Background: an optimization exercise with open tools, aiming at small area and a short achievable clock period. Do not read the settings as production practice. The RTL was checked by simulation tests, not by an equivalence proof against the original design. Some runs may be left out. An edit can pass the tests and still lose a function that they never use.

## flow/run.sh

```bash
#!/bin/bash
# synth_recipe.tcl (not shown) runs the flow's synth.tcl, then flattens the netlist and writes it again
# the make line also repeats each setting of config.mk as NAME=value (left out here)
make -C /OpenROAD-flow-scripts/flow DESIGN_CONFIG=/design/flow/config.mk WORK_HOME=/design/flow/orfs CLKGATE_MAP_FILE= SYNTH_SCRIPT=/design/flow/synth_recipe.tcl finish
```

## flow/config.mk

```make
export PLATFORM = sky130hd
export DESIGN_NAME = gaussian
export DESIGN_NICKNAME = gaussian
export VERILOG_FILES = /design/flow/design.v
export SDC_FILE = /design/flow/constraint.sdc
export NUM_CORES = 4
export LEC_CHECK = 0
export CAP_MARGIN = 20
export CORE_MARGIN = 2
export CORE_UTILIZATION = 40
export SLEW_MARGIN = 20
export SYNTH_MEMORY_MAX_BITS = 32768
```

## flow/constraint.sdc

```tcl
create_clock -name core_clock -period 8.0 [get_ports {clk}]
set_input_delay 1.6000 -clock core_clock [delete_from_list [all_inputs] [get_ports {clk}]]
set_output_delay 1.6000 -clock core_clock [all_outputs]
set_load 0.01 [all_outputs]
```

## flow/design.v

```verilog
`timescale 1 ns / 1 ps
module gaussian_lzd (
    input [60:0] data_in,         
    output [5:0] data_out         
);
wire [63:0] d;
wire p1 [31:0];
wire [31:0] v1;
wire [1:0] p2 [15:0];
wire [15:0] v2;
wire [2:0] p3 [7:0];
wire [7:0] v3;
wire [3:0] p4 [3:0];
wire [3:0] v4;
wire [4:0] p5 [1:0];
wire [1:0] v5;
wire [5:0] p6;
assign d = {data_in, 3'b111};     
assign p1[0 ] = ~d[1 ];
assign p1[1 ] = ~d[3 ];
assign p1[2 ] = ~d[5 ];
assign p1[3 ] = ~d[7 ];
assign p1[4 ] = ~d[9 ];
assign p1[5 ] = ~d[11];
assign p1[6 ] = ~d[13];
assign p1[7 ] = ~d[15];
assign p1[8 ] = ~d[17];
assign p1[9 ] = ~d[19];
assign p1[10] = ~d[21];
assign p1[11] = ~d[23];
assign p1[12] = ~d[25];
assign p1[13] = ~d[27];
assign p1[14] = ~d[29];
assign p1[15] = ~d[31];
assign p1[16] = ~d[33];
assign p1[17] = ~d[35];
assign p1[18] = ~d[37];
assign p1[19] = ~d[39];
assign p1[20] = ~d[41];
assign p1[21] = ~d[43];
assign p1[22] = ~d[45];
assign p1[23] = ~d[47];
assign p1[24] = ~d[49];
assign p1[25] = ~d[51];
assign p1[26] = ~d[53];
assign p1[27] = ~d[55];
assign p1[28] = ~d[57];
assign p1[29] = ~d[59];
assign p1[30] = ~d[61];
assign p1[31] = ~d[63];
assign v1[0 ] = d[0 ] | d[1 ];
assign v1[1 ] = d[2 ] | d[3 ];
assign v1[2 ] = d[4 ] | d[5 ];
assign v1[3 ] = d[6 ] | d[7 ];
assign v1[4 ] = d[8 ] | d[9 ];
assign v1[5 ] = d[10] | d[11];
assign v1[6 ] = d[12] | d[13];
assign v1[7 ] = d[14] | d[15];
assign v1[8 ] = d[16] | d[17];
assign v1[9 ] = d[18] | d[19];
assign v1[10] = d[20] | d[21];
assign v1[11] = d[22] | d[23];
assign v1[12] = d[24] | d[25];
assign v1[13] = d[26] | d[27];
assign v1[14] = d[28] | d[29];
assign v1[15] = d[30] | d[31];
assign v1[16] = d[32] | d[33];
assign v1[17] = d[34] | d[35];
assign v1[18] = d[36] | d[37];
assign v1[19] = d[38] | d[39];
assign v1[20] = d[40] | d[41];
assign v1[21] = d[42] | d[43];
assign v1[22] = d[44] | d[45];
assign v1[23] = d[46] | d[47];
assign v1[24] = d[48] | d[49];
assign v1[25] = d[50] | d[51];
assign v1[26] = d[52] | d[53];
assign v1[27] = d[54] | d[55];
assign v1[28] = d[56] | d[57];
assign v1[29] = d[58] | d[59];
assign v1[30] = d[60] | d[61];
assign v1[31] = d[62] | d[63];
assign p2[0 ] = {~v1[1 ], (v1[1 ] ? p1[1 ] : p1[0 ])};
assign p2[1 ] = {~v1[3 ], (v1[3 ] ? p1[3 ] : p1[2 ])};
assign p2[2 ] = {~v1[5 ], (v1[5 ] ? p1[5 ] : p1[4 ])};
assign p2[3 ] = {~v1[7 ], (v1[7 ] ? p1[7 ] : p1[6 ])};
assign p2[4 ] = {~v1[9 ], (v1[9 ] ? p1[9 ] : p1[8 ])};
assign p2[5 ] = {~v1[11], (v1[11] ? p1[11] : p1[10])};
assign p2[6 ] = {~v1[13], (v1[13] ? p1[13] : p1[12])};
assign p2[7 ] = {~v1[15], (v1[15] ? p1[15] : p1[14])};
assign p2[8 ] = {~v1[17], (v1[17] ? p1[17] : p1[16])};
assign p2[9 ] = {~v1[19], (v1[19] ? p1[19] : p1[18])};
assign p2[10] = {~v1[21], (v1[21] ? p1[21] : p1[20])};
assign p2[11] = {~v1[23], (v1[23] ? p1[23] : p1[22])};
assign p2[12] = {~v1[25], (v1[25] ? p1[25] : p1[24])};
assign p2[13] = {~v1[27], (v1[27] ? p1[27] : p1[26])};
assign p2[14] = {~v1[29], (v1[29] ? p1[29] : p1[28])};
assign p2[15] = {~v1[31], (v1[31] ? p1[31] : p1[30])};
assign v2[0 ] = v1[1 ] | v1[0 ];
assign v2[1 ] = v1[3 ] | v1[2 ];
assign v2[2 ] = v1[5 ] | v1[4 ];
assign v2[3 ] = v1[7 ] | v1[6 ];
assign v2[4 ] = v1[9 ] | v1[8 ];
assign v2[5 ] = v1[11] | v1[10];
assign v2[6 ] = v1[13] | v1[12];
assign v2[7 ] = v1[15] | v1[14];
assign v2[8 ] = v1[17] | v1[16];
assign v2[9 ] = v1[19] | v1[18];
assign v2[10] = v1[21] | v1[20];
assign v2[11] = v1[23] | v1[22];
assign v2[12] = v1[25] | v1[24];
assign v2[13] = v1[27] | v1[26];
assign v2[14] = v1[29] | v1[28];
assign v2[15] = v1[31] | v1[30];
assign p3[0] = {~v2[1 ], (v2[1 ] ? p2[1 ] : p2[0 ])};
assign p3[1] = {~v2[3 ], (v2[3 ] ? p2[3 ] : p2[2 ])};
assign p3[2] = {~v2[5 ], (v2[5 ] ? p2[5 ] : p2[4 ])};
assign p3[3] = {~v2[7 ], (v2[7 ] ? p2[7 ] : p2[6 ])};
assign p3[4] = {~v2[9 ], (v2[9 ] ? p2[9 ] : p2[8 ])};
assign p3[5] = {~v2[11], (v2[11] ? p2[11] : p2[10])};
assign p3[6] = {~v2[13], (v2[13] ? p2[13] : p2[12])};
assign p3[7] = {~v2[15], (v2[15] ? p2[15] : p2[14])};
assign v3[0] = v2[1 ] | v2[0 ];
assign v3[1] = v2[3 ] | v2[2 ];
assign v3[2] = v2[5 ] | v2[4 ];
assign v3[3] = v2[7 ] | v2[6 ];
assign v3[4] = v2[9 ] | v2[8 ];
assign v3[5] = v2[11] | v2[10];
assign v3[6] = v2[13] | v2[12];
assign v3[7] = v2[15] | v2[14];
assign p4[0] = {~v3[1], (v3[1] ? p3[1] : p3[0])};
assign p4[1] = {~v3[3], (v3[3] ? p3[3] : p3[2])};
assign p4[2] = {~v3[5], (v3[5] ? p3[5] : p3[4])};
assign p4[3] = {~v3[7], (v3[7] ? p3[7] : p3[6])};
assign v4[0] = v3[1] | v3[0];
assign v4[1] = v3[3] | v3[2];
assign v4[2] = v3[5] | v3[4];
assign v4[3] = v3[7] | v3[6];
assign p5[0] = {~v4[1], (v4[1] ? p4[1] : p4[0])};
assign p5[1] = {~v4[3], (v4[3] ? p4[3] : p4[2])};
assign v5[0] = v4[1] | v4[0];
assign v5[1] = v4[3] | v4[2];
assign p6 = {~v5[1], (v5[1] ? p5[1] : p5[0])};
assign data_out = p6;
endmodule
`timescale 1 ns / 1 ps
module gaussian_coef (
    input clk,                     
    input [7:0] addr,              
    output reg [17:0] c0,          
    output reg [17:0] c1,          
    output reg [16:0] c2           
);
reg [52:0] d;     
always @ (*) begin
    case (addr)
        8'd0  : d = 53'b000010101100101001_100110111110001110_10100011110000000;
        8'd1  : d = 53'b000001111101000111_101001011111011001_01011111011110011;
        8'd2  : d = 53'b000001010001100100_101010111101101110_00110010101000000;
        8'd3  : d = 53'b000000101000010001_101011101111111001_00001111111010011;
        8'd4  : d = 53'b000100100110011110_101100101100100010_10101101110011100;
        8'd5  : d = 53'b000100000010100011_101111010111110111_01110101000001100;
        8'd6  : d = 53'b000011100011000111_110001001011101011_01010011011010011;
        8'd7  : d = 53'b000011000110110001_110010011110011100_00111101101011001;
        8'd8  : d = 53'b000110001000101110_101111110110101010_10100011001000110;
        8'd9  : d = 53'b000101101010111101_110010010111100001_01101111010111011;
        8'd10 : d = 53'b000101010001011010_110100000101110001_01010000111111000;
        8'd11 : d = 53'b000100111010110110_110101010110001001_00111101100100011;
        8'd12 : d = 53'b000111011100110110_110001111001100101_10010111001100011;
        8'd13 : d = 53'b000111000010111111_110100001110101001_01100111010010101;
        8'd14 : d = 53'b000110101101000010_110101110100111010_01001011010000101;
        8'd15 : d = 53'b000110011001110111_110110111111100110_00111001011001010;
        8'd16 : d = 53'b001000100111011000_110011010110100101_10001100100110110;
        8'd17 : d = 53'b001000010000010000_110101100001001100_01011111111010010;
        8'd18 : d = 53'b000111111100110010_110111000000001000_01000101110011111;
        8'd19 : d = 53'b000111101011110111_111000000101011011_00110101001101001;
        8'd20 : d = 53'b001001101010111000_110100011100101111_10000011100100011;
        8'd21 : d = 53'b001001010101110100_110110011110011100_01011001100101001;
        8'd22 : d = 53'b001001000100001010_110111110111000110_01000001000110100;
        8'd23 : d = 53'b001000110100111000_111000110111101101_00110001100011100;
        8'd24 : d = 53'b001010101000111110_110101010011111110_01111011110111110;
        8'd25 : d = 53'b001010010101100000_110111001110000100_01010100001100011;
        8'd26 : d = 53'b001010000101010000_111000100001011001_00111101000110010;
        8'd27 : d = 53'b001001110111001111_111001011110000001_00101110011100100;
        8'd28 : d = 53'b001011100010101101_110110000000110101_01110101010001000;
        8'd29 : d = 53'b001011010000100011_110111110100011001_01001111100101010;
        8'd30 : d = 53'b001011000001011011_111001000011001010_00111001101011010;
        8'd31 : d = 53'b001010110100011010_111001111100011001_00101011110010110;
        8'd32 : d = 53'b001100011000111001_110110100110001001_01101111100010101;
        8'd33 : d = 53'b001100000111110011_111000010100000101_01001011100110010;
        8'd34 : d = 53'b001011111001100110_111001011110111001_00110110101110100;
        8'd35 : d = 53'b001011101101011011_111010010101001100_00101001100000110;
        8'd36 : d = 53'b001101001100000100_110111000101110100_01101010100010001;
        8'd37 : d = 53'b001100111011111001_111000101110110010_01001000000111110;
        8'd38 : d = 53'b001100101110011110_111001110110001010_00110100001010001;
        8'd39 : d = 53'b001100100010111110_111010101001111011_00100111100001111;
        8'd40 : d = 53'b001101111100101100_110111100001000101_01100110000110111;
        8'd41 : d = 53'b001101101101010011_111001000101101101_01000101000011110;
        8'd42 : d = 53'b001101100000100011_111010001010000011_00110001111001101;
        8'd43 : d = 53'b001101010101101000_111010111011100011_00100101110010101;
        8'd44 : d = 53'b001110101011000101_110111111000111001_01100010001010110;
        8'd45 : d = 53'b001110011100011000_111001011001101000_01000010010101101;
        8'd46 : d = 53'b001110010000001101_111010011011010001_00101111111001101;
        8'd47 : d = 53'b001110000101110011_111011001010110011_00100100010000001;
        8'd48 : d = 53'b001111010111100001_111000001101111010_01011110101000100;
        8'd49 : d = 53'b001111001001011011_111001101011001001_00111111111001110;
        8'd50 : d = 53'b001110111101110000_111010101010011000_00101110000111001;
        8'd51 : d = 53'b001110110011110011_111011011000001000_00100010111000010;
        8'd52 : d = 53'b010000000010001111_111000100000100111_01011011011100010;
        8'd53 : d = 53'b001111110100101011_111001111010101101_00111101101101001;
        8'd54 : d = 53'b001111101001011101_111010110111110001_00101100100000001;
        8'd55 : d = 53'b001111011111111001_111011100011111010_00100001101001010;
        8'd56 : d = 53'b010000101011011010_111000110001011010_01011000100010101;
        8'd57 : d = 53'b010000011110010100_111010001000101001_00111011101101101;
        8'd58 : d = 53'b010000010011100000_111011000011101110_00101011000010110;
        8'd59 : d = 53'b010000001010010010_111011101110011011_00100000100001110;
        8'd60 : d = 53'b010001010011001011_111001000000100110_01010101111001000;
        8'd61 : d = 53'b010001000110100001_111010010101001110_00111001111001011;
        8'd62 : d = 53'b010000111100000101_111011001110100000_00101001101101110;
        8'd63 : d = 53'b010000110011001011_111011110111111001_00011111100000110;
        8'd64 : d = 53'b010001111001101011_111001001110011010_01010011011101011;
        8'd65 : d = 53'b010001101101011010_111010100000101000_00111000001110110;
        8'd66 : d = 53'b010001100011010011_111011011000010001_00101000011111111;
        8'd67 : d = 53'b010001011010101100_111100000000011100_00011110100101010;
        8'd68 : d = 53'b010010011111000010_111001011011000010_01010001001101111;
        8'd69 : d = 53'b010010010011001000_111010101011000011_00110110101100101;
        8'd70 : d = 53'b010010001001010100_111011100001001011_00100111011000011;
        8'd71 : d = 53'b010010000000111110_111100001000001111_00011101101110101;
        8'd72 : d = 53'b010011000011010100_111001100110101010_01001111001001001;
        8'd73 : d = 53'b010010110111110000_111010110100101000_00110101010001111;
        8'd74 : d = 53'b010010101110001110_111011101001010101_00100110010110010;
        8'd75 : d = 53'b010010100110000111_111100001111011000_00011100111100001;
        8'd76 : d = 53'b010011100110101001_111001110001011000_01001101001101110;
        8'd77 : d = 53'b010011011011011000_111010111101011100_00110011111101110;
        8'd78 : d = 53'b010011010010000110_111011110000110110_00100101011000111;
        8'd79 : d = 53'b010011001010001101_111100010101111100_00011100001101100;
        8'd80 : d = 53'b010100001001000100_111001111011010100_01001011011010110;
        8'd81 : d = 53'b010011111110000101_111011000101100111_00110010101111010;
        8'd82 : d = 53'b010011110101000010_111011110111110011_00100100011111111;
        8'd83 : d = 53'b010011101101010110_111100011100000001_00011011100010000;
        8'd84 : d = 53'b010100101010101001_111010000100100011_01001001101111010;
        8'd85 : d = 53'b010100011111111011_111011001101001100_00110001100110000;
        8'd86 : d = 53'b010100010111000110_111011111110010000_00100011101010101;
        8'd87 : d = 53'b010100001111100110_111100100001101001_00011010111001100;
        8'd88 : d = 53'b010101001011011100_111010001101001011_01001000001010100;
        8'd89 : d = 53'b010101000000111110_111011010100010000_00110000100001100;
        8'd90 : d = 53'b010100111000010110_111100000100010001_00100010111000110;
        8'd91 : d = 53'b010100110001000001_111100100110111000_00011010010011100;
        8'd92 : d = 53'b010101101011100000_111010010101001111_01000110101011110;
        8'd93 : d = 53'b010101100001010001_111011011010111000_00101111100001000;
        8'd94 : d = 53'b010101011000110110_111100001001111000_00100010001010000;
        8'd95 : d = 53'b010101010001101011_111100101011110001_00011001110000000;
        8'd96 : d = 53'b010110001010111001_111010011100110100_01000101010010101;
        8'd97 : d = 53'b010110000000110111_111011100001000100_00101110100100011;
        8'd98 : d = 53'b010101111000101000_111100001111001001_00100001011110000;
        8'd99 : d = 53'b010101110001100111_111100110000010110_00011001001110100;
        8'd100: d = 53'b010110101001101001_111010100011111100_01000011111110011;
        8'd101: d = 53'b010110011111110100_111011100110111001_00101101101011001;
        8'd102: d = 53'b010110010111101111_111100010100000101_00100000110100100;
        8'd103: d = 53'b010110010000111000_111100110100101001_00011000101111000;
        8'd104: d = 53'b010111000111110010_111010101010101010_01000010101110101;
        8'd105: d = 53'b010110111110001010_111011101100011001_00101100110101000;
        8'd106: d = 53'b010110110110001111_111100011000101111_00100000001101010;
        8'd107: d = 53'b010110101111100000_111100111000101100_00011000010001010;
        8'd108: d = 53'b010111100101010111_111010110001000000_01000001100011001;
        8'd109: d = 53'b010111011011111010_111011110001100101_00101100000001110;
        8'd110: d = 53'b010111010100001000_111100011101001000_00011111101000001;
        8'd111: d = 53'b010111001101100010_111100111100100000_00010111110101000;
        8'd112: d = 53'b011000000010011001_111010110111000001_01000000011011011;
        8'd113: d = 53'b010111111001000111_111011110110011111_00101011010001001;
        8'd114: d = 53'b010111110001011110_111100100001010011_00011111000100111;
        8'd115: d = 53'b010111101011000000_111101000000000111_00010111011010010;
        8'd116: d = 53'b011000011110111010_111010111100101110_00111111010111001;
        8'd117: d = 53'b011000010101110010_111011111011001001_00101010100010111;
        8'd118: d = 53'b011000001110010011_111100100101001111_00011110100011011;
        8'd119: d = 53'b011000000111111011_111101000011100010_00010111000000111;
        8'd120: d = 53'b011000111010111100_111011000010001010_00111110010110001;
        8'd121: d = 53'b011000110001111110_111011111111100100_00101001110110111;
        8'd122: d = 53'b011000101010100111_111100101000111110_00011110000011100;
        8'd123: d = 53'b011000100100010110_111101000110110010_00010110101000110;
        8'd124: d = 53'b011001010110100001_111011000111010100_00111101011000001;
        8'd125: d = 53'b011001001101101100_111100000011110001_00101001001100110;
        8'd126: d = 53'b011001000110011100_111100101100100010_00011101100101001;
        8'd127: d = 53'b011001000000010011_111101001001111000_00010110010001110;
        8'd128: d = 53'b011001110001101001_111011001100001111_00111100011100111;
        8'd129: d = 53'b011001101000111101_111100000111110010_00101000100100101;
        8'd130: d = 53'b011001100001110101_111100101111111011_00011101001000001;
        8'd131: d = 53'b011001011011110010_111101001100110100_00010101111011110;
        8'd132: d = 53'b011010001100010110_111011010000111100_00111011100100001;
        8'd133: d = 53'b011010000011110011_111100001011100111_00100111111110010;
        8'd134: d = 53'b011001111100110010_111100110011001001_00011100101100011;
        8'd135: d = 53'b011001110110110101_111101001111100111_00010101100110101;
        8'd136: d = 53'b011010100110101010_111011010101011011_00111010101101111;
        8'd137: d = 53'b011010011110001111_111100001111010001_00100111011001101;
        8'd138: d = 53'b011010010111010101_111100110110001111_00011100010001111;
        8'd139: d = 53'b011010010001011101_111101010010010010_00010101010010101;
        8'd140: d = 53'b011011000000100101_111011011001101110_00111001111001110;
        8'd141: d = 53'b011010111000010010_111100010010110001_00100110110110011;
        8'd142: d = 53'b011010110001011110_111100111001001100_00011011111000011;
        8'd143: d = 53'b011010101011101100_111101010100110110_00010100111111010;
        8'd144: d = 53'b011011011010001001_111011011101110110_00111001000111110;
        8'd145: d = 53'b011011010001111101_111100010110000111_00100110010100100;
        8'd146: d = 53'b011011001011001111_111100111100000001_00011011100000000;
        8'd147: d = 53'b011011000101100010_111101010111010011_00010100101100111;
        8'd148: d = 53'b011011110011010110_111011100001110011_00111000010111101;
        8'd149: d = 53'b011011101011010001_111100011001010101_00100101110100000;
        8'd150: d = 53'b011011100100101001_111100111110101111_00011011001000100;
        8'd151: d = 53'b011011011111000010_111101011001101010_00010100011011000;
        8'd152: d = 53'b011100001100001101_111011100101100111_00110111101001100;
        8'd153: d = 53'b011100000100001111_111100011100011011_00100101010100110;
        8'd154: d = 53'b011011111101101101_111101000001010110_00011010110001111;
        8'd155: d = 53'b011011111000001010_111101011011111010_00010100001010000;
        8'd156: d = 53'b011100100100110000_111011101001010001_00110110111100111;
        8'd157: d = 53'b011100011100111000_111100011111011001_00100100110110110;
        8'd158: d = 53'b011100010110011100_111101000011110110_00011010011100010;
        8'd159: d = 53'b011100010000111110_111101011110000101_00010011111001101;
        8'd160: d = 53'b011100111100111110_111011101100110010_00110110010010000;
        8'd161: d = 53'b011100110101001101_111100100010001111_00100100011001110;
        8'd162: d = 53'b011100101110110110_111101000110010000_00011010000111010;
        8'd163: d = 53'b011100101001011100_111101100000001010_00010011101001110;
        8'd164: d = 53'b011101010100111001_111011110000001011_00110101101000101;
        8'd165: d = 53'b011101001101001110_111100100101000000_00100011111101110;
        8'd166: d = 53'b011101000110111100_111101001000100101_00011001110011001;
        8'd167: d = 53'b011101000001100111_111101100010001010_00010011011010100;
        8'd168: d = 53'b011101101100100001_111011110011011100_00110101000000101;
        8'd169: d = 53'b011101100100111101_111100100111101001_00100011100010111;
        8'd170: d = 53'b011101011110101111_111101001010110100_00011001011111101;
        8'd171: d = 53'b011101011001011110_111101100100000110_00010011001011110;
        8'd172: d = 53'b011110000011111000_111011110110100110_00110100011010000;
        8'd173: d = 53'b011101111100011001_111100101010001101_00100011001000110;
        8'd174: d = 53'b011101110110010000_111101001100111110_00011001001100111;
        8'd175: d = 53'b011101110001000011_111101100101111110_00010010111101101;
        8'd176: d = 53'b011110011010111101_111011111001101001_00110011110100110;
        8'd177: d = 53'b011110010011100100_111100101100101011_00100010101111100;
        8'd178: d = 53'b011110001101011111_111101001111000011_00011000111010110;
        8'd179: d = 53'b011110001000010110_111101100111110001_00010010101111111;
        8'd180: d = 53'b011110110001110001_111011111100100101_00110011010000101;
        8'd181: d = 53'b011110101010011101_111100101111000100_00100010010111001;
        8'd182: d = 53'b011110100100011101_111101010001000100_00011000101001001;
        8'd183: d = 53'b011110011111011000_111101101001100000_00010010100010100;
        8'd184: d = 53'b011111001000010110_111011111111011011_00110010101101101;
        8'd185: d = 53'b011111000001000111_111100110001011000_00100001111111101;
        8'd186: d = 53'b011110111011001011_111101010011000000_00011000011000001;
        8'd187: d = 53'b011110110110001001_111101101011001100_00010010010101110;
        8'd188: d = 53'b011111011110101010_111100000010001100_00110010001011110;
        8'd189: d = 53'b011111010111100000_111100110011100111_00100001101000110;
        8'd190: d = 53'b011111010001101001_111101010100111001_00011000000111101;
        8'd191: d = 53'b011111001100101010_111101101100110100_00010010001001010;
        8'd192: d = 53'b011111110100101111_111100000100110111_00110001101011000;
        8'd193: d = 53'b011111101101101010_111100110101110010_00100001010010101;
        8'd194: d = 53'b011111100111110111_111101010110101101_00010111110111110;
        8'd195: d = 53'b011111100010111100_111101101110011001_00010001111101010;
        8'd196: d = 53'b100000001010100110_111100000111011101_00110001001011010;
        8'd197: d = 53'b100000000011100101_111100110111111000_00100000111101010;
        8'd198: d = 53'b011111111101110110_111101011000011110_00010111101000010;
        8'd199: d = 53'b011111111000111110_111101101111111010_00010001110001100;
        8'd200: d = 53'b100000100000001110_111100001001111101_00110000101100101;
        8'd201: d = 53'b100000011001010010_111100111001111010_00100000101000100;
        8'd202: d = 53'b100000010011100110_111101011010001100_00010111011001011;
        8'd203: d = 53'b100000001110110010_111101110001011001_00010001100110010;
        8'd204: d = 53'b100000110101101001_111100001100011001_00110000001111001;
        8'd205: d = 53'b100000101110110001_111100111011111000_00100000010100101;
        8'd206: d = 53'b100000101001001001_111101011011110110_00010111001011000;
        8'd207: d = 53'b100000100100011000_111101110010110101_00010001011011011;
        8'd208: d = 53'b100001001010110110_111100001110110000_00101111110011010;
        8'd209: d = 53'b100001000100000010_111100111101110011_00100000000001101;
        8'd210: d = 53'b100000111110011110_111101011101011101_00010110111101010;
        8'd211: d = 53'b100000111001101111_111101110100001110_00010001010001000;
        8'd212: d = 53'b100001011111110110_111100010001000010_00101111011001100;
        8'd213: d = 53'b100001011001000111_111100111111101001_00011111101111111;
        8'd214: d = 53'b100001010011100101_111101011111000001_00010110110000010;
        8'd215: d = 53'b100001001110111010_111101110101100100_00010001000111001;
        8'd216: d = 53'b100001110100101001_111100010011001110_00101111000011000;
        8'd217: d = 53'b100001101101111110_111101000001011100_00011111100000001;
        8'd218: d = 53'b100001101000100000_111101100000100010_00010110100100101;
        8'd219: d = 53'b100001100011110111_111101110110111000_00010000111110001;
        8'd220: d = 53'b100010001001010000_111100010101010100_00101110110010010;
        8'd221: d = 53'b100010000010101001_111101000011001010_00011111010011101;
        8'd222: d = 53'b100001111101001110_111101100001111111_00010110011011000;
        8'd223: d = 53'b100001111000101000_111101111000001001_00010000110110100;
        8'd224: d = 53'b100010011101101011_111100010111010010_00101110101100100;
        8'd225: d = 53'b100010010111000111_111101000100110010_00011111001101001;
        8'd226: d = 53'b100010010001110000_111101100011011000_00010110010101000;
        8'd227: d = 53'b100010001101001101_111101111001010110_00010000110001010;
        8'd228: d = 53'b100010110001111010_111100011001000101_00101110111011101;
        8'd229: d = 53'b100010101011011010_111101000110010011_00011111010010001;
        8'd230: d = 53'b100010100110000110_111101100100101100_00010110010110000;
        8'd231: d = 53'b100010100001100101_111101111010100000_00010000110000101;
        8'd232: d = 53'b100011000101111110_111100011010100111_00101111110100001;
        8'd233: d = 53'b100010111111100010_111101000111101011_00011111101101110;
        8'd234: d = 53'b100010111010010000_111101100101111001_00010110100100111;
        8'd235: d = 53'b100010110101110010_111101111011100101_00010000111001000;
        8'd236: d = 53'b100011011001110111_111100101000100000_00000000000000000;
        8'd237: d = 53'b100011010011011110_111101010001001010_00000000000000000;
        8'd238: d = 53'b100011001110010000_111101101100110110_00000000000000000;
        8'd239: d = 53'b100011001001110100_111110000000111011_00000000000000000;
        8'd240: d = 53'b100011101101100101_000000000000000000_00000000000000000;
        8'd241: d = 53'b100011100111010000_000000000000000000_00000000000000000;
        8'd242: d = 53'b100011100010000100_000000000000000000_00000000000000000;
        8'd243: d = 53'b100011011101101011_000000000000000000_00000000000000000;
        8'd244: d = 53'b100100100111110000_000000000000000000_00000000000000000;
        8'd245: d = 53'b100100010100100001_000000000000000000_00000000000000000;
        8'd246: d = 53'b100100000001001000_000000000000000000_00000000000000000;
        8'd247: d = 53'b100011110101101101_000000000000000000_00000000000000000;
        default: d = 53'd0;
    endcase
end
always @ (posedge clk) begin
    c0 <= d[52:35];
    c1 <= d[34:17];
    c2 <= d[16:0];
end
endmodule
`timescale 1 ns / 1 ps
module gaussian_smul_16_18 (
    input clk,                   
    input [15:0] a,              
    input [17:0] b,              
    output [33:0] p              
);
reg signed [15:0] a_reg;
reg signed [17:0] b_reg;
reg signed [33:0] prod;
always @ (posedge clk) begin
    a_reg <= a;
    b_reg <= b;
end
always @ (posedge clk) begin
    prod <= a_reg * b_reg;
end
assign p = prod;
endmodule
`timescale 1 ns / 1 ps
module gaussian_smul_16_18_sadd_37 (
    input clk,                   
    input [15:0] a,              
    input [17:0] b,              
    input [36:0] c,              
    output [37:0] p              
);
reg signed [15:0] a_reg;
reg signed [17:0] b_reg;
reg signed [36:0] c_reg;
reg signed [33:0] prod;
wire signed [37:0] sum;
reg [37:0] result;
always @ (posedge clk) begin
    a_reg <= a;
    b_reg <= b;
    c_reg <= c;
end
always @ (posedge clk) begin
    prod <= a_reg * b_reg;
end
assign sum = c_reg + prod;
always @ (posedge clk) begin
    result <= sum;
end
assign p = result;
endmodule
`timescale 1 ns / 1 ps
module gaussian_ctg #(
    parameter INIT_Z1 = 64'd5030521883283424767,
    parameter INIT_Z2 = 64'd18445829279364155008,
    parameter INIT_Z3 = 64'd18436106298727503359
)
(
    input clk,                     
    input rstn,                    
    input ce,                      
    output reg valid_out,          
    output reg [63:0] data_out     
);
reg [63:0] z1, z2, z3;
wire [63:0] z1_next, z2_next, z3_next;
assign z1_next = {z1[39:1], z1[58:34] ^ z1[63:39]};
assign z2_next = {z2[50:6], z2[44:26] ^ z2[63:45]};
assign z3_next = {z3[56:9], z3[39:24] ^ z3[63:48]};
always @ (posedge clk) begin
    if (!rstn) begin
        z1 <= INIT_Z1;
        z2 <= INIT_Z2;
        z3 <= INIT_Z3;
    end
    else if (ce) begin
        z1 <= z1_next;
        z2 <= z2_next;
        z3 <= z3_next;
    end
end
always @ (posedge clk) begin
    if (!rstn)
        valid_out <= 1'b0;
    else
        valid_out <= ce;
end
always @ (posedge clk) begin
    if (!rstn)
        data_out <= 64'd0;
    else
        data_out <= z1_next ^ z2_next ^ z3_next;
end
endmodule
`timescale 1 ns / 1 ps
module gaussian_interp (
    input clk,                     
    input rstn,                    
    input valid_in,                
    input [63:0] data_in,          
    output reg valid_out,          
    output reg [15:0] data_out     
);
wire [5:0] num_lzd;
reg [5:0] num_lzd_r;
reg [14:0] mask;
reg [1:0] offset;
wire [7:0] addr;
wire [17:0] c0;     
wire [17:0] c1;     
wire [16:0] c2;     
reg [14:0] x;       
reg [14:0] x_r1, x_r2, x_r3, x_r4;    
reg [17:0] c1_r1;     
wire [37:0] sum1;     
wire [17:0] sum1_new;     
wire [33:0] mul1;     
wire signed [13:0] mul1_new;     
reg [17:0] c0_r1, c0_r2, c0_r3, c0_r4, c0_r5;    
reg signed [18:0] sum2;     
reg [14:0] sum2_rnd;     
reg [8:0] sign_r;
reg [8:0] valid_in_r;
gaussian_lzd u_gaussian_lzd (
    .data_in(data_in[63:3]),
    .data_out(num_lzd)
);
always @ (posedge clk) begin
    if (!rstn)
        num_lzd_r <= 6'd0;
    else
        num_lzd_r <= num_lzd;
end
always @ (posedge clk) begin
    if (!rstn)
        mask <= 15'b111111111111111;
    else begin
        case (num_lzd_r)
            6'd61:   mask <= 15'b111111111111111;
            6'd60:   mask <= 15'b011111111111111;
            6'd59:   mask <= 15'b101111111111111;
            6'd58:   mask <= 15'b110111111111111;
            6'd57:   mask <= 15'b111011111111111;
            6'd56:   mask <= 15'b111101111111111;
            6'd55:   mask <= 15'b111110111111111;
            6'd54:   mask <= 15'b111111011111111;
            6'd53:   mask <= 15'b111111101111111;
            6'd52:   mask <= 15'b111111110111111;
            6'd51:   mask <= 15'b111111111011111;
            6'd50:   mask <= 15'b111111111101111;
            6'd49:   mask <= 15'b111111111110111;
            6'd48:   mask <= 15'b111111111111011;
            6'd47:   mask <= 15'b111111111111101;
            6'd46:   mask <= 15'b111111111111110;
            default: mask <= 15'b111111111111111;
        endcase
    end
end
always @ (posedge clk) begin
    if (!rstn)
        offset <= 2'd0;
    else
        offset <= {data_in[1], data_in[2]};
end
assign addr = {num_lzd_r, offset};
gaussian_coef u_gaussian_coef (
    .clk(clk),
    .addr(addr),
    .c0(c0),
    .c1(c1),
    .c2(c2)
);
always @ (posedge clk) begin
    if (!rstn)
        x <= 15'd0;
    else
        x <= {data_in[3], data_in[4], data_in[5], data_in[6], data_in[7],
              data_in[8], data_in[9], data_in[10], data_in[11], data_in[12],
              data_in[13], data_in[14], data_in[15], data_in[16], data_in[17]};
end
always @ (posedge clk) begin
    x_r1 <= x & mask;
    x_r2 <= x_r1;
    x_r3 <= x_r2;
    x_r4 <= x_r3;
end
always @ (posedge clk) begin
    c1_r1 <= c1;
end
always @ (posedge clk) begin
    c0_r1 <= c0;
    c0_r2 <= c0_r1;
    c0_r3 <= c0_r2;
    c0_r4 <= c0_r3;
    c0_r5 <= c0_r4;
end
always @ (posedge clk) begin
    sign_r <= {sign_r[7:0], data_in[0]};
end
always @ (posedge clk) begin
    if (!rstn)
        valid_in_r <= 9'd0;
    else
        valid_in_r <= {valid_in_r[7:0], valid_in};
end
gaussian_smul_16_18_sadd_37 u_gaussian_smul_16_18_sadd_37 (
    .clk(clk),
    .a({1'b0, x_r1}),
    .b({1'b0, c2}),
    .c({c1_r1, 19'd0}),
    .p(sum1)
);
assign sum1_new = sum1[37:20];
gaussian_smul_16_18 u_gaussian_smul_16_18 (
    .clk(clk),
    .a({1'b0, x_r4}),
    .b(sum1_new),
    .p(mul1)
);
assign mul1_new = mul1[32:19];
always @ (posedge clk) begin
    sum2 <= $signed({1'b0, c0_r5}) + mul1_new;
end
always @ (posedge clk) begin
    sum2_rnd <= sum2[17:3] + sum2[2];
end
always @ (posedge clk) begin
    if (!rstn)
        valid_out <= 1'b0;
    else
        valid_out <= valid_in_r[8];
end
always @ (posedge clk) begin
    if (!rstn)
        data_out <= 16'd0;
    else if (sign_r[8])
        data_out <= {1'b1, ~sum2_rnd} + 1'b1;
    else
        data_out <= {1'b0, sum2_rnd};
end
endmodule
`timescale 1 ns / 1 ps
module gaussian #(
    parameter INIT_Z1 = 64'd5030521883283424767,
    parameter INIT_Z2 = 64'd18445829279364155008,
    parameter INIT_Z3 = 64'd18436106298727503359
)
(
    input clk,                     
    input rstn,                    
    input ce,                      
    output valid_out,              
    output [15:0] data_out         
);
wire valid_out_ctg;
wire [63:0] data_out_ctg;
gaussian_ctg #(
    .INIT_Z1(INIT_Z1),
    .INIT_Z2(INIT_Z2),
    .INIT_Z3(INIT_Z3)
) u_gaussian_ctg (
    .clk(clk),
    .rstn(rstn),
    .ce(ce),
    .valid_out(valid_out_ctg),
    .data_out(data_out_ctg)
);
gaussian_interp u_gaussian_interp (
    .clk(clk),
    .rstn(rstn),
    .valid_in(valid_out_ctg),
    .data_in(data_out_ctg),
    .valid_out(valid_out),
    .data_out(data_out)
);
endmodule
```

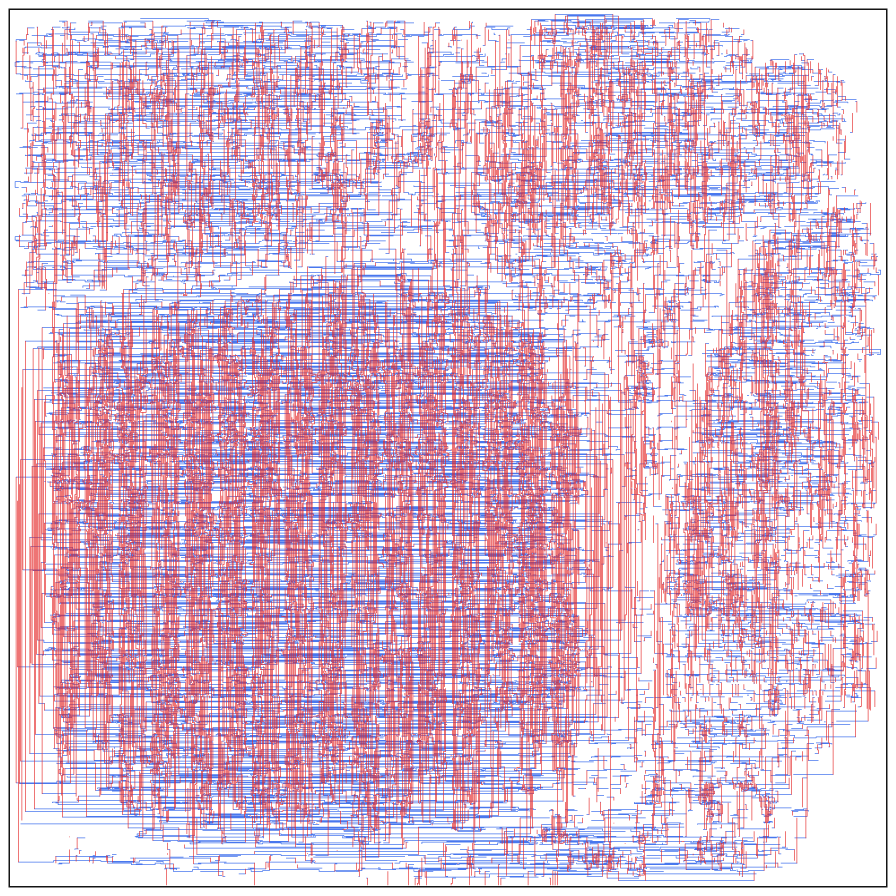
Fig. 1. Routed metal, one color a layer (run 1).
Two of the layers only.
- M2: red (wire length 99.0 mm)
- M1: blue (wire length 97.7 mm)
drt total wl: 244400 microns
gr usage total: 38.18%
via count: 44740
wire length per cell: 33.25 microns

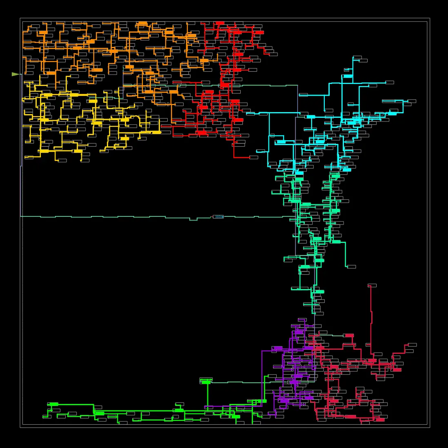
Fig. 2. Clock tree after CTS (run 1).
Seq Cell Count: 679
clk sinks: 679
H-tree Lvls: 3

==> qor.yml, run 1 <==
n_all_buffers: 186
cpMostUsedCell: "fa_1"
r2r_cells: 20
clkbuf_count: 104
crit_start: "u_gaussian_interp.x_r2[6]"
wl_met1_microns: 97700
crit_slowest_cell: "dfxtp_1"
via_per_inst: 6.086
end_kind: "flip-flop"
status: "finished clean"
whs_path_depth: 0
grt_overflow_total: 0
setup_viol: 0
drt_first_pass_iters: 7
seq_area_sq_mm: 0.01362
final_cell_mix: "nand2_1, dfxtp_1, inv_1, fa_1, and2_1"
netlist_instances: 5762
die_h_microns: 356.6
maxSlewViolCount: 0
crit_path_start_kind: "flip-flop"
grt-busiest-layer: "met2"
place_area_sq_mm: 0.05185
holdPathEnd: "u_gaussian_interp.c0_r2[14]"
synth_compound_area_share_pct: 15.76
worst-path-stages: 20
crit_path_max_fanout: 18
final.setup.worst_slack_ns: 1.348
final_common_cell: "nand2_1"
grtUsageMet1_pct: 49.07
cts_hold_buf: 0
synthMuxAreaShare_pct: 3.255
synth_xor_area_share_pct: 4.825
synth_top_family_by_area: "adder cells"
multi_input_cells: 4107
drtIter0Drc: 5853
max_cap_violations: 0
worst_slew_pin_slew_ns: 1.290
crit_type: "flip-flop to flip-flop"
die_area_sq_mm: 0.1272
cp_top_family: "adder cells"
use_met2_pct: 53.30
crit_path_max_incr_delay_ns: 0.92
hold_path_class: "flip-flop to flip-flop"
ant_nets: 0
slew_headroom_pct: 13.70
numCtsBuffers: 76
yosysSeqAreaShare_pct: 27.33
initial_core_util_pct: 40.28
nNonClkInverters: 580
maxUsedRoutingLayer: "met5"
cts_buffer_depth: 3
path_buf_inv: 3
fin_crit_ns: 6.652
multi_input_area_share_pct: 59.41
cp_cell_sequence: "nand2_1 -> fa_1 -> fa_1 -> inv_1 -> fa_1 -> fa_1 -> fa_1 -> inv_1 -> fa_1 -> inv_1 -> ha_1 -> a21oi_1 -> o211ai_1 -> a211oi_2 -> o211ai_1 -> a211oi_2 -> o31ai_2 -> a211o_1 -> a21oi_2 -> xnor2_1"
hp-start: "u_gaussian_interp.c0_r1[14]"
synth-simple-area-share_pct: 16.99
critical_path_required_ns: 8.60
fin_setup_tns_ns: 0
synthesis.nets: 6451
nFillCells: 12300
wl_met2_microns: 99000
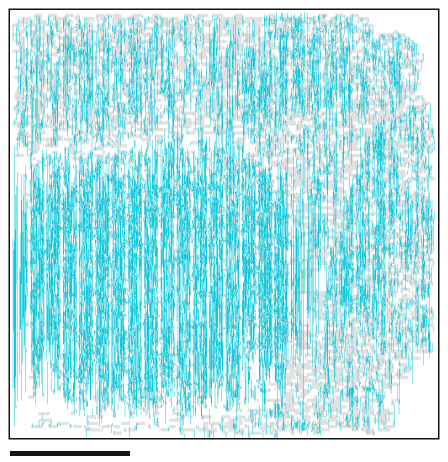
Fig. 3. Signal wires on met2 (run 1).
The bar under the picture is 100 microns long. Cells faint in the background.
- main direction: vertical
- wire length on this layer: 99.0 mm
- longest straight run: 233 microns
- share of all routed wire: 41%

## run 1: per-stage QoR
| step | hold slack, ns | cells |
|---|---|---|
| after global routing | 0.3101 | 7331 |
| after CTS | 0.2981 | 7325 |
| final | 0.3029 | 7351 |
| after global placement | 0.3100 | 7185 |
| after detailed placement | 0.3121 | 7185 |
| after floorplan | 0.3096 | 5762 |
## run 1: cell usage after synthesis (all sizes together), types with 13 or more instances
cell	count	area [sq um]
xor2	47	411.6
nand4	18	112.6
o2111ai	17	148.9
o32ai	16	140.1
a21oi	321	1614
buf	141	656.9
or3	14	87.58
o22ai	34	212.7
o31ai	35	272.8
a211o	13	113.9
and3	13	81.33
nand2b	23	143.9
nor2b	81	506.7
a31oi	80	506.7
o311ai	44	385.4
mux2i	146	1461
nand3	82	410.4
nor4	19	118.9
a221oi	23	201.4
ha	226	2828
a211oi	55	437.9
o211ai	62	465.5
xnor2	227	1988
a21o	14	105.1
o221ai	21	183.9
nor3	111	555.5
clkbuf	255	958.4
fa	460	9209
and2	397	2484
o21ai	311	1556
nor2	309	1177
dfxtp	679	13590
nand2	692	2600
inv	579	2173
a311oi	29	254.0
o211a	23	230.2
--- run 2 (changed files replaced; the others as in run 1) ---
==> flow/design.v <==
`timescale 1 ns / 1 ps
module gaussian_lzd (
    input [60:0] data_in,         
    output [5:0] data_out         
);
wire [63:0] d;
wire p1 [31:0];
wire [31:0] v1;
wire [1:0] p2 [15:0];
wire [15:0] v2;
wire [2:0] p3 [7:0];
wire [7:0] v3;
wire [3:0] p4 [3:0];
wire [3:0] v4;
wire [4:0] p5 [1:0];
wire [1:0] v5;
wire [5:0] p6;
assign d = {data_in, 3'b111};     
assign p1[0 ] = ~d[1 ];
assign p1[1 ] = ~d[3 ];
assign p1[2 ] = ~d[5 ];
assign p1[3 ] = ~d[7 ];
assign p1[4 ] = ~d[9 ];
assign p1[5 ] = ~d[11];
assign p1[6 ] = ~d[13];
assign p1[7 ] = ~d[15];
assign p1[8 ] = ~d[17];
assign p1[9 ] = ~d[19];
assign p1[10] = ~d[21];
assign p1[11] = ~d[23];
assign p1[12] = ~d[25];
assign p1[13] = ~d[27];
assign p1[14] = ~d[29];
assign p1[15] = ~d[31];
assign p1[16] = ~d[33];
assign p1[17] = ~d[35];
assign p1[18] = ~d[37];
assign p1[19] = ~d[39];
assign p1[20] = ~d[41];
assign p1[21] = ~d[43];
assign p1[22] = ~d[45];
assign p1[23] = ~d[47];
assign p1[24] = ~d[49];
assign p1[25] = ~d[51];
assign p1[26] = ~d[53];
assign p1[27] = ~d[55];
assign p1[28] = ~d[57];
assign p1[29] = ~d[59];
assign p1[30] = ~d[61];
assign p1[31] = ~d[63];
assign v1[0 ] = d[0 ] | d[1 ];
assign v1[1 ] = d[2 ] | d[3 ];
assign v1[2 ] = d[4 ] | d[5 ];
assign v1[3 ] = d[6 ] | d[7 ];
assign v1[4 ] = d[8 ] | d[9 ];
assign v1[5 ] = d[10] | d[11];
assign v1[6 ] = d[12] | d[13];
assign v1[7 ] = d[14] | d[15];
assign v1[8 ] = d[16] | d[17];
assign v1[9 ] = d[18] | d[19];
assign v1[10] = d[20] | d[21];
assign v1[11] = d[22] | d[23];
assign v1[12] = d[24] | d[25];
assign v1[13] = d[26] | d[27];
assign v1[14] = d[28] | d[29];
assign v1[15] = d[30] | d[31];
assign v1[16] = d[32] | d[33];
assign v1[17] = d[34] | d[35];
assign v1[18] = d[36] | d[37];
assign v1[19] = d[38] | d[39];
assign v1[20] = d[40] | d[41];
assign v1[21] = d[42] | d[43];
assign v1[22] = d[44] | d[45];
assign v1[23] = d[46] | d[47];
assign v1[24] = d[48] | d[49];
assign v1[25] = d[50] | d[51];
assign v1[26] = d[52] | d[53];
assign v1[27] = d[54] | d[55];
assign v1[28] = d[56] | d[57];
assign v1[29] = d[58] | d[59];
assign v1[30] = d[60] | d[61];
assign v1[31] = d[62] | d[63];
assign p2[0 ] = {~v1[1 ], (v1[1 ] ? p1[1 ] : p1[0 ])};
assign p2[1 ] = {~v1[3 ], (v1[3 ] ? p1[3 ] : p1[2 ])};
assign p2[2 ] = {~v1[5 ], (v1[5 ] ? p1[5 ] : p1[4 ])};
assign p2[3 ] = {~v1[7 ], (v1[7 ] ? p1[7 ] : p1[6 ])};
assign p2[4 ] = {~v1[9 ], (v1[9 ] ? p1[9 ] : p1[8 ])};
assign p2[5 ] = {~v1[11], (v1[11] ? p1[11] : p1[10])};
assign p2[6 ] = {~v1[13], (v1[13] ? p1[13] : p1[12])};
assign p2[7 ] = {~v1[15], (v1[15] ? p1[15] : p1[14])};
assign p2[8 ] = {~v1[17], (v1[17] ? p1[17] : p1[16])};
assign p2[9 ] = {~v1[19], (v1[19] ? p1[19] : p1[18])};
assign p2[10] = {~v1[21], (v1[21] ? p1[21] : p1[20])};
assign p2[11] = {~v1[23], (v1[23] ? p1[23] : p1[22])};
assign p2[12] = {~v1[25], (v1[25] ? p1[25] : p1[24])};
assign p2[13] = {~v1[27], (v1[27] ? p1[27] : p1[26])};
assign p2[14] = {~v1[29], (v1[29] ? p1[29] : p1[28])};
assign p2[15] = {~v1[31], (v1[31] ? p1[31] : p1[30])};
assign v2[0 ] = v1[1 ] | v1[0 ];
assign v2[1 ] = v1[3 ] | v1[2 ];
assign v2[2 ] = v1[5 ] | v1[4 ];
assign v2[3 ] = v1[7 ] | v1[6 ];
assign v2[4 ] = v1[9 ] | v1[8 ];
assign v2[5 ] = v1[11] | v1[10];
assign v2[6 ] = v1[13] | v1[12];
assign v2[7 ] = v1[15] | v1[14];
assign v2[8 ] = v1[17] | v1[16];
assign v2[9 ] = v1[19] | v1[18];
assign v2[10] = v1[21] | v1[20];
assign v2[11] = v1[23] | v1[22];
assign v2[12] = v1[25] | v1[24];
assign v2[13] = v1[27] | v1[26];
assign v2[14] = v1[29] | v1[28];
assign v2[15] = v1[31] | v1[30];
assign p3[0] = {~v2[1 ], (v2[1 ] ? p2[1 ] : p2[0 ])};
assign p3[1] = {~v2[3 ], (v2[3 ] ? p2[3 ] : p2[2 ])};
assign p3[2] = {~v2[5 ], (v2[5 ] ? p2[5 ] : p2[4 ])};
assign p3[3] = {~v2[7 ], (v2[7 ] ? p2[7 ] : p2[6 ])};
assign p3[4] = {~v2[9 ], (v2[9 ] ? p2[9 ] : p2[8 ])};
assign p3[5] = {~v2[11], (v2[11] ? p2[11] : p2[10])};
assign p3[6] = {~v2[13], (v2[13] ? p2[13] : p2[12])};
assign p3[7] = {~v2[15], (v2[15] ? p2[15] : p2[14])};
assign v3[0] = v2[1 ] | v2[0 ];
assign v3[1] = v2[3 ] | v2[2 ];
assign v3[2] = v2[5 ] | v2[4 ];
assign v3[3] = v2[7 ] | v2[6 ];
assign v3[4] = v2[9 ] | v2[8 ];
assign v3[5] = v2[11] | v2[10];
assign v3[6] = v2[13] | v2[12];
assign v3[7] = v2[15] | v2[14];
assign p4[0] = {~v3[1], (v3[1] ? p3[1] : p3[0])};
assign p4[1] = {~v3[3], (v3[3] ? p3[3] : p3[2])};
assign p4[2] = {~v3[5], (v3[5] ? p3[5] : p3[4])};
assign p4[3] = {~v3[7], (v3[7] ? p3[7] : p3[6])};
assign v4[0] = v3[1] | v3[0];
assign v4[1] = v3[3] | v3[2];
assign v4[2] = v3[5] | v3[4];
assign v4[3] = v3[7] | v3[6];
assign p5[0] = {~v4[1], (v4[1] ? p4[1] : p4[0])};
assign p5[1] = {~v4[3], (v4[3] ? p4[3] : p4[2])};
assign v5[0] = v4[1] | v4[0];
assign v5[1] = v4[3] | v4[2];
assign p6 = {~v5[1], (v5[1] ? p5[1] : p5[0])};
assign data_out = p6;
endmodule
module gaussian_coef (
    input      [7:0]  addr,
    output     [16:0] c2,
    output     [16:0] k1,
    output     [17:0] kc
);
reg [51:0] d;
always @(*) begin
    case (addr)
        8'd0  : d = {17'd83840, 17'd28556, 18'd251090};
        8'd1  : d = {17'd48883, 17'd38871, 18'd254132};
        8'd2  : d = {17'd25920, 17'd44908, 18'd256919};
        8'd3  : d = {17'd8147, 17'd48119, 18'd259562};
        8'd4  : d = {17'd88988, 17'd52000, 18'd243293};
        8'd5  : d = {17'd59916, 17'd62965, 18'd245592};
        8'd6  : d = {17'd42707, 17'd70377, 18'd247604};
        8'd7  : d = {17'd31577, 17'd75674, 18'd249418};
        8'd8  : d = {17'd83526, 17'd64936, 18'd237005};
        8'd9  : d = {17'd57019, 17'd75231, 18'd238910};
        8'd10 : d = {17'd41464, 17'd82287, 18'd240545};
        8'd11 : d = {17'd31523, 17'd87431, 18'd241989};
        8'd12 : d = {17'd77411, 17'd73315, 18'd231621};
        8'd13 : d = {17'd52885, 17'd82855, 18'd233276};
        8'd14 : d = {17'd38533, 17'd89400, 18'd234681};
        8'd15 : d = {17'd29386, 17'd94180, 18'd235908};
        8'd16 : d = {17'd71990, 17'd79267, 18'd226851};
        8'd17 : d = {17'd49106, 17'd88138, 18'd228331};
        8'd18 : d = {17'd35743, 17'd94214, 18'd229577};
        8'd19 : d = {17'd27241, 17'd98649, 18'd230660};
        8'd20 : d = {17'd67363, 17'd83757, 18'd222531};
        8'd21 : d = {17'd45865, 17'd92058, 18'd223879};
        8'd22 : d = {17'd33332, 17'd97732, 18'd225009};
        8'd23 : d = {17'd25372, 17'd101867, 18'd225987};
        8'd24 : d = {17'd63422, 17'd87292, 18'd218557};
        8'd25 : d = {17'd43107, 17'd95106, 18'd219803};
        8'd26 : d = {17'd31282, 17'd100439, 18'd220843};
        8'd27 : d = {17'd23780, 17'd104319, 18'd221740};
        8'd28 : d = {17'd60040, 17'd90163, 18'd214862};
        8'd29 : d = {17'd40746, 17'd97559, 18'd216024};
        8'd30 : d = {17'd29530, 17'd102600, 18'd216992};
        8'd31 : d = {17'd22422, 17'd106263, 18'd217825};
        8'd32 : d = {17'd57109, 17'd92551, 18'd211394};
        8'd33 : d = {17'd38706, 17'd99587, 18'd212488};
        8'd34 : d = {17'd28020, 17'd104375, 18'd213397};
        8'd35 : d = {17'd21254, 17'd107850, 18'd214176};
        8'd36 : d = {17'd54545, 17'd94578, 18'd208119};
        8'd37 : d = {17'd36926, 17'd101296, 18'd209154};
        8'd38 : d = {17'd26705, 17'd105864, 18'd210013};
        8'd39 : d = {17'd20239, 17'd109177, 18'd210749};
        8'd40 : d = {17'd52279, 17'd96323, 18'd205007};
        8'd41 : d = {17'd35358, 17'd102763, 18'd205992};
        8'd42 : d = {17'd25549, 17'd107137, 18'd206808};
        8'd43 : d = {17'd19349, 17'd110305, 18'd207507};
        8'd44 : d = {17'd50262, 17'd97847, 18'd202038};
        8'd45 : d = {17'd33965, 17'd104038, 18'd202979};
        8'd46 : d = {17'd24525, 17'd108239, 18'd203758};
        8'd47 : d = {17'd18561, 17'd111281, 18'd204424};
        8'd48 : d = {17'd48452, 17'd99192, 18'd199194};
        8'd49 : d = {17'd32718, 17'd105159, 18'd200096};
        8'd50 : d = {17'd23609, 17'd109206, 18'd200843};
        8'd51 : d = {17'd17858, 17'd112134, 18'd201480};
        8'd52 : d = {17'd46818, 17'd100389, 18'd196460};
        8'd53 : d = {17'd31593, 17'd106155, 18'd197328};
        8'd54 : d = {17'd22785, 17'd110063, 18'd198046};
        8'd55 : d = {17'd17226, 17'd112888, 18'd198658};
        8'd56 : d = {17'd45333, 17'd101464, 18'd193825};
        8'd57 : d = {17'd30573, 17'd107047, 18'd194663};
        8'd58 : d = {17'd22038, 17'd110828, 18'd195355};
        8'd59 : d = {17'd16654, 17'd113561, 18'd195945};
        8'd60 : d = {17'd43976, 17'd102436, 18'd191280};
        8'd61 : d = {17'd29643, 17'd107852, 18'd192090};
        8'd62 : d = {17'd21358, 17'd111518, 18'd192758};
        8'd63 : d = {17'd16134, 17'd114167, 18'd193328};
        8'd64 : d = {17'd42731, 17'd103320, 18'd188816};
        8'd65 : d = {17'd28790, 17'd108582, 18'd189601};
        8'd66 : d = {17'd20735, 17'd112143, 18'd190248};
        8'd67 : d = {17'd15658, 17'd114714, 18'd190799};
        8'd68 : d = {17'd41583, 17'd104128, 18'd186425};
        8'd69 : d = {17'd28005, 17'd109249, 18'd187187};
        8'd70 : d = {17'd20163, 17'd112713, 18'd187815};
        8'd71 : d = {17'd15221, 17'd115213, 18'd188349};
        8'd72 : d = {17'd40521, 17'd104872, 18'd184103};
        8'd73 : d = {17'd27279, 17'd109862, 18'd184843};
        8'd74 : d = {17'd19634, 17'd113235, 18'd185453};
        8'd75 : d = {17'd14817, 17'd115670, 18'd185972};
        8'd76 : d = {17'd39534, 17'd105558, 18'd181842};
        8'd77 : d = {17'd26606, 17'd110426, 18'd182563};
        8'd78 : d = {17'd19143, 17'd113716, 18'd183157};
        8'd79 : d = {17'd14444, 17'd116090, 18'd183662};
        8'd80 : d = {17'd38614, 17'd106194, 18'd179639};
        8'd81 : d = {17'd25978, 17'd110949, 18'd180342};
        8'd82 : d = {17'd18687, 17'd114161, 18'd180921};
        8'd83 : d = {17'd14096, 17'd116479, 18'd181413};
        8'd84 : d = {17'd37754, 17'd106785, 18'd177490};
        8'd85 : d = {17'd25392, 17'd111434, 18'd178176};
        8'd86 : d = {17'd18261, 17'd114574, 18'd178741};
        8'd87 : d = {17'd13772, 17'd116839, 18'd179221};
        8'd88 : d = {17'd36948, 17'd107337, 18'd175391};
        8'd89 : d = {17'd24844, 17'd111886, 18'd176061};
        8'd90 : d = {17'd17862, 17'd114959, 18'd176613};
        8'd91 : d = {17'd13468, 17'd117174, 18'd177082};
        8'd92 : d = {17'd36190, 17'd107853, 18'd173339};
        8'd93 : d = {17'd24328, 17'd112310, 18'd173994};
        8'd94 : d = {17'd17488, 17'd115318, 18'd174533};
        8'd95 : d = {17'd13184, 17'd117487, 18'd174992};
        8'd96 : d = {17'd35477, 17'd108338, 18'd171330};
        8'd97 : d = {17'd23843, 17'd112706, 18'd171972};
        8'd98 : d = {17'd17136, 17'd115655, 18'd172499};
        8'd99 : d = {17'd12916, 17'd117780, 18'd172948};
        8'd100: d = {17'd34803, 17'd108794, 18'd169362};
        8'd101: d = {17'd23385, 17'd113079, 18'd169991};
        8'd102: d = {17'd16804, 17'd115971, 18'd170508};
        8'd103: d = {17'd12664, 17'd118055, 18'd170947};
        8'd104: d = {17'd34165, 17'd109224, 18'd167433};
        8'd105: d = {17'd22952, 17'd113431, 18'd168049};
        8'd106: d = {17'd16490, 17'd116269, 18'd168556};
        8'd107: d = {17'd12426, 17'd118314, 18'd168987};
        8'd108: d = {17'd33561, 17'd109630, 18'd165540};
        8'd109: d = {17'd22542, 17'd113763, 18'd166145};
        8'd110: d = {17'd16193, 17'd116550, 18'd166643};
        8'd111: d = {17'd12200, 17'd118558, 18'd167065};
        8'd112: d = {17'd32987, 17'd110015, 18'd163682};
        8'd113: d = {17'd22153, 17'd114077, 18'd164276};
        8'd114: d = {17'd15911, 17'd116817, 18'd164765};
        8'd115: d = {17'd11986, 17'd118789, 18'd165179};
        8'd116: d = {17'd32441, 17'd110380, 18'd161857};
        8'd117: d = {17'd21783, 17'd114375, 18'd162441};
        8'd118: d = {17'd15643, 17'd117069, 18'd162920};
        8'd119: d = {17'd11783, 17'd119008, 18'd163328};
        8'd120: d = {17'd31921, 17'd110728, 18'd160063};
        8'd121: d = {17'd21431, 17'd114658, 18'd160637};
        8'd122: d = {17'd15388, 17'd117308, 18'd161108};
        8'd123: d = {17'd11590, 17'd119216, 18'd161509};
        8'd124: d = {17'd31425, 17'd111058, 18'd158298};
        8'd125: d = {17'd21094, 17'd114927, 18'd158863};
        8'd126: d = {17'd15145, 17'd117536, 18'd159327};
        8'd127: d = {17'd11406, 17'd119414, 18'd159720};
        8'd128: d = {17'd30951, 17'd111373, 18'd156562};
        8'd129: d = {17'd20773, 17'd115184, 18'd157118};
        8'd130: d = {17'd14913, 17'd117753, 18'd157574};
        8'd131: d = {17'd11230, 17'd119602, 18'd157961};
        8'd132: d = {17'd30497, 17'd111674, 18'd154853};
        8'd133: d = {17'd20466, 17'd115429, 18'd155400};
        8'd134: d = {17'd14691, 17'd117959, 18'd155849};
        8'd135: d = {17'd11061, 17'd119781, 18'd156230};
        8'd136: d = {17'd30063, 17'd111961, 18'd153169};
        8'd137: d = {17'd20173, 17'd115663, 18'd153708};
        8'd138: d = {17'd14479, 17'd118157, 18'd154150};
        8'd139: d = {17'd10901, 17'd119952, 18'd154526};
        8'd140: d = {17'd29646, 17'd112236, 18'd151510};
        8'd141: d = {17'd19891, 17'd115887, 18'd152041};
        8'd142: d = {17'd14275, 17'd118346, 18'd152477};
        8'd143: d = {17'd10746, 17'd120116, 18'd152847};
        8'd144: d = {17'd29246, 17'd112500, 18'd149874};
        8'd145: d = {17'd19620, 17'd116101, 18'd150398};
        8'd146: d = {17'd14080, 17'd118527, 18'd150828};
        8'd147: d = {17'd10599, 17'd120273, 18'd151193};
        8'd148: d = {17'd28861, 17'd112753, 18'd148261};
        8'd149: d = {17'd19360, 17'd116307, 18'd148778};
        8'd150: d = {17'd13892, 17'd118701, 18'd149202};
        8'd151: d = {17'd10456, 17'd120424, 18'd149561};
        8'd152: d = {17'd28492, 17'd112997, 18'd146670};
        8'd153: d = {17'd19110, 17'd116505, 18'd147180};
        8'd154: d = {17'd13711, 17'd118868, 18'd147598};
        8'd155: d = {17'd10320, 17'd120568, 18'd147953};
        8'd156: d = {17'd28135, 17'd113231, 18'd145099};
        8'd157: d = {17'd18870, 17'd116695, 18'd145603};
        8'd158: d = {17'd13538, 17'd119028, 18'd146015};
        8'd159: d = {17'd10189, 17'd120707, 18'd146365};
        8'd160: d = {17'd27792, 17'd113456, 18'd143549};
        8'd161: d = {17'd18638, 17'd116877, 18'd144046};
        8'd162: d = {17'd13370, 17'd119182, 18'd144453};
        8'd163: d = {17'd10062, 17'd120840, 18'd144799};
        8'd164: d = {17'd27461, 17'd113673, 18'd142018};
        8'd165: d = {17'd18414, 17'd117054, 18'd142509};
        8'd166: d = {17'd13209, 17'd119331, 18'd142911};
        8'd167: d = {17'd9940, 17'd120968, 18'd143252};
        8'd168: d = {17'd27141, 17'd113882, 18'd140506};
        8'd169: d = {17'd18199, 17'd117223, 18'd140990};
        8'd170: d = {17'd13053, 17'd119474, 18'd141388};
        8'd171: d = {17'd9822, 17'd121092, 18'd141725};
        8'd172: d = {17'd26832, 17'd114084, 18'd139011};
        8'd173: d = {17'd17990, 17'd117387, 18'd139490};
        8'd174: d = {17'd12903, 17'd119612, 18'd139883};
        8'd175: d = {17'd9709, 17'd121212, 18'd140216};
        8'd176: d = {17'd26534, 17'd114279, 18'd137534};
        8'd177: d = {17'd17788, 17'd117545, 18'd138007};
        8'd178: d = {17'd12758, 17'd119745, 18'd138396};
        8'd179: d = {17'd9599, 17'd121327, 18'd138725};
        8'd180: d = {17'd26245, 17'd114467, 18'd136074};
        8'd181: d = {17'd17593, 17'd117698, 18'd136542};
        8'd182: d = {17'd12617, 17'd119874, 18'd136926};
        8'd183: d = {17'd9492, 17'd121438, 18'd137251};
        8'd184: d = {17'd25965, 17'd114649, 18'd134629};
        8'd185: d = {17'd17405, 17'd117846, 18'd135092};
        8'd186: d = {17'd12481, 17'd119998, 18'd135472};
        8'd187: d = {17'd9390, 17'd121546, 18'd135794};
        8'd188: d = {17'd25694, 17'd114826, 18'd133201};
        8'd189: d = {17'd17222, 17'd117989, 18'd133659};
        8'd190: d = {17'd12349, 17'd120119, 18'd134034};
        8'd191: d = {17'd9290, 17'd121650, 18'd134353};
        8'd192: d = {17'd25432, 17'd114997, 18'd131788};
        8'd193: d = {17'd17045, 17'd118128, 18'd132241};
        8'd194: d = {17'd12222, 17'd120235, 18'd132612};
        8'd195: d = {17'd9194, 17'd121751, 18'd132927};
        8'd196: d = {17'd25178, 17'd115163, 18'd130389};
        8'd197: d = {17'd16874, 17'd118262, 18'd130838};
        8'd198: d = {17'd12098, 17'd120348, 18'd131205};
        8'd199: d = {17'd9100, 17'd121848, 18'd131517};
        8'd200: d = {17'd24933, 17'd115323, 18'd129005};
        8'd201: d = {17'd16708, 17'd118392, 18'd129449};
        8'd202: d = {17'd11979, 17'd120458, 18'd129813};
        8'd203: d = {17'd9010, 17'd121943, 18'd130121};
        8'd204: d = {17'd24697, 17'd115479, 18'd127634};
        8'd205: d = {17'd16549, 17'd118518, 18'd128074};
        8'd206: d = {17'd11864, 17'd120564, 18'd128434};
        8'd207: d = {17'd8923, 17'd122035, 18'd128739};
        8'd208: d = {17'd24474, 17'd115630, 18'd126277};
        8'd209: d = {17'd16397, 17'd118641, 18'd126713};
        8'd210: d = {17'd11754, 17'd120667, 18'd127069};
        8'd211: d = {17'd8840, 17'd122124, 18'd127372};
        8'd212: d = {17'd24268, 17'd115776, 18'd124933};
        8'd213: d = {17'd16255, 17'd118759, 18'd125364};
        8'd214: d = {17'd11650, 17'd120767, 18'd125718};
        8'd215: d = {17'd8761, 17'd122210, 18'd126017};
        8'd216: d = {17'd24088, 17'd115916, 18'd123602};
        8'd217: d = {17'd16129, 17'd118874, 18'd124029};
        8'd218: d = {17'd11557, 17'd120864, 18'd124379};
        8'd219: d = {17'd8689, 17'd122294, 18'd124676};
        8'd220: d = {17'd23954, 17'd116050, 18'd122283};
        8'd221: d = {17'd16029, 17'd118984, 18'd122706};
        8'd222: d = {17'd11480, 17'd120957, 18'd123053};
        8'd223: d = {17'd8628, 17'd122375, 18'd123347};
        8'd224: d = {17'd23908, 17'd116176, 18'd120976};
        8'd225: d = {17'd15977, 17'd119088, 18'd121396};
        8'd226: d = {17'd11432, 17'd121046, 18'd121739};
        8'd227: d = {17'd8586, 17'd122452, 18'd122030};
        8'd228: d = {17'd24029, 17'd116291, 18'd119681};
        8'd229: d = {17'd16017, 17'd119185, 18'd120097};
        8'd230: d = {17'd11440, 17'd121130, 18'd120437};
        8'd231: d = {17'd8581, 17'd122526, 18'd120726};
        8'd232: d = {17'd24481, 17'd116389, 18'd118397};
        8'd233: d = {17'd16238, 17'd119273, 18'd118809};
        8'd234: d = {17'd11559, 17'd121207, 18'd119147};
        8'd235: d = {17'd8648, 17'd122595, 18'd119433};
        8'd236: d = {17'd0, 17'd117278, 18'd117124};
        8'd237: d = {17'd0, 17'd119880, 18'd117533};
        8'd238: d = {17'd0, 17'd121652, 18'd117867};
        8'd239: d = {17'd0, 17'd122937, 18'd118151};
        8'd240: d = {17'd0, 17'd131070, 18'd115862};
        8'd241: d = {17'd0, 17'd131070, 18'd116267};
        8'd242: d = {17'd0, 17'd131070, 18'd116599};
        8'd243: d = {17'd0, 17'd131070, 18'd116880};
        8'd244: d = {17'd0, 17'd131070, 18'd112139};
        8'd245: d = {17'd0, 17'd131070, 18'd113370};
        8'd246: d = {17'd0, 17'd131070, 18'd114611};
        8'd247: d = {17'd0, 17'd131070, 18'd115342};
        default: d = 52'd0;
    endcase
end
assign c2 = d[51:35];
assign k1 = d[34:18];
assign kc = d[17:0];
endmodule
`timescale 1 ns / 1 ps
module gaussian_ctg #(
    parameter INIT_Z1 = 64'd5030521883283424767,
    parameter INIT_Z2 = 64'd18445829279364155008,
    parameter INIT_Z3 = 64'd18436106298727503359
)
(
    input clk,
    input rstn,
    input ce,
    output [63:0] word,
    output word_rst
);
function [63:0] next1(input [63:0] z);
    next1 = {z[39:1], z[58:34] ^ z[63:39]};
endfunction
function [63:0] next2(input [63:0] z);
    next2 = {z[50:6], z[44:26] ^ z[63:45]};
endfunction
function [63:0] next3(input [63:0] z);
    next3 = {z[56:9], z[39:24] ^ z[63:48]};
endfunction
localparam [63:0] R1 = next1(INIT_Z1);
localparam [63:0] R2 = next2(INIT_Z2);
localparam [63:0] R3 = next3(INIT_Z3);
reg rst_r, ce_r;
reg [63:0] z1, z2, z3;
always @(posedge clk) begin
    rst_r <= !rstn;
    ce_r  <= ce;
end
always @(posedge clk) begin
    if (rst_r) begin
        z1 <= R1;
        z2 <= R2;
        z3 <= R3;
    end
    else if (ce_r) begin
        z1 <= next1(z1);
        z2 <= next2(z2);
        z3 <= next3(z3);
    end
end
assign word = z1 ^ z2 ^ z3;
assign word_rst = rst_r;
endmodule
`timescale 1 ns / 1 ps
module gaussian_interp (
    input clk,
    input rstn,
    input ce,
    input [63:0] word,
    input word_rst,
    output valid_out,
    output reg [15:0] data_out
);
reg [6:0] vld;
always @(posedge clk) begin
    if (!rstn)
        vld <= 7'd0;
    else
        vld <= {vld[5:0], ce};
end
assign valid_out = vld[6];
wire [5:0] lz;
gaussian_lzd u_gaussian_lzd (
    .data_in(word[63:3]),
    .data_out(lz)
);
reg [5:0]  a_lz;       
reg [5:0]  a_lzp;      
reg [1:0]  a_off;
reg [14:0] a_x;
reg        a_sign;
always @(posedge clk) begin
    a_lz   <= word_rst ? 6'd0 : lz;
    a_lzp  <= a_lz;
    a_off  <= {word[1], word[2]};
    a_x    <= {word[3], word[4], word[5], word[6], word[7],
               word[8], word[9], word[10], word[11], word[12],
               word[13], word[14], word[15], word[16], word[17]};
    a_sign <= word[0];
end
wire [16:0] c2, k1;
wire [17:0] kc;
gaussian_coef u_gaussian_coef (
    .addr({a_lz, a_off}),
    .c2(c2),
    .k1(k1),
    .kc(kc)
);
reg [14:0] mask_n;
integer i;
always @(*) begin
    for (i = 0; i < 15; i = i + 1)
        mask_n[i] = (a_lzp == 6'd46 + i);
end
reg [16:0] b_c2, b_k1;
reg [17:0] b_kc;
reg [14:0] b_x;
reg        b_sign;
always @(posedge clk) begin
    b_c2   <= c2;
    b_k1   <= k1;
    b_kc   <= kc;
    b_x    <= a_x & ~mask_n;
    b_sign <= a_sign;
end
reg [24:0] c_qlo;
reg [23:0] c_qhi;
reg [16:0] c_k1;
reg [17:0] c_kc;
reg [14:0] c_x;
reg        c_sign;
always @(posedge clk) begin
    c_qlo  <= b_x[7:0] * b_c2;
    c_qhi  <= b_x[14:8] * b_c2;
    c_k1   <= b_k1;
    c_kc   <= b_kc;
    c_x    <= b_x;
    c_sign <= b_sign;
end
wire [35:0] xsum = {c_k1, 19'd0} + {c_qhi, 8'd0} + c_qlo;
reg [15:0] d_n1;
reg [17:0] d_kc;
reg [14:0] d_x;
reg        d_sign;
always @(posedge clk) begin
    d_n1   <= ~xsum[35:20];
    d_kc   <= c_kc;
    d_x    <= c_x;
    d_sign <= c_sign;
end
reg [23:0] e_rlo;
reg [22:0] e_rhi;
reg [17:0] e_kc;
reg        e_sign;
always @(posedge clk) begin
    e_rlo  <= d_x[7:0] * d_n1;
    e_rhi  <= d_x[14:8] * d_n1;
    e_kc   <= d_kc;
    e_sign <= d_sign;
end
wire [37:0] usum = {1'b1, e_kc, 19'h7ffff} + {e_sign, 22'd0} + {e_rhi, 8'd0} + e_rlo;
always @(posedge clk) begin
    data_out <= usum[37:22] ^ {16{~e_sign}};
end
endmodule
`timescale 1 ns / 1 ps
module gaussian #(
    parameter INIT_Z1 = 64'd5030521883283424767,
    parameter INIT_Z2 = 64'd18445829279364155008,
    parameter INIT_Z3 = 64'd18436106298727503359
)
(
    input clk,
    input rstn,
    input ce,
    output valid_out,
    output [15:0] data_out
);
wire [63:0] word;      
wire        word_rst;  
gaussian_ctg #(
    .INIT_Z1(INIT_Z1),
    .INIT_Z2(INIT_Z2),
    .INIT_Z3(INIT_Z3)
) u_gaussian_ctg (
    .clk(clk),
    .rstn(rstn),
    .ce(ce),
    .word(word),
    .word_rst(word_rst)
);
gaussian_interp u_gaussian_interp (
    .clk(clk),
    .rstn(rstn),
    .ce(ce),
    .word(word),
    .word_rst(word_rst),
    .valid_out(valid_out),
    .data_out(data_out)
);
endmodule
==> run 2 against run 1 <==
Worst setup slack better by 1.2 ns. Clock skew is 0.013 ns lower. Synthesized cell count is 4.6% lower. Non-clock buffer count is 14 lower. Routed wire length is 4.5% lower. Design area is 9.5% lower. Area after synthesis is 8.5% lower. Still clean. Register-to-register slack better by 1.2 ns. Highest routed layer unchanged.
==> qor.yml, run 2 <==
reg2reg_from: "u_gaussian_interp.b_c2[9]"
grt-busiest-layer: "met2"
clock-root-buffer: "clkbuf_16"
dpl.cell_count: 6777  # -5.7%
rrSetupSlack_ns: 2.55
drc: 0
status: "finished clean"
cts_hold_buf: 0  # unchanged
crit_path_max_incr_delay_ns: 0.99  # +0.07 ns
syn-cell-area_sq_mm: 0.04550
critical_path_required_ns: 8.63  # +0.03 ns
reg_top3: "u_gaussian_ctg.z1 (64), u_gaussian_ctg.z2 (64), u_gaussian_ctg.z3 (64)"
seq_share_pct: 21.21
core_sq_mm: 0.1127
ys_warn_count: 4
end_kind: "flip-flop"
grt_antenna_before_repair: 44
holdWs_ns: 0.2968  # -0.006053 ns
drive_above_1_share_pct: 7.085
hp-start: "u_gaussian_interp.b_kc[17]"
die_area_sq_mm: 0.1165  # -8.4%
ioPinCount: 20
maxUsedRoutingLayer: "met5"
clkbuf_count: 81  # -22%
use_met3_pct: 16.86
port_buffers: 19
row_count: 123
die_w_microns: 341.3
max_cap_violations: 0  # unchanged
clk_pin_slew_ns: 0.09
crit_path_start_kind: "flip-flop"
wl_per_cell_microns: 33.71  # +1.4%
yosysSeqAreaShare_pct: 23.01  # -4.3 points
grt_overflow_total: 0  # unchanged
r2r-end: "u_gaussian_interp.c_qhi[22]"
seq_area_sq_mm: 0.01050  # -23%
synthesis.nets: 6139  # -4.8%
async_reset_ff_share_pct: 0
hold_viol: 0
cts_setup_buffers: 0
final.setup.worst_slack_ns: 2.550  # +1.202 ns
pre_cts_ws_ns: 2.612
crit_type: "flip-flop to flip-flop"
worst_slew_pin_slew_ns: 1.378  # +0.08806 ns
holdPathEnd: "u_gaussian_interp.c_kc[17]"
synth-edff-count: 0
initial_core_util_pct: 40.39  # +0.11 points
min_period_over_period_pct: 68.13
max_freq_mhz: 183.5
synthTopCellsByArea: "dfxtp_1, fa_1, ha_1"
numCtsBuffers: 61  # -20%
ant_nets: 0  # unchanged
wl_met3_microns: 30040
nNonClkInverters: 445  # -23%
final_cells: 6923  # -5.8%
fin_setup_tns_ns: 0  # unchanged
gp_congestion: 1.125
wl_met2_microns: 91510  # -7.6%
diodes: 31
synth_common_cells: "dfxtp_1, nand2_1, nor2_1"
finalNetCount: 5983
netlist_instances: 5499  # -4.6%
place_area_sq_mm: 0.04730  # -8.8%
die_h_microns: 341.3  # -4.3%
maxSlewViolCount: 0  # unchanged
nFillCells: 11370  # -7.5%
largest_class: "multi-input combinational cells"
crit_end: "u_gaussian_interp.c_qhi[22]"
fin_worst_skew_ns: 0.04228
whs_path_depth: 0  # unchanged
wl_met1_microns: 93390  # -4.4%
grt_pass1_wl_microns: 324500
synth_ff_type: "dfxtp_1"
grt_setup_unrepaired: "no"
areaGrowthSynthToFinish_pct: 8.816
cp_cell_sequence: "and2_1 -> fa_1 -> fa_1 -> fa_1 -> inv_1 -> fa_1 -> inv_1 -> ha_1 -> a21o_1 -> a21o_1 -> a21oi_1 -> nor2_1 -> a2111oi_0 -> o21bai_1 -> a21oi_1 -> xnor2_1"
clock_latency_ns: 0.70
crit_start: "u_gaussian_interp.b_c2[9]"
via_per_inst: 6.408  # +5.3%
synth_cell_type_count: 88
final_area_sq_mm: 0.04951
synth_area_per_cell_sq_um: 8.275
grt_util_all_layers_pct: 39.31  # +1.1 points
cts_buffer_depth: 3  # unchanged
cts_tree: "yes"
multiInputGateArea_sq_mm: 0.03194
taps: 1500
ctsResizeCount: 0
n_all_buffers: 172  # -7.5%
synth.top_cell.area_share_pct: 23.01  # -4.3 points
grt_max_degree: 105
slew_headroom_pct: 7.810  # -5.9 points
fin_util_pct: 43.95
fin_crit_ns: 5.450  # -1.202 ns
r2r_cells: 16  # -20%
final_cell_mix: "dfxtp_1, nand2_1, inv_1, nor2_1, and2_1"
buffer_area_share_pct: 2.737
grtUsageMet1_pct: 50.56  # +1.5 points
nFlopsAndLatches: 523  # -23%
setup_viol: 0  # unchanged
final-clk-cell-share_pct: 4.215
cpMostUsedCell: "fa_1"
drtIter0Drc: 6809  # +16%
crit_path_max_fanout: 15  # -3
hpwlAfterDp_microns: 166700
synth-seq-cells: 523
crit_slowest_cell: "dfxtp_1"
final_common_cell: "dfxtp_1"
grt_pass1_vias: 41730
synthMostInstantiatedCell: "dfxtp_1"
htreeDepth: 2  # -1
clock-sinks: 523  # -23%
multi_input_area_share_pct: 64.51  # +5.1 points
drt_first_pass_iters: 9  # +2
hold_path_class: "flip-flop to flip-flop"
post-synth-top-area-cell: "dfxtp_1"
arrival_ns: 6.08
multi_input_cells: 4140  # +0.80%
==> run 2: cell types whose count changed in the layout (fill, tap and decap cells not counted), moves of 86 or more <==
cell     change
nor2_1     +146
ha_1        +86
fa_1       -131
inv_1      -137
dfxtp_1    -159
nand2_1    -237
==> run 2: kinds of logic (layout without fill, tap and decap cells) <==
logic type	Yosys count	after routing	share of synthesized area [%]
and+or+nand+nor	1781	1781	19.20
xor gates and xnor gates	295	295	6.000
AOI/OAI and AO/OA	1349	1349	19.80
adders and majority gates	637	637	22.94
muxes	78	78	2.076
DFF	523	523	23.01
other	0	31	0
buffers and inverters	836	729	6.971
==> run 2: critical path, delay by kind of cell (launching register included) <==
family	cells	cell delay [ns]
buf+inv	2	0.09
simple gates	2	0.36
xor+xnor	1	0.14
compound gates	6	1.53
fa+ha+maj	5	2.26
flops	1	0.99
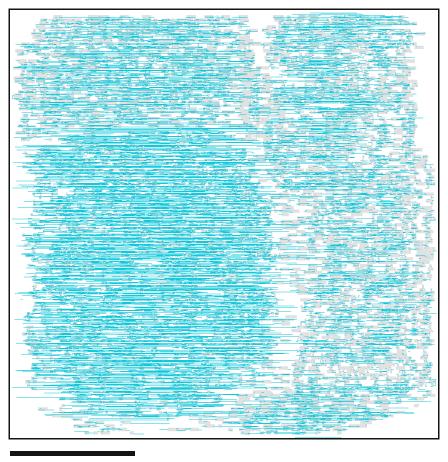
Fig. 4. Signal wires on met1 (run 2).
The bar under the picture is 100 microns long. Cells faint in the background.
- longest straight run: 176 microns
- nets with wire on the layer: 5605

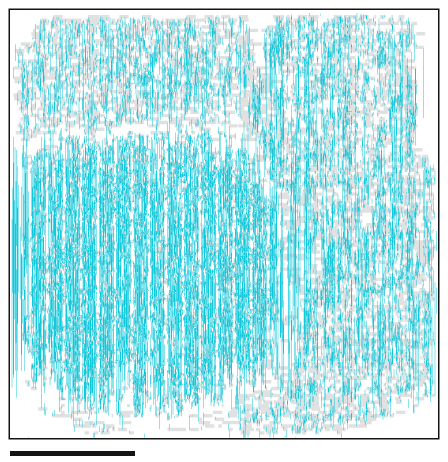
Fig. 5. Signal wires on met2 (run 2).
The bar under the picture is 100 microns long. Cells faint in the background.
- main direction: vertical
- nets with wire on the layer: 4902
- share of all routed wire: 39%
- wire length on this layer: 91.5 mm
- longest straight run: 189 microns
via count: 44370
met2 Use GR: 53.43%
drt total wl: 233400 microns

## Run 3: large edit since run 2, in outline
flow/design.v: 593 -> 4369 lines; modules unchanged: 4
  gaussian_interp: edited, 101 -> 62 lines
  gaussian_poly: new, 3815 lines
==> module gaussian_interp as of run 3 <==
module gaussian_interp (
    input clk,
    input rstn,
    input ce,
    input [63:0] word,         
    input word_rst,            
    output valid_out,
    output [15:0] data_out
);
localparam LAT = 7;        
localparam VL = LAT + 2;       
reg [VL-1:0] vld;
always @(posedge clk) begin
    if (!rstn)
        vld <= {VL{1'b0}};
    else
        vld <= {vld[VL-2:0], ce};
end
assign valid_out = vld[VL-1];
wire [5:0] lz;
gaussian_lzd u_gaussian_lzd (
    .data_in(word[63:3]),
    .data_out(lz)
);
reg [5:0]  a_lz;       
reg [5:0]  a_lzp;      
reg [1:0]  a_off;
reg [14:0] a_x;
reg        a_sign;
always @(posedge clk) begin
    a_lz   <= word_rst ? 6'd0 : lz;
    a_lzp  <= a_lz;
    a_off  <= {word[1], word[2]};
    a_x    <= {word[3], word[4], word[5], word[6], word[7],
               word[8], word[9], word[10], word[11], word[12],
               word[13], word[14], word[15], word[16], word[17]};
    a_sign <= word[0];
end
wire [16:0] c2, k1;
wire [17:0] kc;
gaussian_coef u_gaussian_coef (
    .addr({a_lz, a_off}),
    .c2(c2),
    .k1(k1),
    .kc(kc)
);
reg [14:0] mask_n;
integer i;
always @(*) begin
    for (i = 0; i < 15; i = i + 1)
        mask_n[i] = (a_lzp == 6'd46 + i);
end
gaussian_poly u_gaussian_poly (
    .clk(clk),
    .x(a_x & ~mask_n),
    .c2(c2),
    .k1(k1),
    .kc(kc),
    .sign(a_sign),
    .out(data_out)
);
endmodule
==> run 3 against run 2 <==
Hold slack gained 0.0089 ns. Critical path type unchanged. Critical path depth shrank 6. Fmax grew 15%. Area after synthesis grew 0.49%. Cell count shrank 3.7%. Worst setup slack gained 0.73 ns. Utilization grew 0.54 points. Register-to-register slack gained 0.73 ns. Sequential share of layout area grew 7.6 points.
==> qor.yml, run 3 <==
status: "finished clean"
grt_overflow_total: 0  # unchanged
die_area_sq_mm: 0.1170  # +0.49%
diodes: 26  # -16%
grt_pass1_vias: 40060  # -4.0%
grt_max_degree: 229  # +120%
clk_pin_slew_ns: 0.07  # -0.02 ns
nFillCells: 11290  # -0.76%
core_sq_mm: 0.1139  # +1.1%
cts_buffer_depth: 3  # unchanged
grt_setup_unrepaired: "no"
hpwlAfterDp_microns: 163800  # -1.7%
cts_tree: "yes"
netlist_instances: 5164  # -6.1%
cpMostUsedCell: "buf_4"
clock-sinks: 729  # +39%
taps: 1512  # +0.80%
drive_above_1_share_pct: 7.488  # +0.40 points
crit_type: "flip-flop to flip-flop"
nFlopsAndLatches: 729  # +39%
synth-edff-count: 0  # unchanged
final.setup.worst_slack_ns: 3.278  # +0.7282 ns
nNonClkInverters: 443  # -0.45%
synthesis.nets: 5701  # -7.1%
final_cells: 6666  # -3.7%
gp_congestion: 1.144  # +1.7%
ctsResizeCount: 0  # unchanged
grt_pass1_wl_microns: 318700  # -1.8%
cts_setup_buffers: 0  # unchanged
areaGrowthSynthToFinish_pct: 10.80
post-synth-top-area-cell: "dfxtp_1"
dpl.cell_count: 6489  # -4.2%
cts_hold_buf: 0  # unchanged
synth.top_cell.area_share_pct: 31.92  # +8.9 points
r2r-end: "u_gaussian_interp.u_gaussian_poly.r16"
rrSetupSlack_ns: 3.28  # +0.73 ns
crit_path_max_incr_delay_ns: 0.90  # -0.09 ns
cp_cell_sequence: "buf_4 -> inv_1 -> ha_1 -> buf_4 -> and2_1 -> nor3_1 -> a21oi_1 -> o22ai_1 -> o311ai_0 -> o21ai_0"
max_freq_mhz: 211.8  # +15%
die_w_microns: 342.1  # +0.24%
syn-cell-area_sq_mm: 0.04573  # +0.49%
synthAdderAreaFrac_pct: 21.15  # -1.8 points
end_kind: "flip-flop"
clock_latency_ns: 0.69  # about the same
port_buffers: 19  # unchanged
worst_slew_pin_slew_ns: 1.358  # -0.01946 ns
wl_met1_microns: 92200  # -1.3%
synth_top_family_by_area: "adder cells"
hold_viol: 0  # unchanged
wl_met3_microns: 27260  # -9.3%
max_cap_violations: 0  # unchanged
async_reset_ff_share_pct: 0  # unchanged
synth-seq-cells: 729  # +39%
initial_core_util_pct: 40.15  # -0.24 points
drc: 0  # unchanged
whs_path_depth: 0  # unchanged
drtIter0Drc: 5278  # -22%
fin_crit_ns: 4.722  # -0.7282 ns
ioPinCount: 20  # unchanged
use_met3_pct: 16.44  # -0.42 points
grt_antenna_before_repair: 32  # -27%
synth_ff_type: "dfxtp_1"
synthMuxAreaShare_pct: 1.502  # -0.57 points
slew_headroom_pct: 8.490  # +0.68 points
synth_compound_area_share_pct: 17.61  # -2.2 points
final_common_cell: "dfxtp_1"
critical_path_required_ns: 8.50  # -0.13 ns
clkbuf_count: 110  # +36%
synthMostInstantiatedCell: "dfxtp_1"
final-clk-cell-share_pct: 5.418  # +1.2 points
synth_area_per_cell_sq_um: 8.855  # +7.0%
ys_warn_count: 5  # +1
multi_input_area_share_pct: 55.87  # -8.6 points
final_cell_mix: "dfxtp_1, nand2_1, inv_1, fa_1, nor2_1"
grt_util_all_layers_pct: 38.88  # -0.43 points
synthTopCellsByArea: "dfxtp_1, fa_1, and2_1"
fin_setup_tns_ns: 0  # unchanged
crit_slowest_cell: "and2_1"
r2r_cells: 10  # -6
final_area_sq_mm: 0.05067  # +2.3%
setup_viol: 0  # unchanged
hold_path_class: "flip-flop to flip-flop"
row_count: 124  # +0.81%
pre_cts_ws_ns: 3.658  # +1.046 ns
via_per_inst: 6.242  # -2.6%
wl_per_cell_microns: 34.47  # +2.2%
place_area_sq_mm: 0.04779  # +1.0%
reg2reg_from: "u_gaussian_interp.a_off[0]"
fin_worst_skew_ns: 0.04905  # +0.006765 ns
yosysSeqAreaShare_pct: 31.92  # +8.9 points
buffer_area_share_pct: 2.699  # -0.038 points
multiInputGateArea_sq_mm: 0.02831  # -11%
arrival_ns: 5.23  # -0.85 ns
hp-start: "u_gaussian_interp.u_gaussian_poly.r1024"
crit_end: "u_gaussian_interp.u_gaussian_poly.r16"
synth-simple-area-share_pct: 16.78  # -2.4 points
synth_xor_area_share_pct: 4.542  # -1.5 points
clock-root-buffer: "clkbuf_16"
largest_class: "multi-input combinational cells"
maxSlewViolCount: 0  # unchanged
crit_start: "u_gaussian_interp.a_off[0]"
multi_input_cells: 3648  # -12%
numCtsBuffers: 83  # +36%
drt_first_pass_iters: 8  # -1
synth_common_cells: "dfxtp_1, nand2_1, inv_1"
finalNetCount: 5603  # -6.4%
grt-busiest-layer: "met2"
maxUsedRoutingLayer: "met5"
n_all_buffers: 161  # -6.4%
crit_path_max_fanout: 25  # +10
wl_met2_microns: 91790  # +0.31%
ant_nets: 0  # unchanged
holdPathEnd: "u_gaussian_interp.u_gaussian_poly.r1025"
crit_path_start_kind: "flip-flop"
min_period_over_period_pct: 59.03  # -9.1 points
die_h_microns: 342.1  # +0.24%
seq_area_sq_mm: 0.01462  # +39%
synth_cell_type_count: 81  # -8.0%
seq_share_pct: 28.86  # +7.6 points
htreeDepth: 3  # +1
reg_top3: "u_gaussian_ctg.z1 (64), u_gaussian_ctg.z2 (64), u_gaussian_ctg.z3 (64)"
run 3: cell count changes in the layout (fill, tap and decap cells not counted), moves of 19 or more:
cell       previous run  this run
dfxtp_1             514       721
ha_1                305       134
fa_1                329       398
and2_1              404       348
nor2_1              434       379
a21oi_1             337       307
xor2_1               65        35
nor3_1               93        65
clkbuf_16            61        84
xnor2_1             220       197
nor2b_1             108        86
buf_4               151       131
a211oi_1            102        83
a221oi_1             33        14
run 3: critical path, delay by kind of cell (launching register included):
kind	cells	cell delay, ns
AO/OA/AOI/OAI	4	1.43
adder cells (fa/ha/maj)	1	0.40
buffers and inverters	3	1.11
flip-flops	1	0.32
AND/OR/NAND/NOR	2	1.23
run 3: through the flow:
stage / util (%) / hold WS (ns)
floorplan: - / 0.3096
global placement: 41.94 / 0.3096
detailed placement: 41.96 / 0.3121
CTS: 44.37 / 0.3009
global route: 44.43 / 0.3020
finish: 44.49 / 0.3057
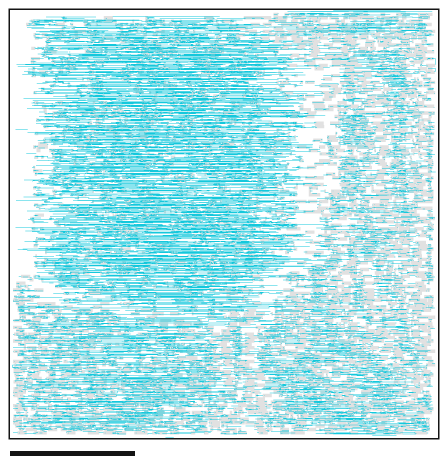
Fig. 6. Signal wires on met1 (run 3).
The bar under the picture is 100 microns long. Cells faint in the background.
- main direction: horizontal
- nets with wire on the layer: 5290
- wire length on this layer: 92.2 mm
- share of all routed wire: 40%
- longest straight run: 136 microns
met1 Usage GRT: 48.89%
via count: 41610
drt total wl: 229800 microns

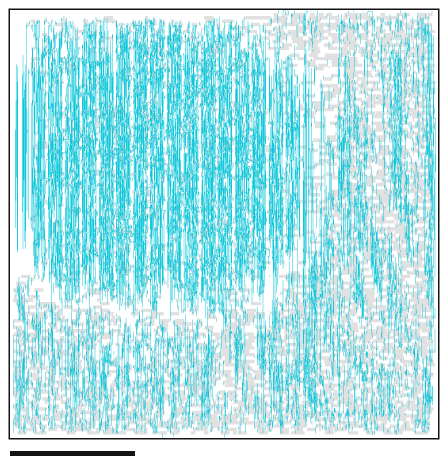
Fig. 7. Signal wires on met2 (run 3).
The bar under the picture is 100 microns long. Cells faint in the background.
- wire length on this layer: 91.8 mm
- longest straight run: 188 microns
- share of all routed wire: 40%
- main direction: vertical
met2 Use GR: 54.18%

==> run 4, diff against run 3 <==
--- a/flow/config.mk
+++ b/flow/config.mk
@@ -9,4 +9,5 @@
 export CORE_MARGIN = 2
 export CORE_UTILIZATION = 40
+export SETUP_SLACK_MARGIN = 5.0
 export SLEW_MARGIN = 20
 export SYNTH_MEMORY_MAX_BITS = 32768
==> run 4 against run 3 <==
Sequential share of layout area decreased by 1.3 points. Register-to-register slack improved by 1.3 ns. Global-route usage grew 1.6 points. Routed wire length increased by 4.9%. Cell count grew 1.8%. Non-clock buffer count increased by 122. Still clean. Hold slack better by 0.014 ns. Fmax increased by 38%. Via count is 2.4% higher. Worst setup slack better by 1.3 ns. Area after synthesis is the same.
==> qor.yml, run 4 <==
synth-seq-cells: 729  # unchanged
synth-simple-area-share_pct: 16.78  # unchanged
hold_path_class: "flip-flop to flip-flop"
multiInputGateArea_sq_mm: 0.02951  # +4.2%
fin_util_pct: 47.15  # +2.7 points
final.setup.worst_slack_ns: 4.572  # +1.295 ns
core_sq_mm: 0.1139  # unchanged
ant_nets: 0  # unchanged
crit_path_start_kind: "flip-flop"
grt-busiest-layer: "met2"
final_area_sq_mm: 0.05369  # +6.0%
ioPinCount: 20  # unchanged
min_period_over_period_pct: 42.84  # -16 points
die_area_sq_mm: 0.1170  # unchanged
cts_buffer_depth: 3  # unchanged
fin_worst_skew_ns: 0.03736  # -0.01169 ns
clkbuf_count: 116  # +5.5%
drive_above_1_share_pct: 14.92  # +7.4 points
largest_class: "multi-input combinational cells"
crit_slowest_cell: "nor2_1"
max_freq_mhz: 291.8  # +38%
cpMostUsedCell: "buf_12"
synth_common_cells: "dfxtp_1, nand2_1, inv_1"
crit_path_max_incr_delay_ns: 0.62  # -0.28 ns
final-clk-cell-share_pct: 5.215  # -0.20 points
cp_top_family: "compound AO/OA/AOI/OAI gates"
dpl.cell_count: 6490  # +0.015%
nNonClkInverters: 443  # unchanged
initial_core_util_pct: 40.15  # unchanged
use_met2_pct: 55.94  # +1.8 points
synth.top_cell.area_share_pct: 31.92  # unchanged
wl_met1_microns: 94940  # +3.0%
multi_input_area_share_pct: 54.96  # -0.91 points
hpwlAfterDp_microns: 165600  # +1.1%
yosysSeqAreaShare_pct: 31.92  # unchanged
status: "finished clean"
post-synth-top-area-cell: "dfxtp_1"
nFillCells: 11130  # -1.4%
seq_share_pct: 27.54  # -1.3 points
critical_path_required_ns: 8.57  # +0.07 ns
grt_pass1_vias: 40980  # +2.3%
cp_cell_sequence: "buf_12 -> clkinvlp_4 -> ha_2 -> buf_12 -> nor2_2 -> buf_4 -> nor2_1 -> a21oi_2 -> a211oi_4 -> a31oi_2 -> a211o_1 -> o211ai_1"
grt_util_all_layers_pct: 40.48  # +1.6 points
grt_setup_unrepaired: "yes"
grt_max_degree: 186  # -19%
drtIter0Drc: 5615  # +6.4%
htreeDepth: 3  # unchanged
netlist_instances: 5164  # unchanged
synth_xor_area_share_pct: 4.542  # unchanged
ys_warn_count: 5  # unchanged
nFlopsAndLatches: 729  # unchanged
rrSetupSlack_ns: 4.57  # +1.29 ns
setup_viol: 0  # unchanged
buffer_area_share_pct: 5.520  # +2.8 points
max_cap_violations: 0  # unchanged
die_h_microns: 342.1  # unchanged
final_common_cell: "dfxtp_1"
synth-edff-count: 0  # unchanged
fin_setup_tns_ns: 0  # unchanged
synthMuxAreaShare_pct: 1.502  # unchanged
synthTopCellsByArea: "dfxtp_1, fa_1, and2_1"
port_buffers: 19  # unchanged
use_met3_pct: 17.55  # +1.1 points
seq_area_sq_mm: 0.01479  # +1.1%
hold_viol: 0  # unchanged
reg_top3: "u_gaussian_ctg.z1 (64), u_gaussian_ctg.z2 (64), u_gaussian_ctg.z3 (64)"
wl_met3_microns: 30010  # +10%
finalNetCount: 5726  # +2.2%
wl_per_cell_microns: 35.49  # +3.0%
areaGrowthSynthToFinish_pct: 17.42
synth_area_per_cell_sq_um: 8.855  # unchanged
path_buf_inv: 4  # +1
via_per_inst: 6.273  # +0.51%
cts_hold_buf: 0  # unchanged
syn-cell-area_sq_mm: 0.04573  # unchanged
drt_wl_total_microns: 240900  # +4.9%
grt_overflow_total: 0  # unchanged
multi_input_cells: 3649  # +0.027%
synth_cell_type_count: 81  # unchanged
final_cell_mix: "dfxtp_1, inv_1, nand2_1, fa_1, and2_1"
grtUsageMet1_pct: 50.74  # +1.9 points
row_count: 124  # unchanged
ctsResizeCount: 314  # +314
slew_headroom_pct: 18.35  # +9.9 points
holdWs_ns: 0.3194  # +0.01366 ns
taps: 1512  # unchanged
pre_cts_ws_ns: 3.433  # -0.2257 ns
grt_antenna_before_repair: 31  # -3.1%
place_area_sq_mm: 0.04778  # about the same
cts_setup_buffers: 43  # +43
end_kind: "flip-flop"
fin_crit_ns: 3.428  # -1.295 ns
async_reset_ff_share_pct: 0  # unchanged
cts_tree: "yes"
arrival_ns: 4.00  # -1.23 ns
clk_pin_slew_ns: 0.07  # about the same
synth_top_family_by_area: "adder cells"
crit_type: "flip-flop to flip-flop"
final_cells: 6789  # +1.8%
gp_congestion: 1.132  # -1.0%
synthAdderAreaFrac_pct: 21.15  # unchanged
numCtsBuffers: 83  # unchanged
worst_slew_pin_slew_ns: 1.219  # -0.1393 ns
wl_met2_microns: 94760  # +3.2%
maxUsedRoutingLayer: "met5"
crit_path_max_fanout: 21  # -16%
diodes: 23  # -12%
grt_pass1_wl_microns: 329600  # +3.4%
clock_latency_ns: 0.71  # +0.02 ns
synth_ff_type: "dfxtp_1"
drc: 0  # unchanged
n_all_buffers: 283  # +76%
maxSlewViolCount: 0  # unchanged
die_w_microns: 342.1  # unchanged
drt_first_pass_iters: 8  # unchanged
synthMostInstantiatedCell: "dfxtp_1"
synthesis.nets: 5701  # unchanged
synth_compound_area_share_pct: 17.61  # unchanged
dr_total_vias: 42590  # +2.4%
run 4: cell types whose count changed in the layout (fill, tap and decap cells not counted), sizes merged:
cell           before  now
clkinv             28   18
bufinv              4    7
inv               446  447
clkinvlp            2    5
buf               142  258
bufbuf              0    3
or2                45   46
clkbuf            110  119
clkdlybuf4s50      19    2
diode              26   23
dlygate4sd2         0   17
run 4: kinds of logic after synthesis:
family | after synthesis
compound gates | 1225
mux | 66
fa+ha+maj | 534
simple gates | 1589
buf+inv | 787
xor+xnor | 234
flops | 729
run 4: final timing paths:
path / startpoint / to / depth (start not counted)
max: u_gaussian_interp.a_off[0] / u_gaussian_interp.u_gaussian_poly.r22 / 12
min: u_gaussian_interp.u_gaussian_poly.r1384 / u_gaussian_interp.u_gaussian_poly.r1385 / 0
max reg2reg: u_gaussian_interp.a_off[0] / u_gaussian_interp.u_gaussian_poly.r22 / 12
min reg2reg: u_gaussian_interp.u_gaussian_poly.r1384 / u_gaussian_interp.u_gaussian_poly.r1385 / 0
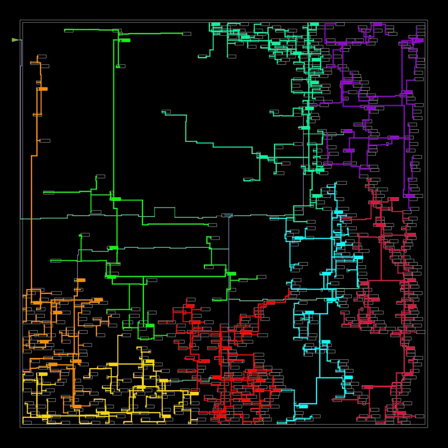
Fig. 8. Clock tree after CTS (run 4).
clk sinks: 729
Root Driver: clkbuf_16

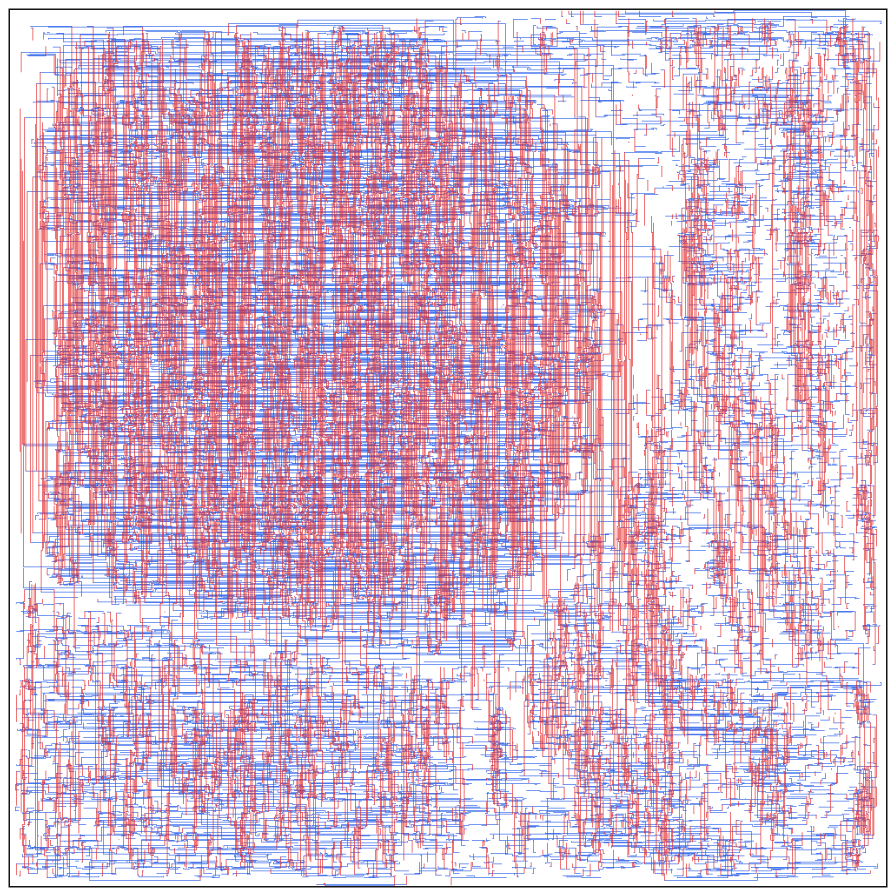
Fig. 9. Routed metal, one color a layer (run 4).
Two of the layers only.
- M2: red (wire length 94.8 mm)
- M1: blue (wire length 94.9 mm)

## Run 5: large edit since run 4, in outline
flow/design.v: 4369 -> 8925 lines; modules unchanged: 4
  gaussian_coef: edited, 264 -> 4866 lines
  gaussian_poly: edited, 3815 -> 3769 lines
==> run 5 against run 4 <==
Still clean on timing, DRC and antenna. Critical path depth is 2 lower. Cell count is 6.1% lower. Hold slack worse by 0.0069 ns. Register-to-register slack better by 0.19 ns. Sequential cell count is 28 lower. Non-clock buffer count is 41 lower. Critical path type unchanged.
==> qor.yml, run 5 <==
grt_overflow_total: 0  # unchanged
n_all_buffers: 242  # -14%
multiInputGateArea_sq_mm: 0.02867  # -2.9%
syn-cell-area_sq_mm: 0.04428  # -3.2%
die_h_microns: 336.7  # -1.6%
async_reset_ff_share_pct: 0  # unchanged
htreeDepth: 3  # unchanged
ctsResizeCount: 280  # -11%
nFillCells: 10700  # -3.8%
taps: 1488  # -1.6%
max_cap_violations: 0  # unchanged
finalNetCount: 5347  # -6.6%
largest_class: "multi-input combinational cells"
crit_path_start_kind: "flip-flop"
status: "finished clean"
via_per_inst: 6.261  # -0.19%
reg_top3: "u_gaussian_ctg.z1 (64), u_gaussian_ctg.z2 (64), u_gaussian_ctg.z3 (64)"
holdWs_ns: 0.3124  # -0.006931 ns
grt_max_degree: 121  # -35%
cts_setup_buffers: 41  # -4.7%
fin_crit_ns: 3.234  # -0.1937 ns
crit_slowest_cell: "o21ai_4"
die_w_microns: 336.7  # -1.6%
drtIter0Drc: 5005  # -11%
grt_setup_unrepaired: "yes"
clk_pin_slew_ns: 0.06  # about the same
cts_tree: "yes"
synth_compound_area_share_pct: 16.20  # -1.4 points
wl_per_cell_microns: 35.43  # -0.18%
hpwlAfterDp_microns: 159100  # -3.9%
end_kind: "flip-flop"
synthAdderAreaFrac_pct: 22.01  # +0.86 points
maxSlewViolCount: 0  # unchanged
reg2reg_from: "u_gaussian_interp.a_lz[0]"
drt_first_pass_iters: 6  # -2
min_period_over_period_pct: 40.42  # -2.4 points
synth_ff_type: "dfxtp_1"
row_count: 122  # -1.6%
areaGrowthSynthToFinish_pct: 15.53
synth-seq-cells: 701  # -3.8%
grt_pass1_wl_microns: 308300  # -6.5%
diodes: 17  # -26%
crit_start: "u_gaussian_interp.a_lz[0]"
fin_worst_skew_ns: 0.04410  # +0.006738 ns
seq_area_sq_mm: 0.01418  # -4.1%
synth_area_per_cell_sq_um: 9.205  # +3.9%
final_common_cell: "dfxtp_1"
worst_slew_pin_slew_ns: 1.201  # -0.01813 ns
synthTopCellsByArea: "dfxtp_1, fa_1, nand2_1"
slew_headroom_pct: 18.67  # +0.32 points
drc: 0  # unchanged
final_cell_mix: "dfxtp_1, nand2_1, fa_1, inv_1, nor2_1"
netlist_instances: 4811  # -6.8%
clock_latency_ns: 0.71  # about the same
critical_path_required_ns: 8.61  # +0.04 ns
synth_cell_type_count: 83  # +2.5%
cp_cell_sequence: "buf_16 -> inv_6 -> ha_4 -> buf_8 -> nand2b_1 -> o21ai_4 -> nor2_1 -> o311a_1 -> o21ai_0 -> and3_1"
setup_viol: 0  # unchanged
synth.top_cell.area_share_pct: 31.69  # -0.23 points
yosysSeqAreaShare_pct: 31.69  # -0.23 points
hold_viol: 0  # unchanged
multi_input_area_share_pct: 56.04  # +1.1 points
cts_buffer_depth: 3  # unchanged
path_buf_inv: 3  # -1
final_cells: 6373  # -6.1%
grt_antenna_before_repair: 18  # -42%
hold_path_class: "flip-flop to flip-flop"
cts_hold_buf: 0  # unchanged
synth_common_cells: "dfxtp_1, nand2_1, fa_1"
multi_input_cells: 3420  # -6.3%
pre_cts_ws_ns: 2.886  # -0.5463 ns
final-clk-cell-share_pct: 5.226  # +0.011 points
crit_path_max_incr_delay_ns: 0.58  # -0.04 ns
final_area_sq_mm: 0.05116  # -4.7%
cp_top_family: "compound AO/OA/AOI/OAI gates"
synth-edff-count: 0  # unchanged
seq_share_pct: 27.72  # +0.17 points
synth-simple-area-share_pct: 16.97  # +0.19 points
ys_warn_count: 4  # -1
hp-start: "u_gaussian_interp.u_gaussian_poly.q4_1407"
dpl.cell_count: 6121  # -5.7%
post-synth-top-area-cell: "dfxtp_1"
fin_util_pct: 46.42  # -0.73 points
crit_path_max_fanout: 16  # -24%
clkbuf_count: 103  # -11%
gp_congestion: 1.168  # +3.2%
crit_type: "flip-flop to flip-flop"
place_area_sq_mm: 0.04623  # -3.3%
fin_setup_tns_ns: 0  # unchanged
die_area_sq_mm: 0.1134  # -3.1%
grt_util_all_layers_pct: 39.29  # -1.2 points
port_buffers: 19  # unchanged
buffer_area_share_pct: 4.566  # -0.95 points
ioPinCount: 20  # unchanged
synth_top_family_by_area: "adder cells"
max_freq_mhz: 309.2  # +6.0%
ant_nets: 0  # unchanged
grt_pass1_vias: 38590  # -5.8%
synthMuxAreaShare_pct: 1.667  # +0.16 points
core_sq_mm: 0.1102  # -3.2%
clock-root-buffer: "clkbuf_16"
final.setup.worst_slack_ns: 4.766  # +0.1937 ns
drive_above_1_share_pct: 13.87  # -1.1 points
nNonClkInverters: 362  # -18%
synthesis.nets: 5353  # -6.1%
synth_xor_area_share_pct: 5.462  # +0.92 points
synthMostInstantiatedCell: "dfxtp_1"
[run 5: changes by cell type after synthesis, sizes merged, moves of 31 or more]
cell / before / now
xnor2: 197 / 116
o21ai: 275 / 221
a21oi: 309 / 243
nand3: 89 / 56
nor2: 402 / 369
inv: 442 / 359
xnor3: 2 / 41
and2: 349 / 262
nand2b: 26 / 57
nand2: 446 / 492
[run 5: worst paths after layout]
path / end / slack (ns) / cells past startpoint
worst max-delay path: u_gaussian_interp.u_gaussian_poly.q1_168 / 4.77 / 10
worst min-delay path: u_gaussian_interp.u_gaussian_poly.q5_1408 / 0.31 / 0
worst min register to register: u_gaussian_interp.u_gaussian_poly.q5_1408 / 0.31 / 0
worst max register to register: u_gaussian_interp.u_gaussian_poly.q1_168 / 4.77 / 10
[run 5: routing by layer]
| metal | wire (microns) | vias to the layer above | track usage [%] | share of wire, % |
|---|---|---|---|---|
| li1 | - | 16340 | - | - |
| met1 | 89590 | 19850 | 49.16 | 40 |
| met2 | 88820 | 2747 | 54.81 | 39 |
| met3 | 28500 | 952 | 17.04 | 13 |
| met4 | 18380 | 18 | 25.08 | 8.1 |
| met5 | 489 | - | 2.170 | 0.22 |
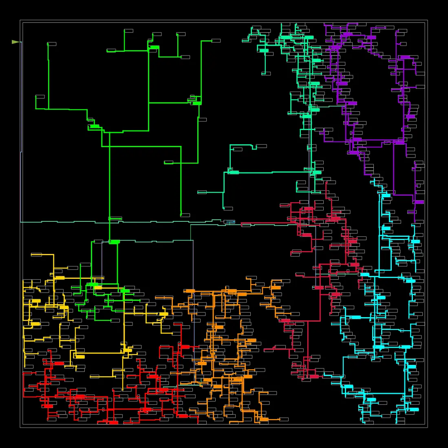
Fig. 10. Clock tree after CTS (run 5).
Seq Cell Count: 701
total clock buffers created by CTS: 78
clk sinks: 701

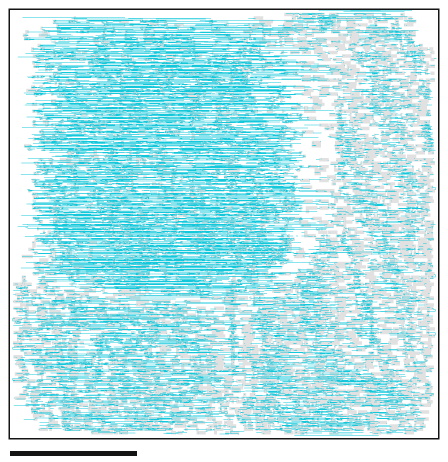
Fig. 11. Signal wires on met1 (run 5).
The bar under the picture is 100 microns long. Cells faint in the background.
- wire length on this layer: 89.6 mm
- nets with wire on the layer: 5008
- share of all routed wire: 40%
- longest straight run: 97.5 microns
via count: 39900
met1 Usage GRT: 49.16%
drt total wl: 225800 microns

re-timing with driven ports:
No port has a modelled driver above. Below, the same layouts with a new extraction and two added sets of constraints. Step 1 (the two cells are an assumption about what drives the block):
set clk [get_ports {clk}]
set_driving_cell -lib_cell sky130_fd_sc_hd__clkbuf_16 $clk
set_driving_cell -lib_cell sky130_fd_sc_hd__buf_2 [delete_from_list [all_inputs] $clk]
Step 2, shift: input delay + t, output delay - t, t = (earliest + latest rising clock arrival at the registers) / 2. This alone moves slack from input paths to output paths. Three values: no drivers, after step 1, after step 2; two values: the first two.
| run | shift t [ns] | setup slack, ns | worst hold slack (ns) | worst setup path after step 2 | worst data-port slew with drivers (ns) |
|---|---|---|---|---|---|
| run 1 | 0.730 | 1.348 / 1.348 / 1.348 | 0.303 / 0.303 / 0.303 | register to register | 0.06 |
| run 2 | 0.770 | 2.550 / 2.550 / 2.550 | 0.297 / 0.297 / 0.297 | register to register | 0.03 |
| run 3 | 0.743 | 3.278 / 3.278 / 3.278 | 0.306 / 0.306 / 0.306 | register to register | 0.04 |
| run 4 | 0.770 | 4.572 / 4.572 / 4.572 | 0.319 / 0.319 / 0.319 | register to register | 0.05 |
| run 5 | 0.762 | 4.766 / 4.766 / 4.766 | 0.312 / 0.312 / 0.312 | register to register | 0.03 |
After both steps every run listed still meets setup and hold.
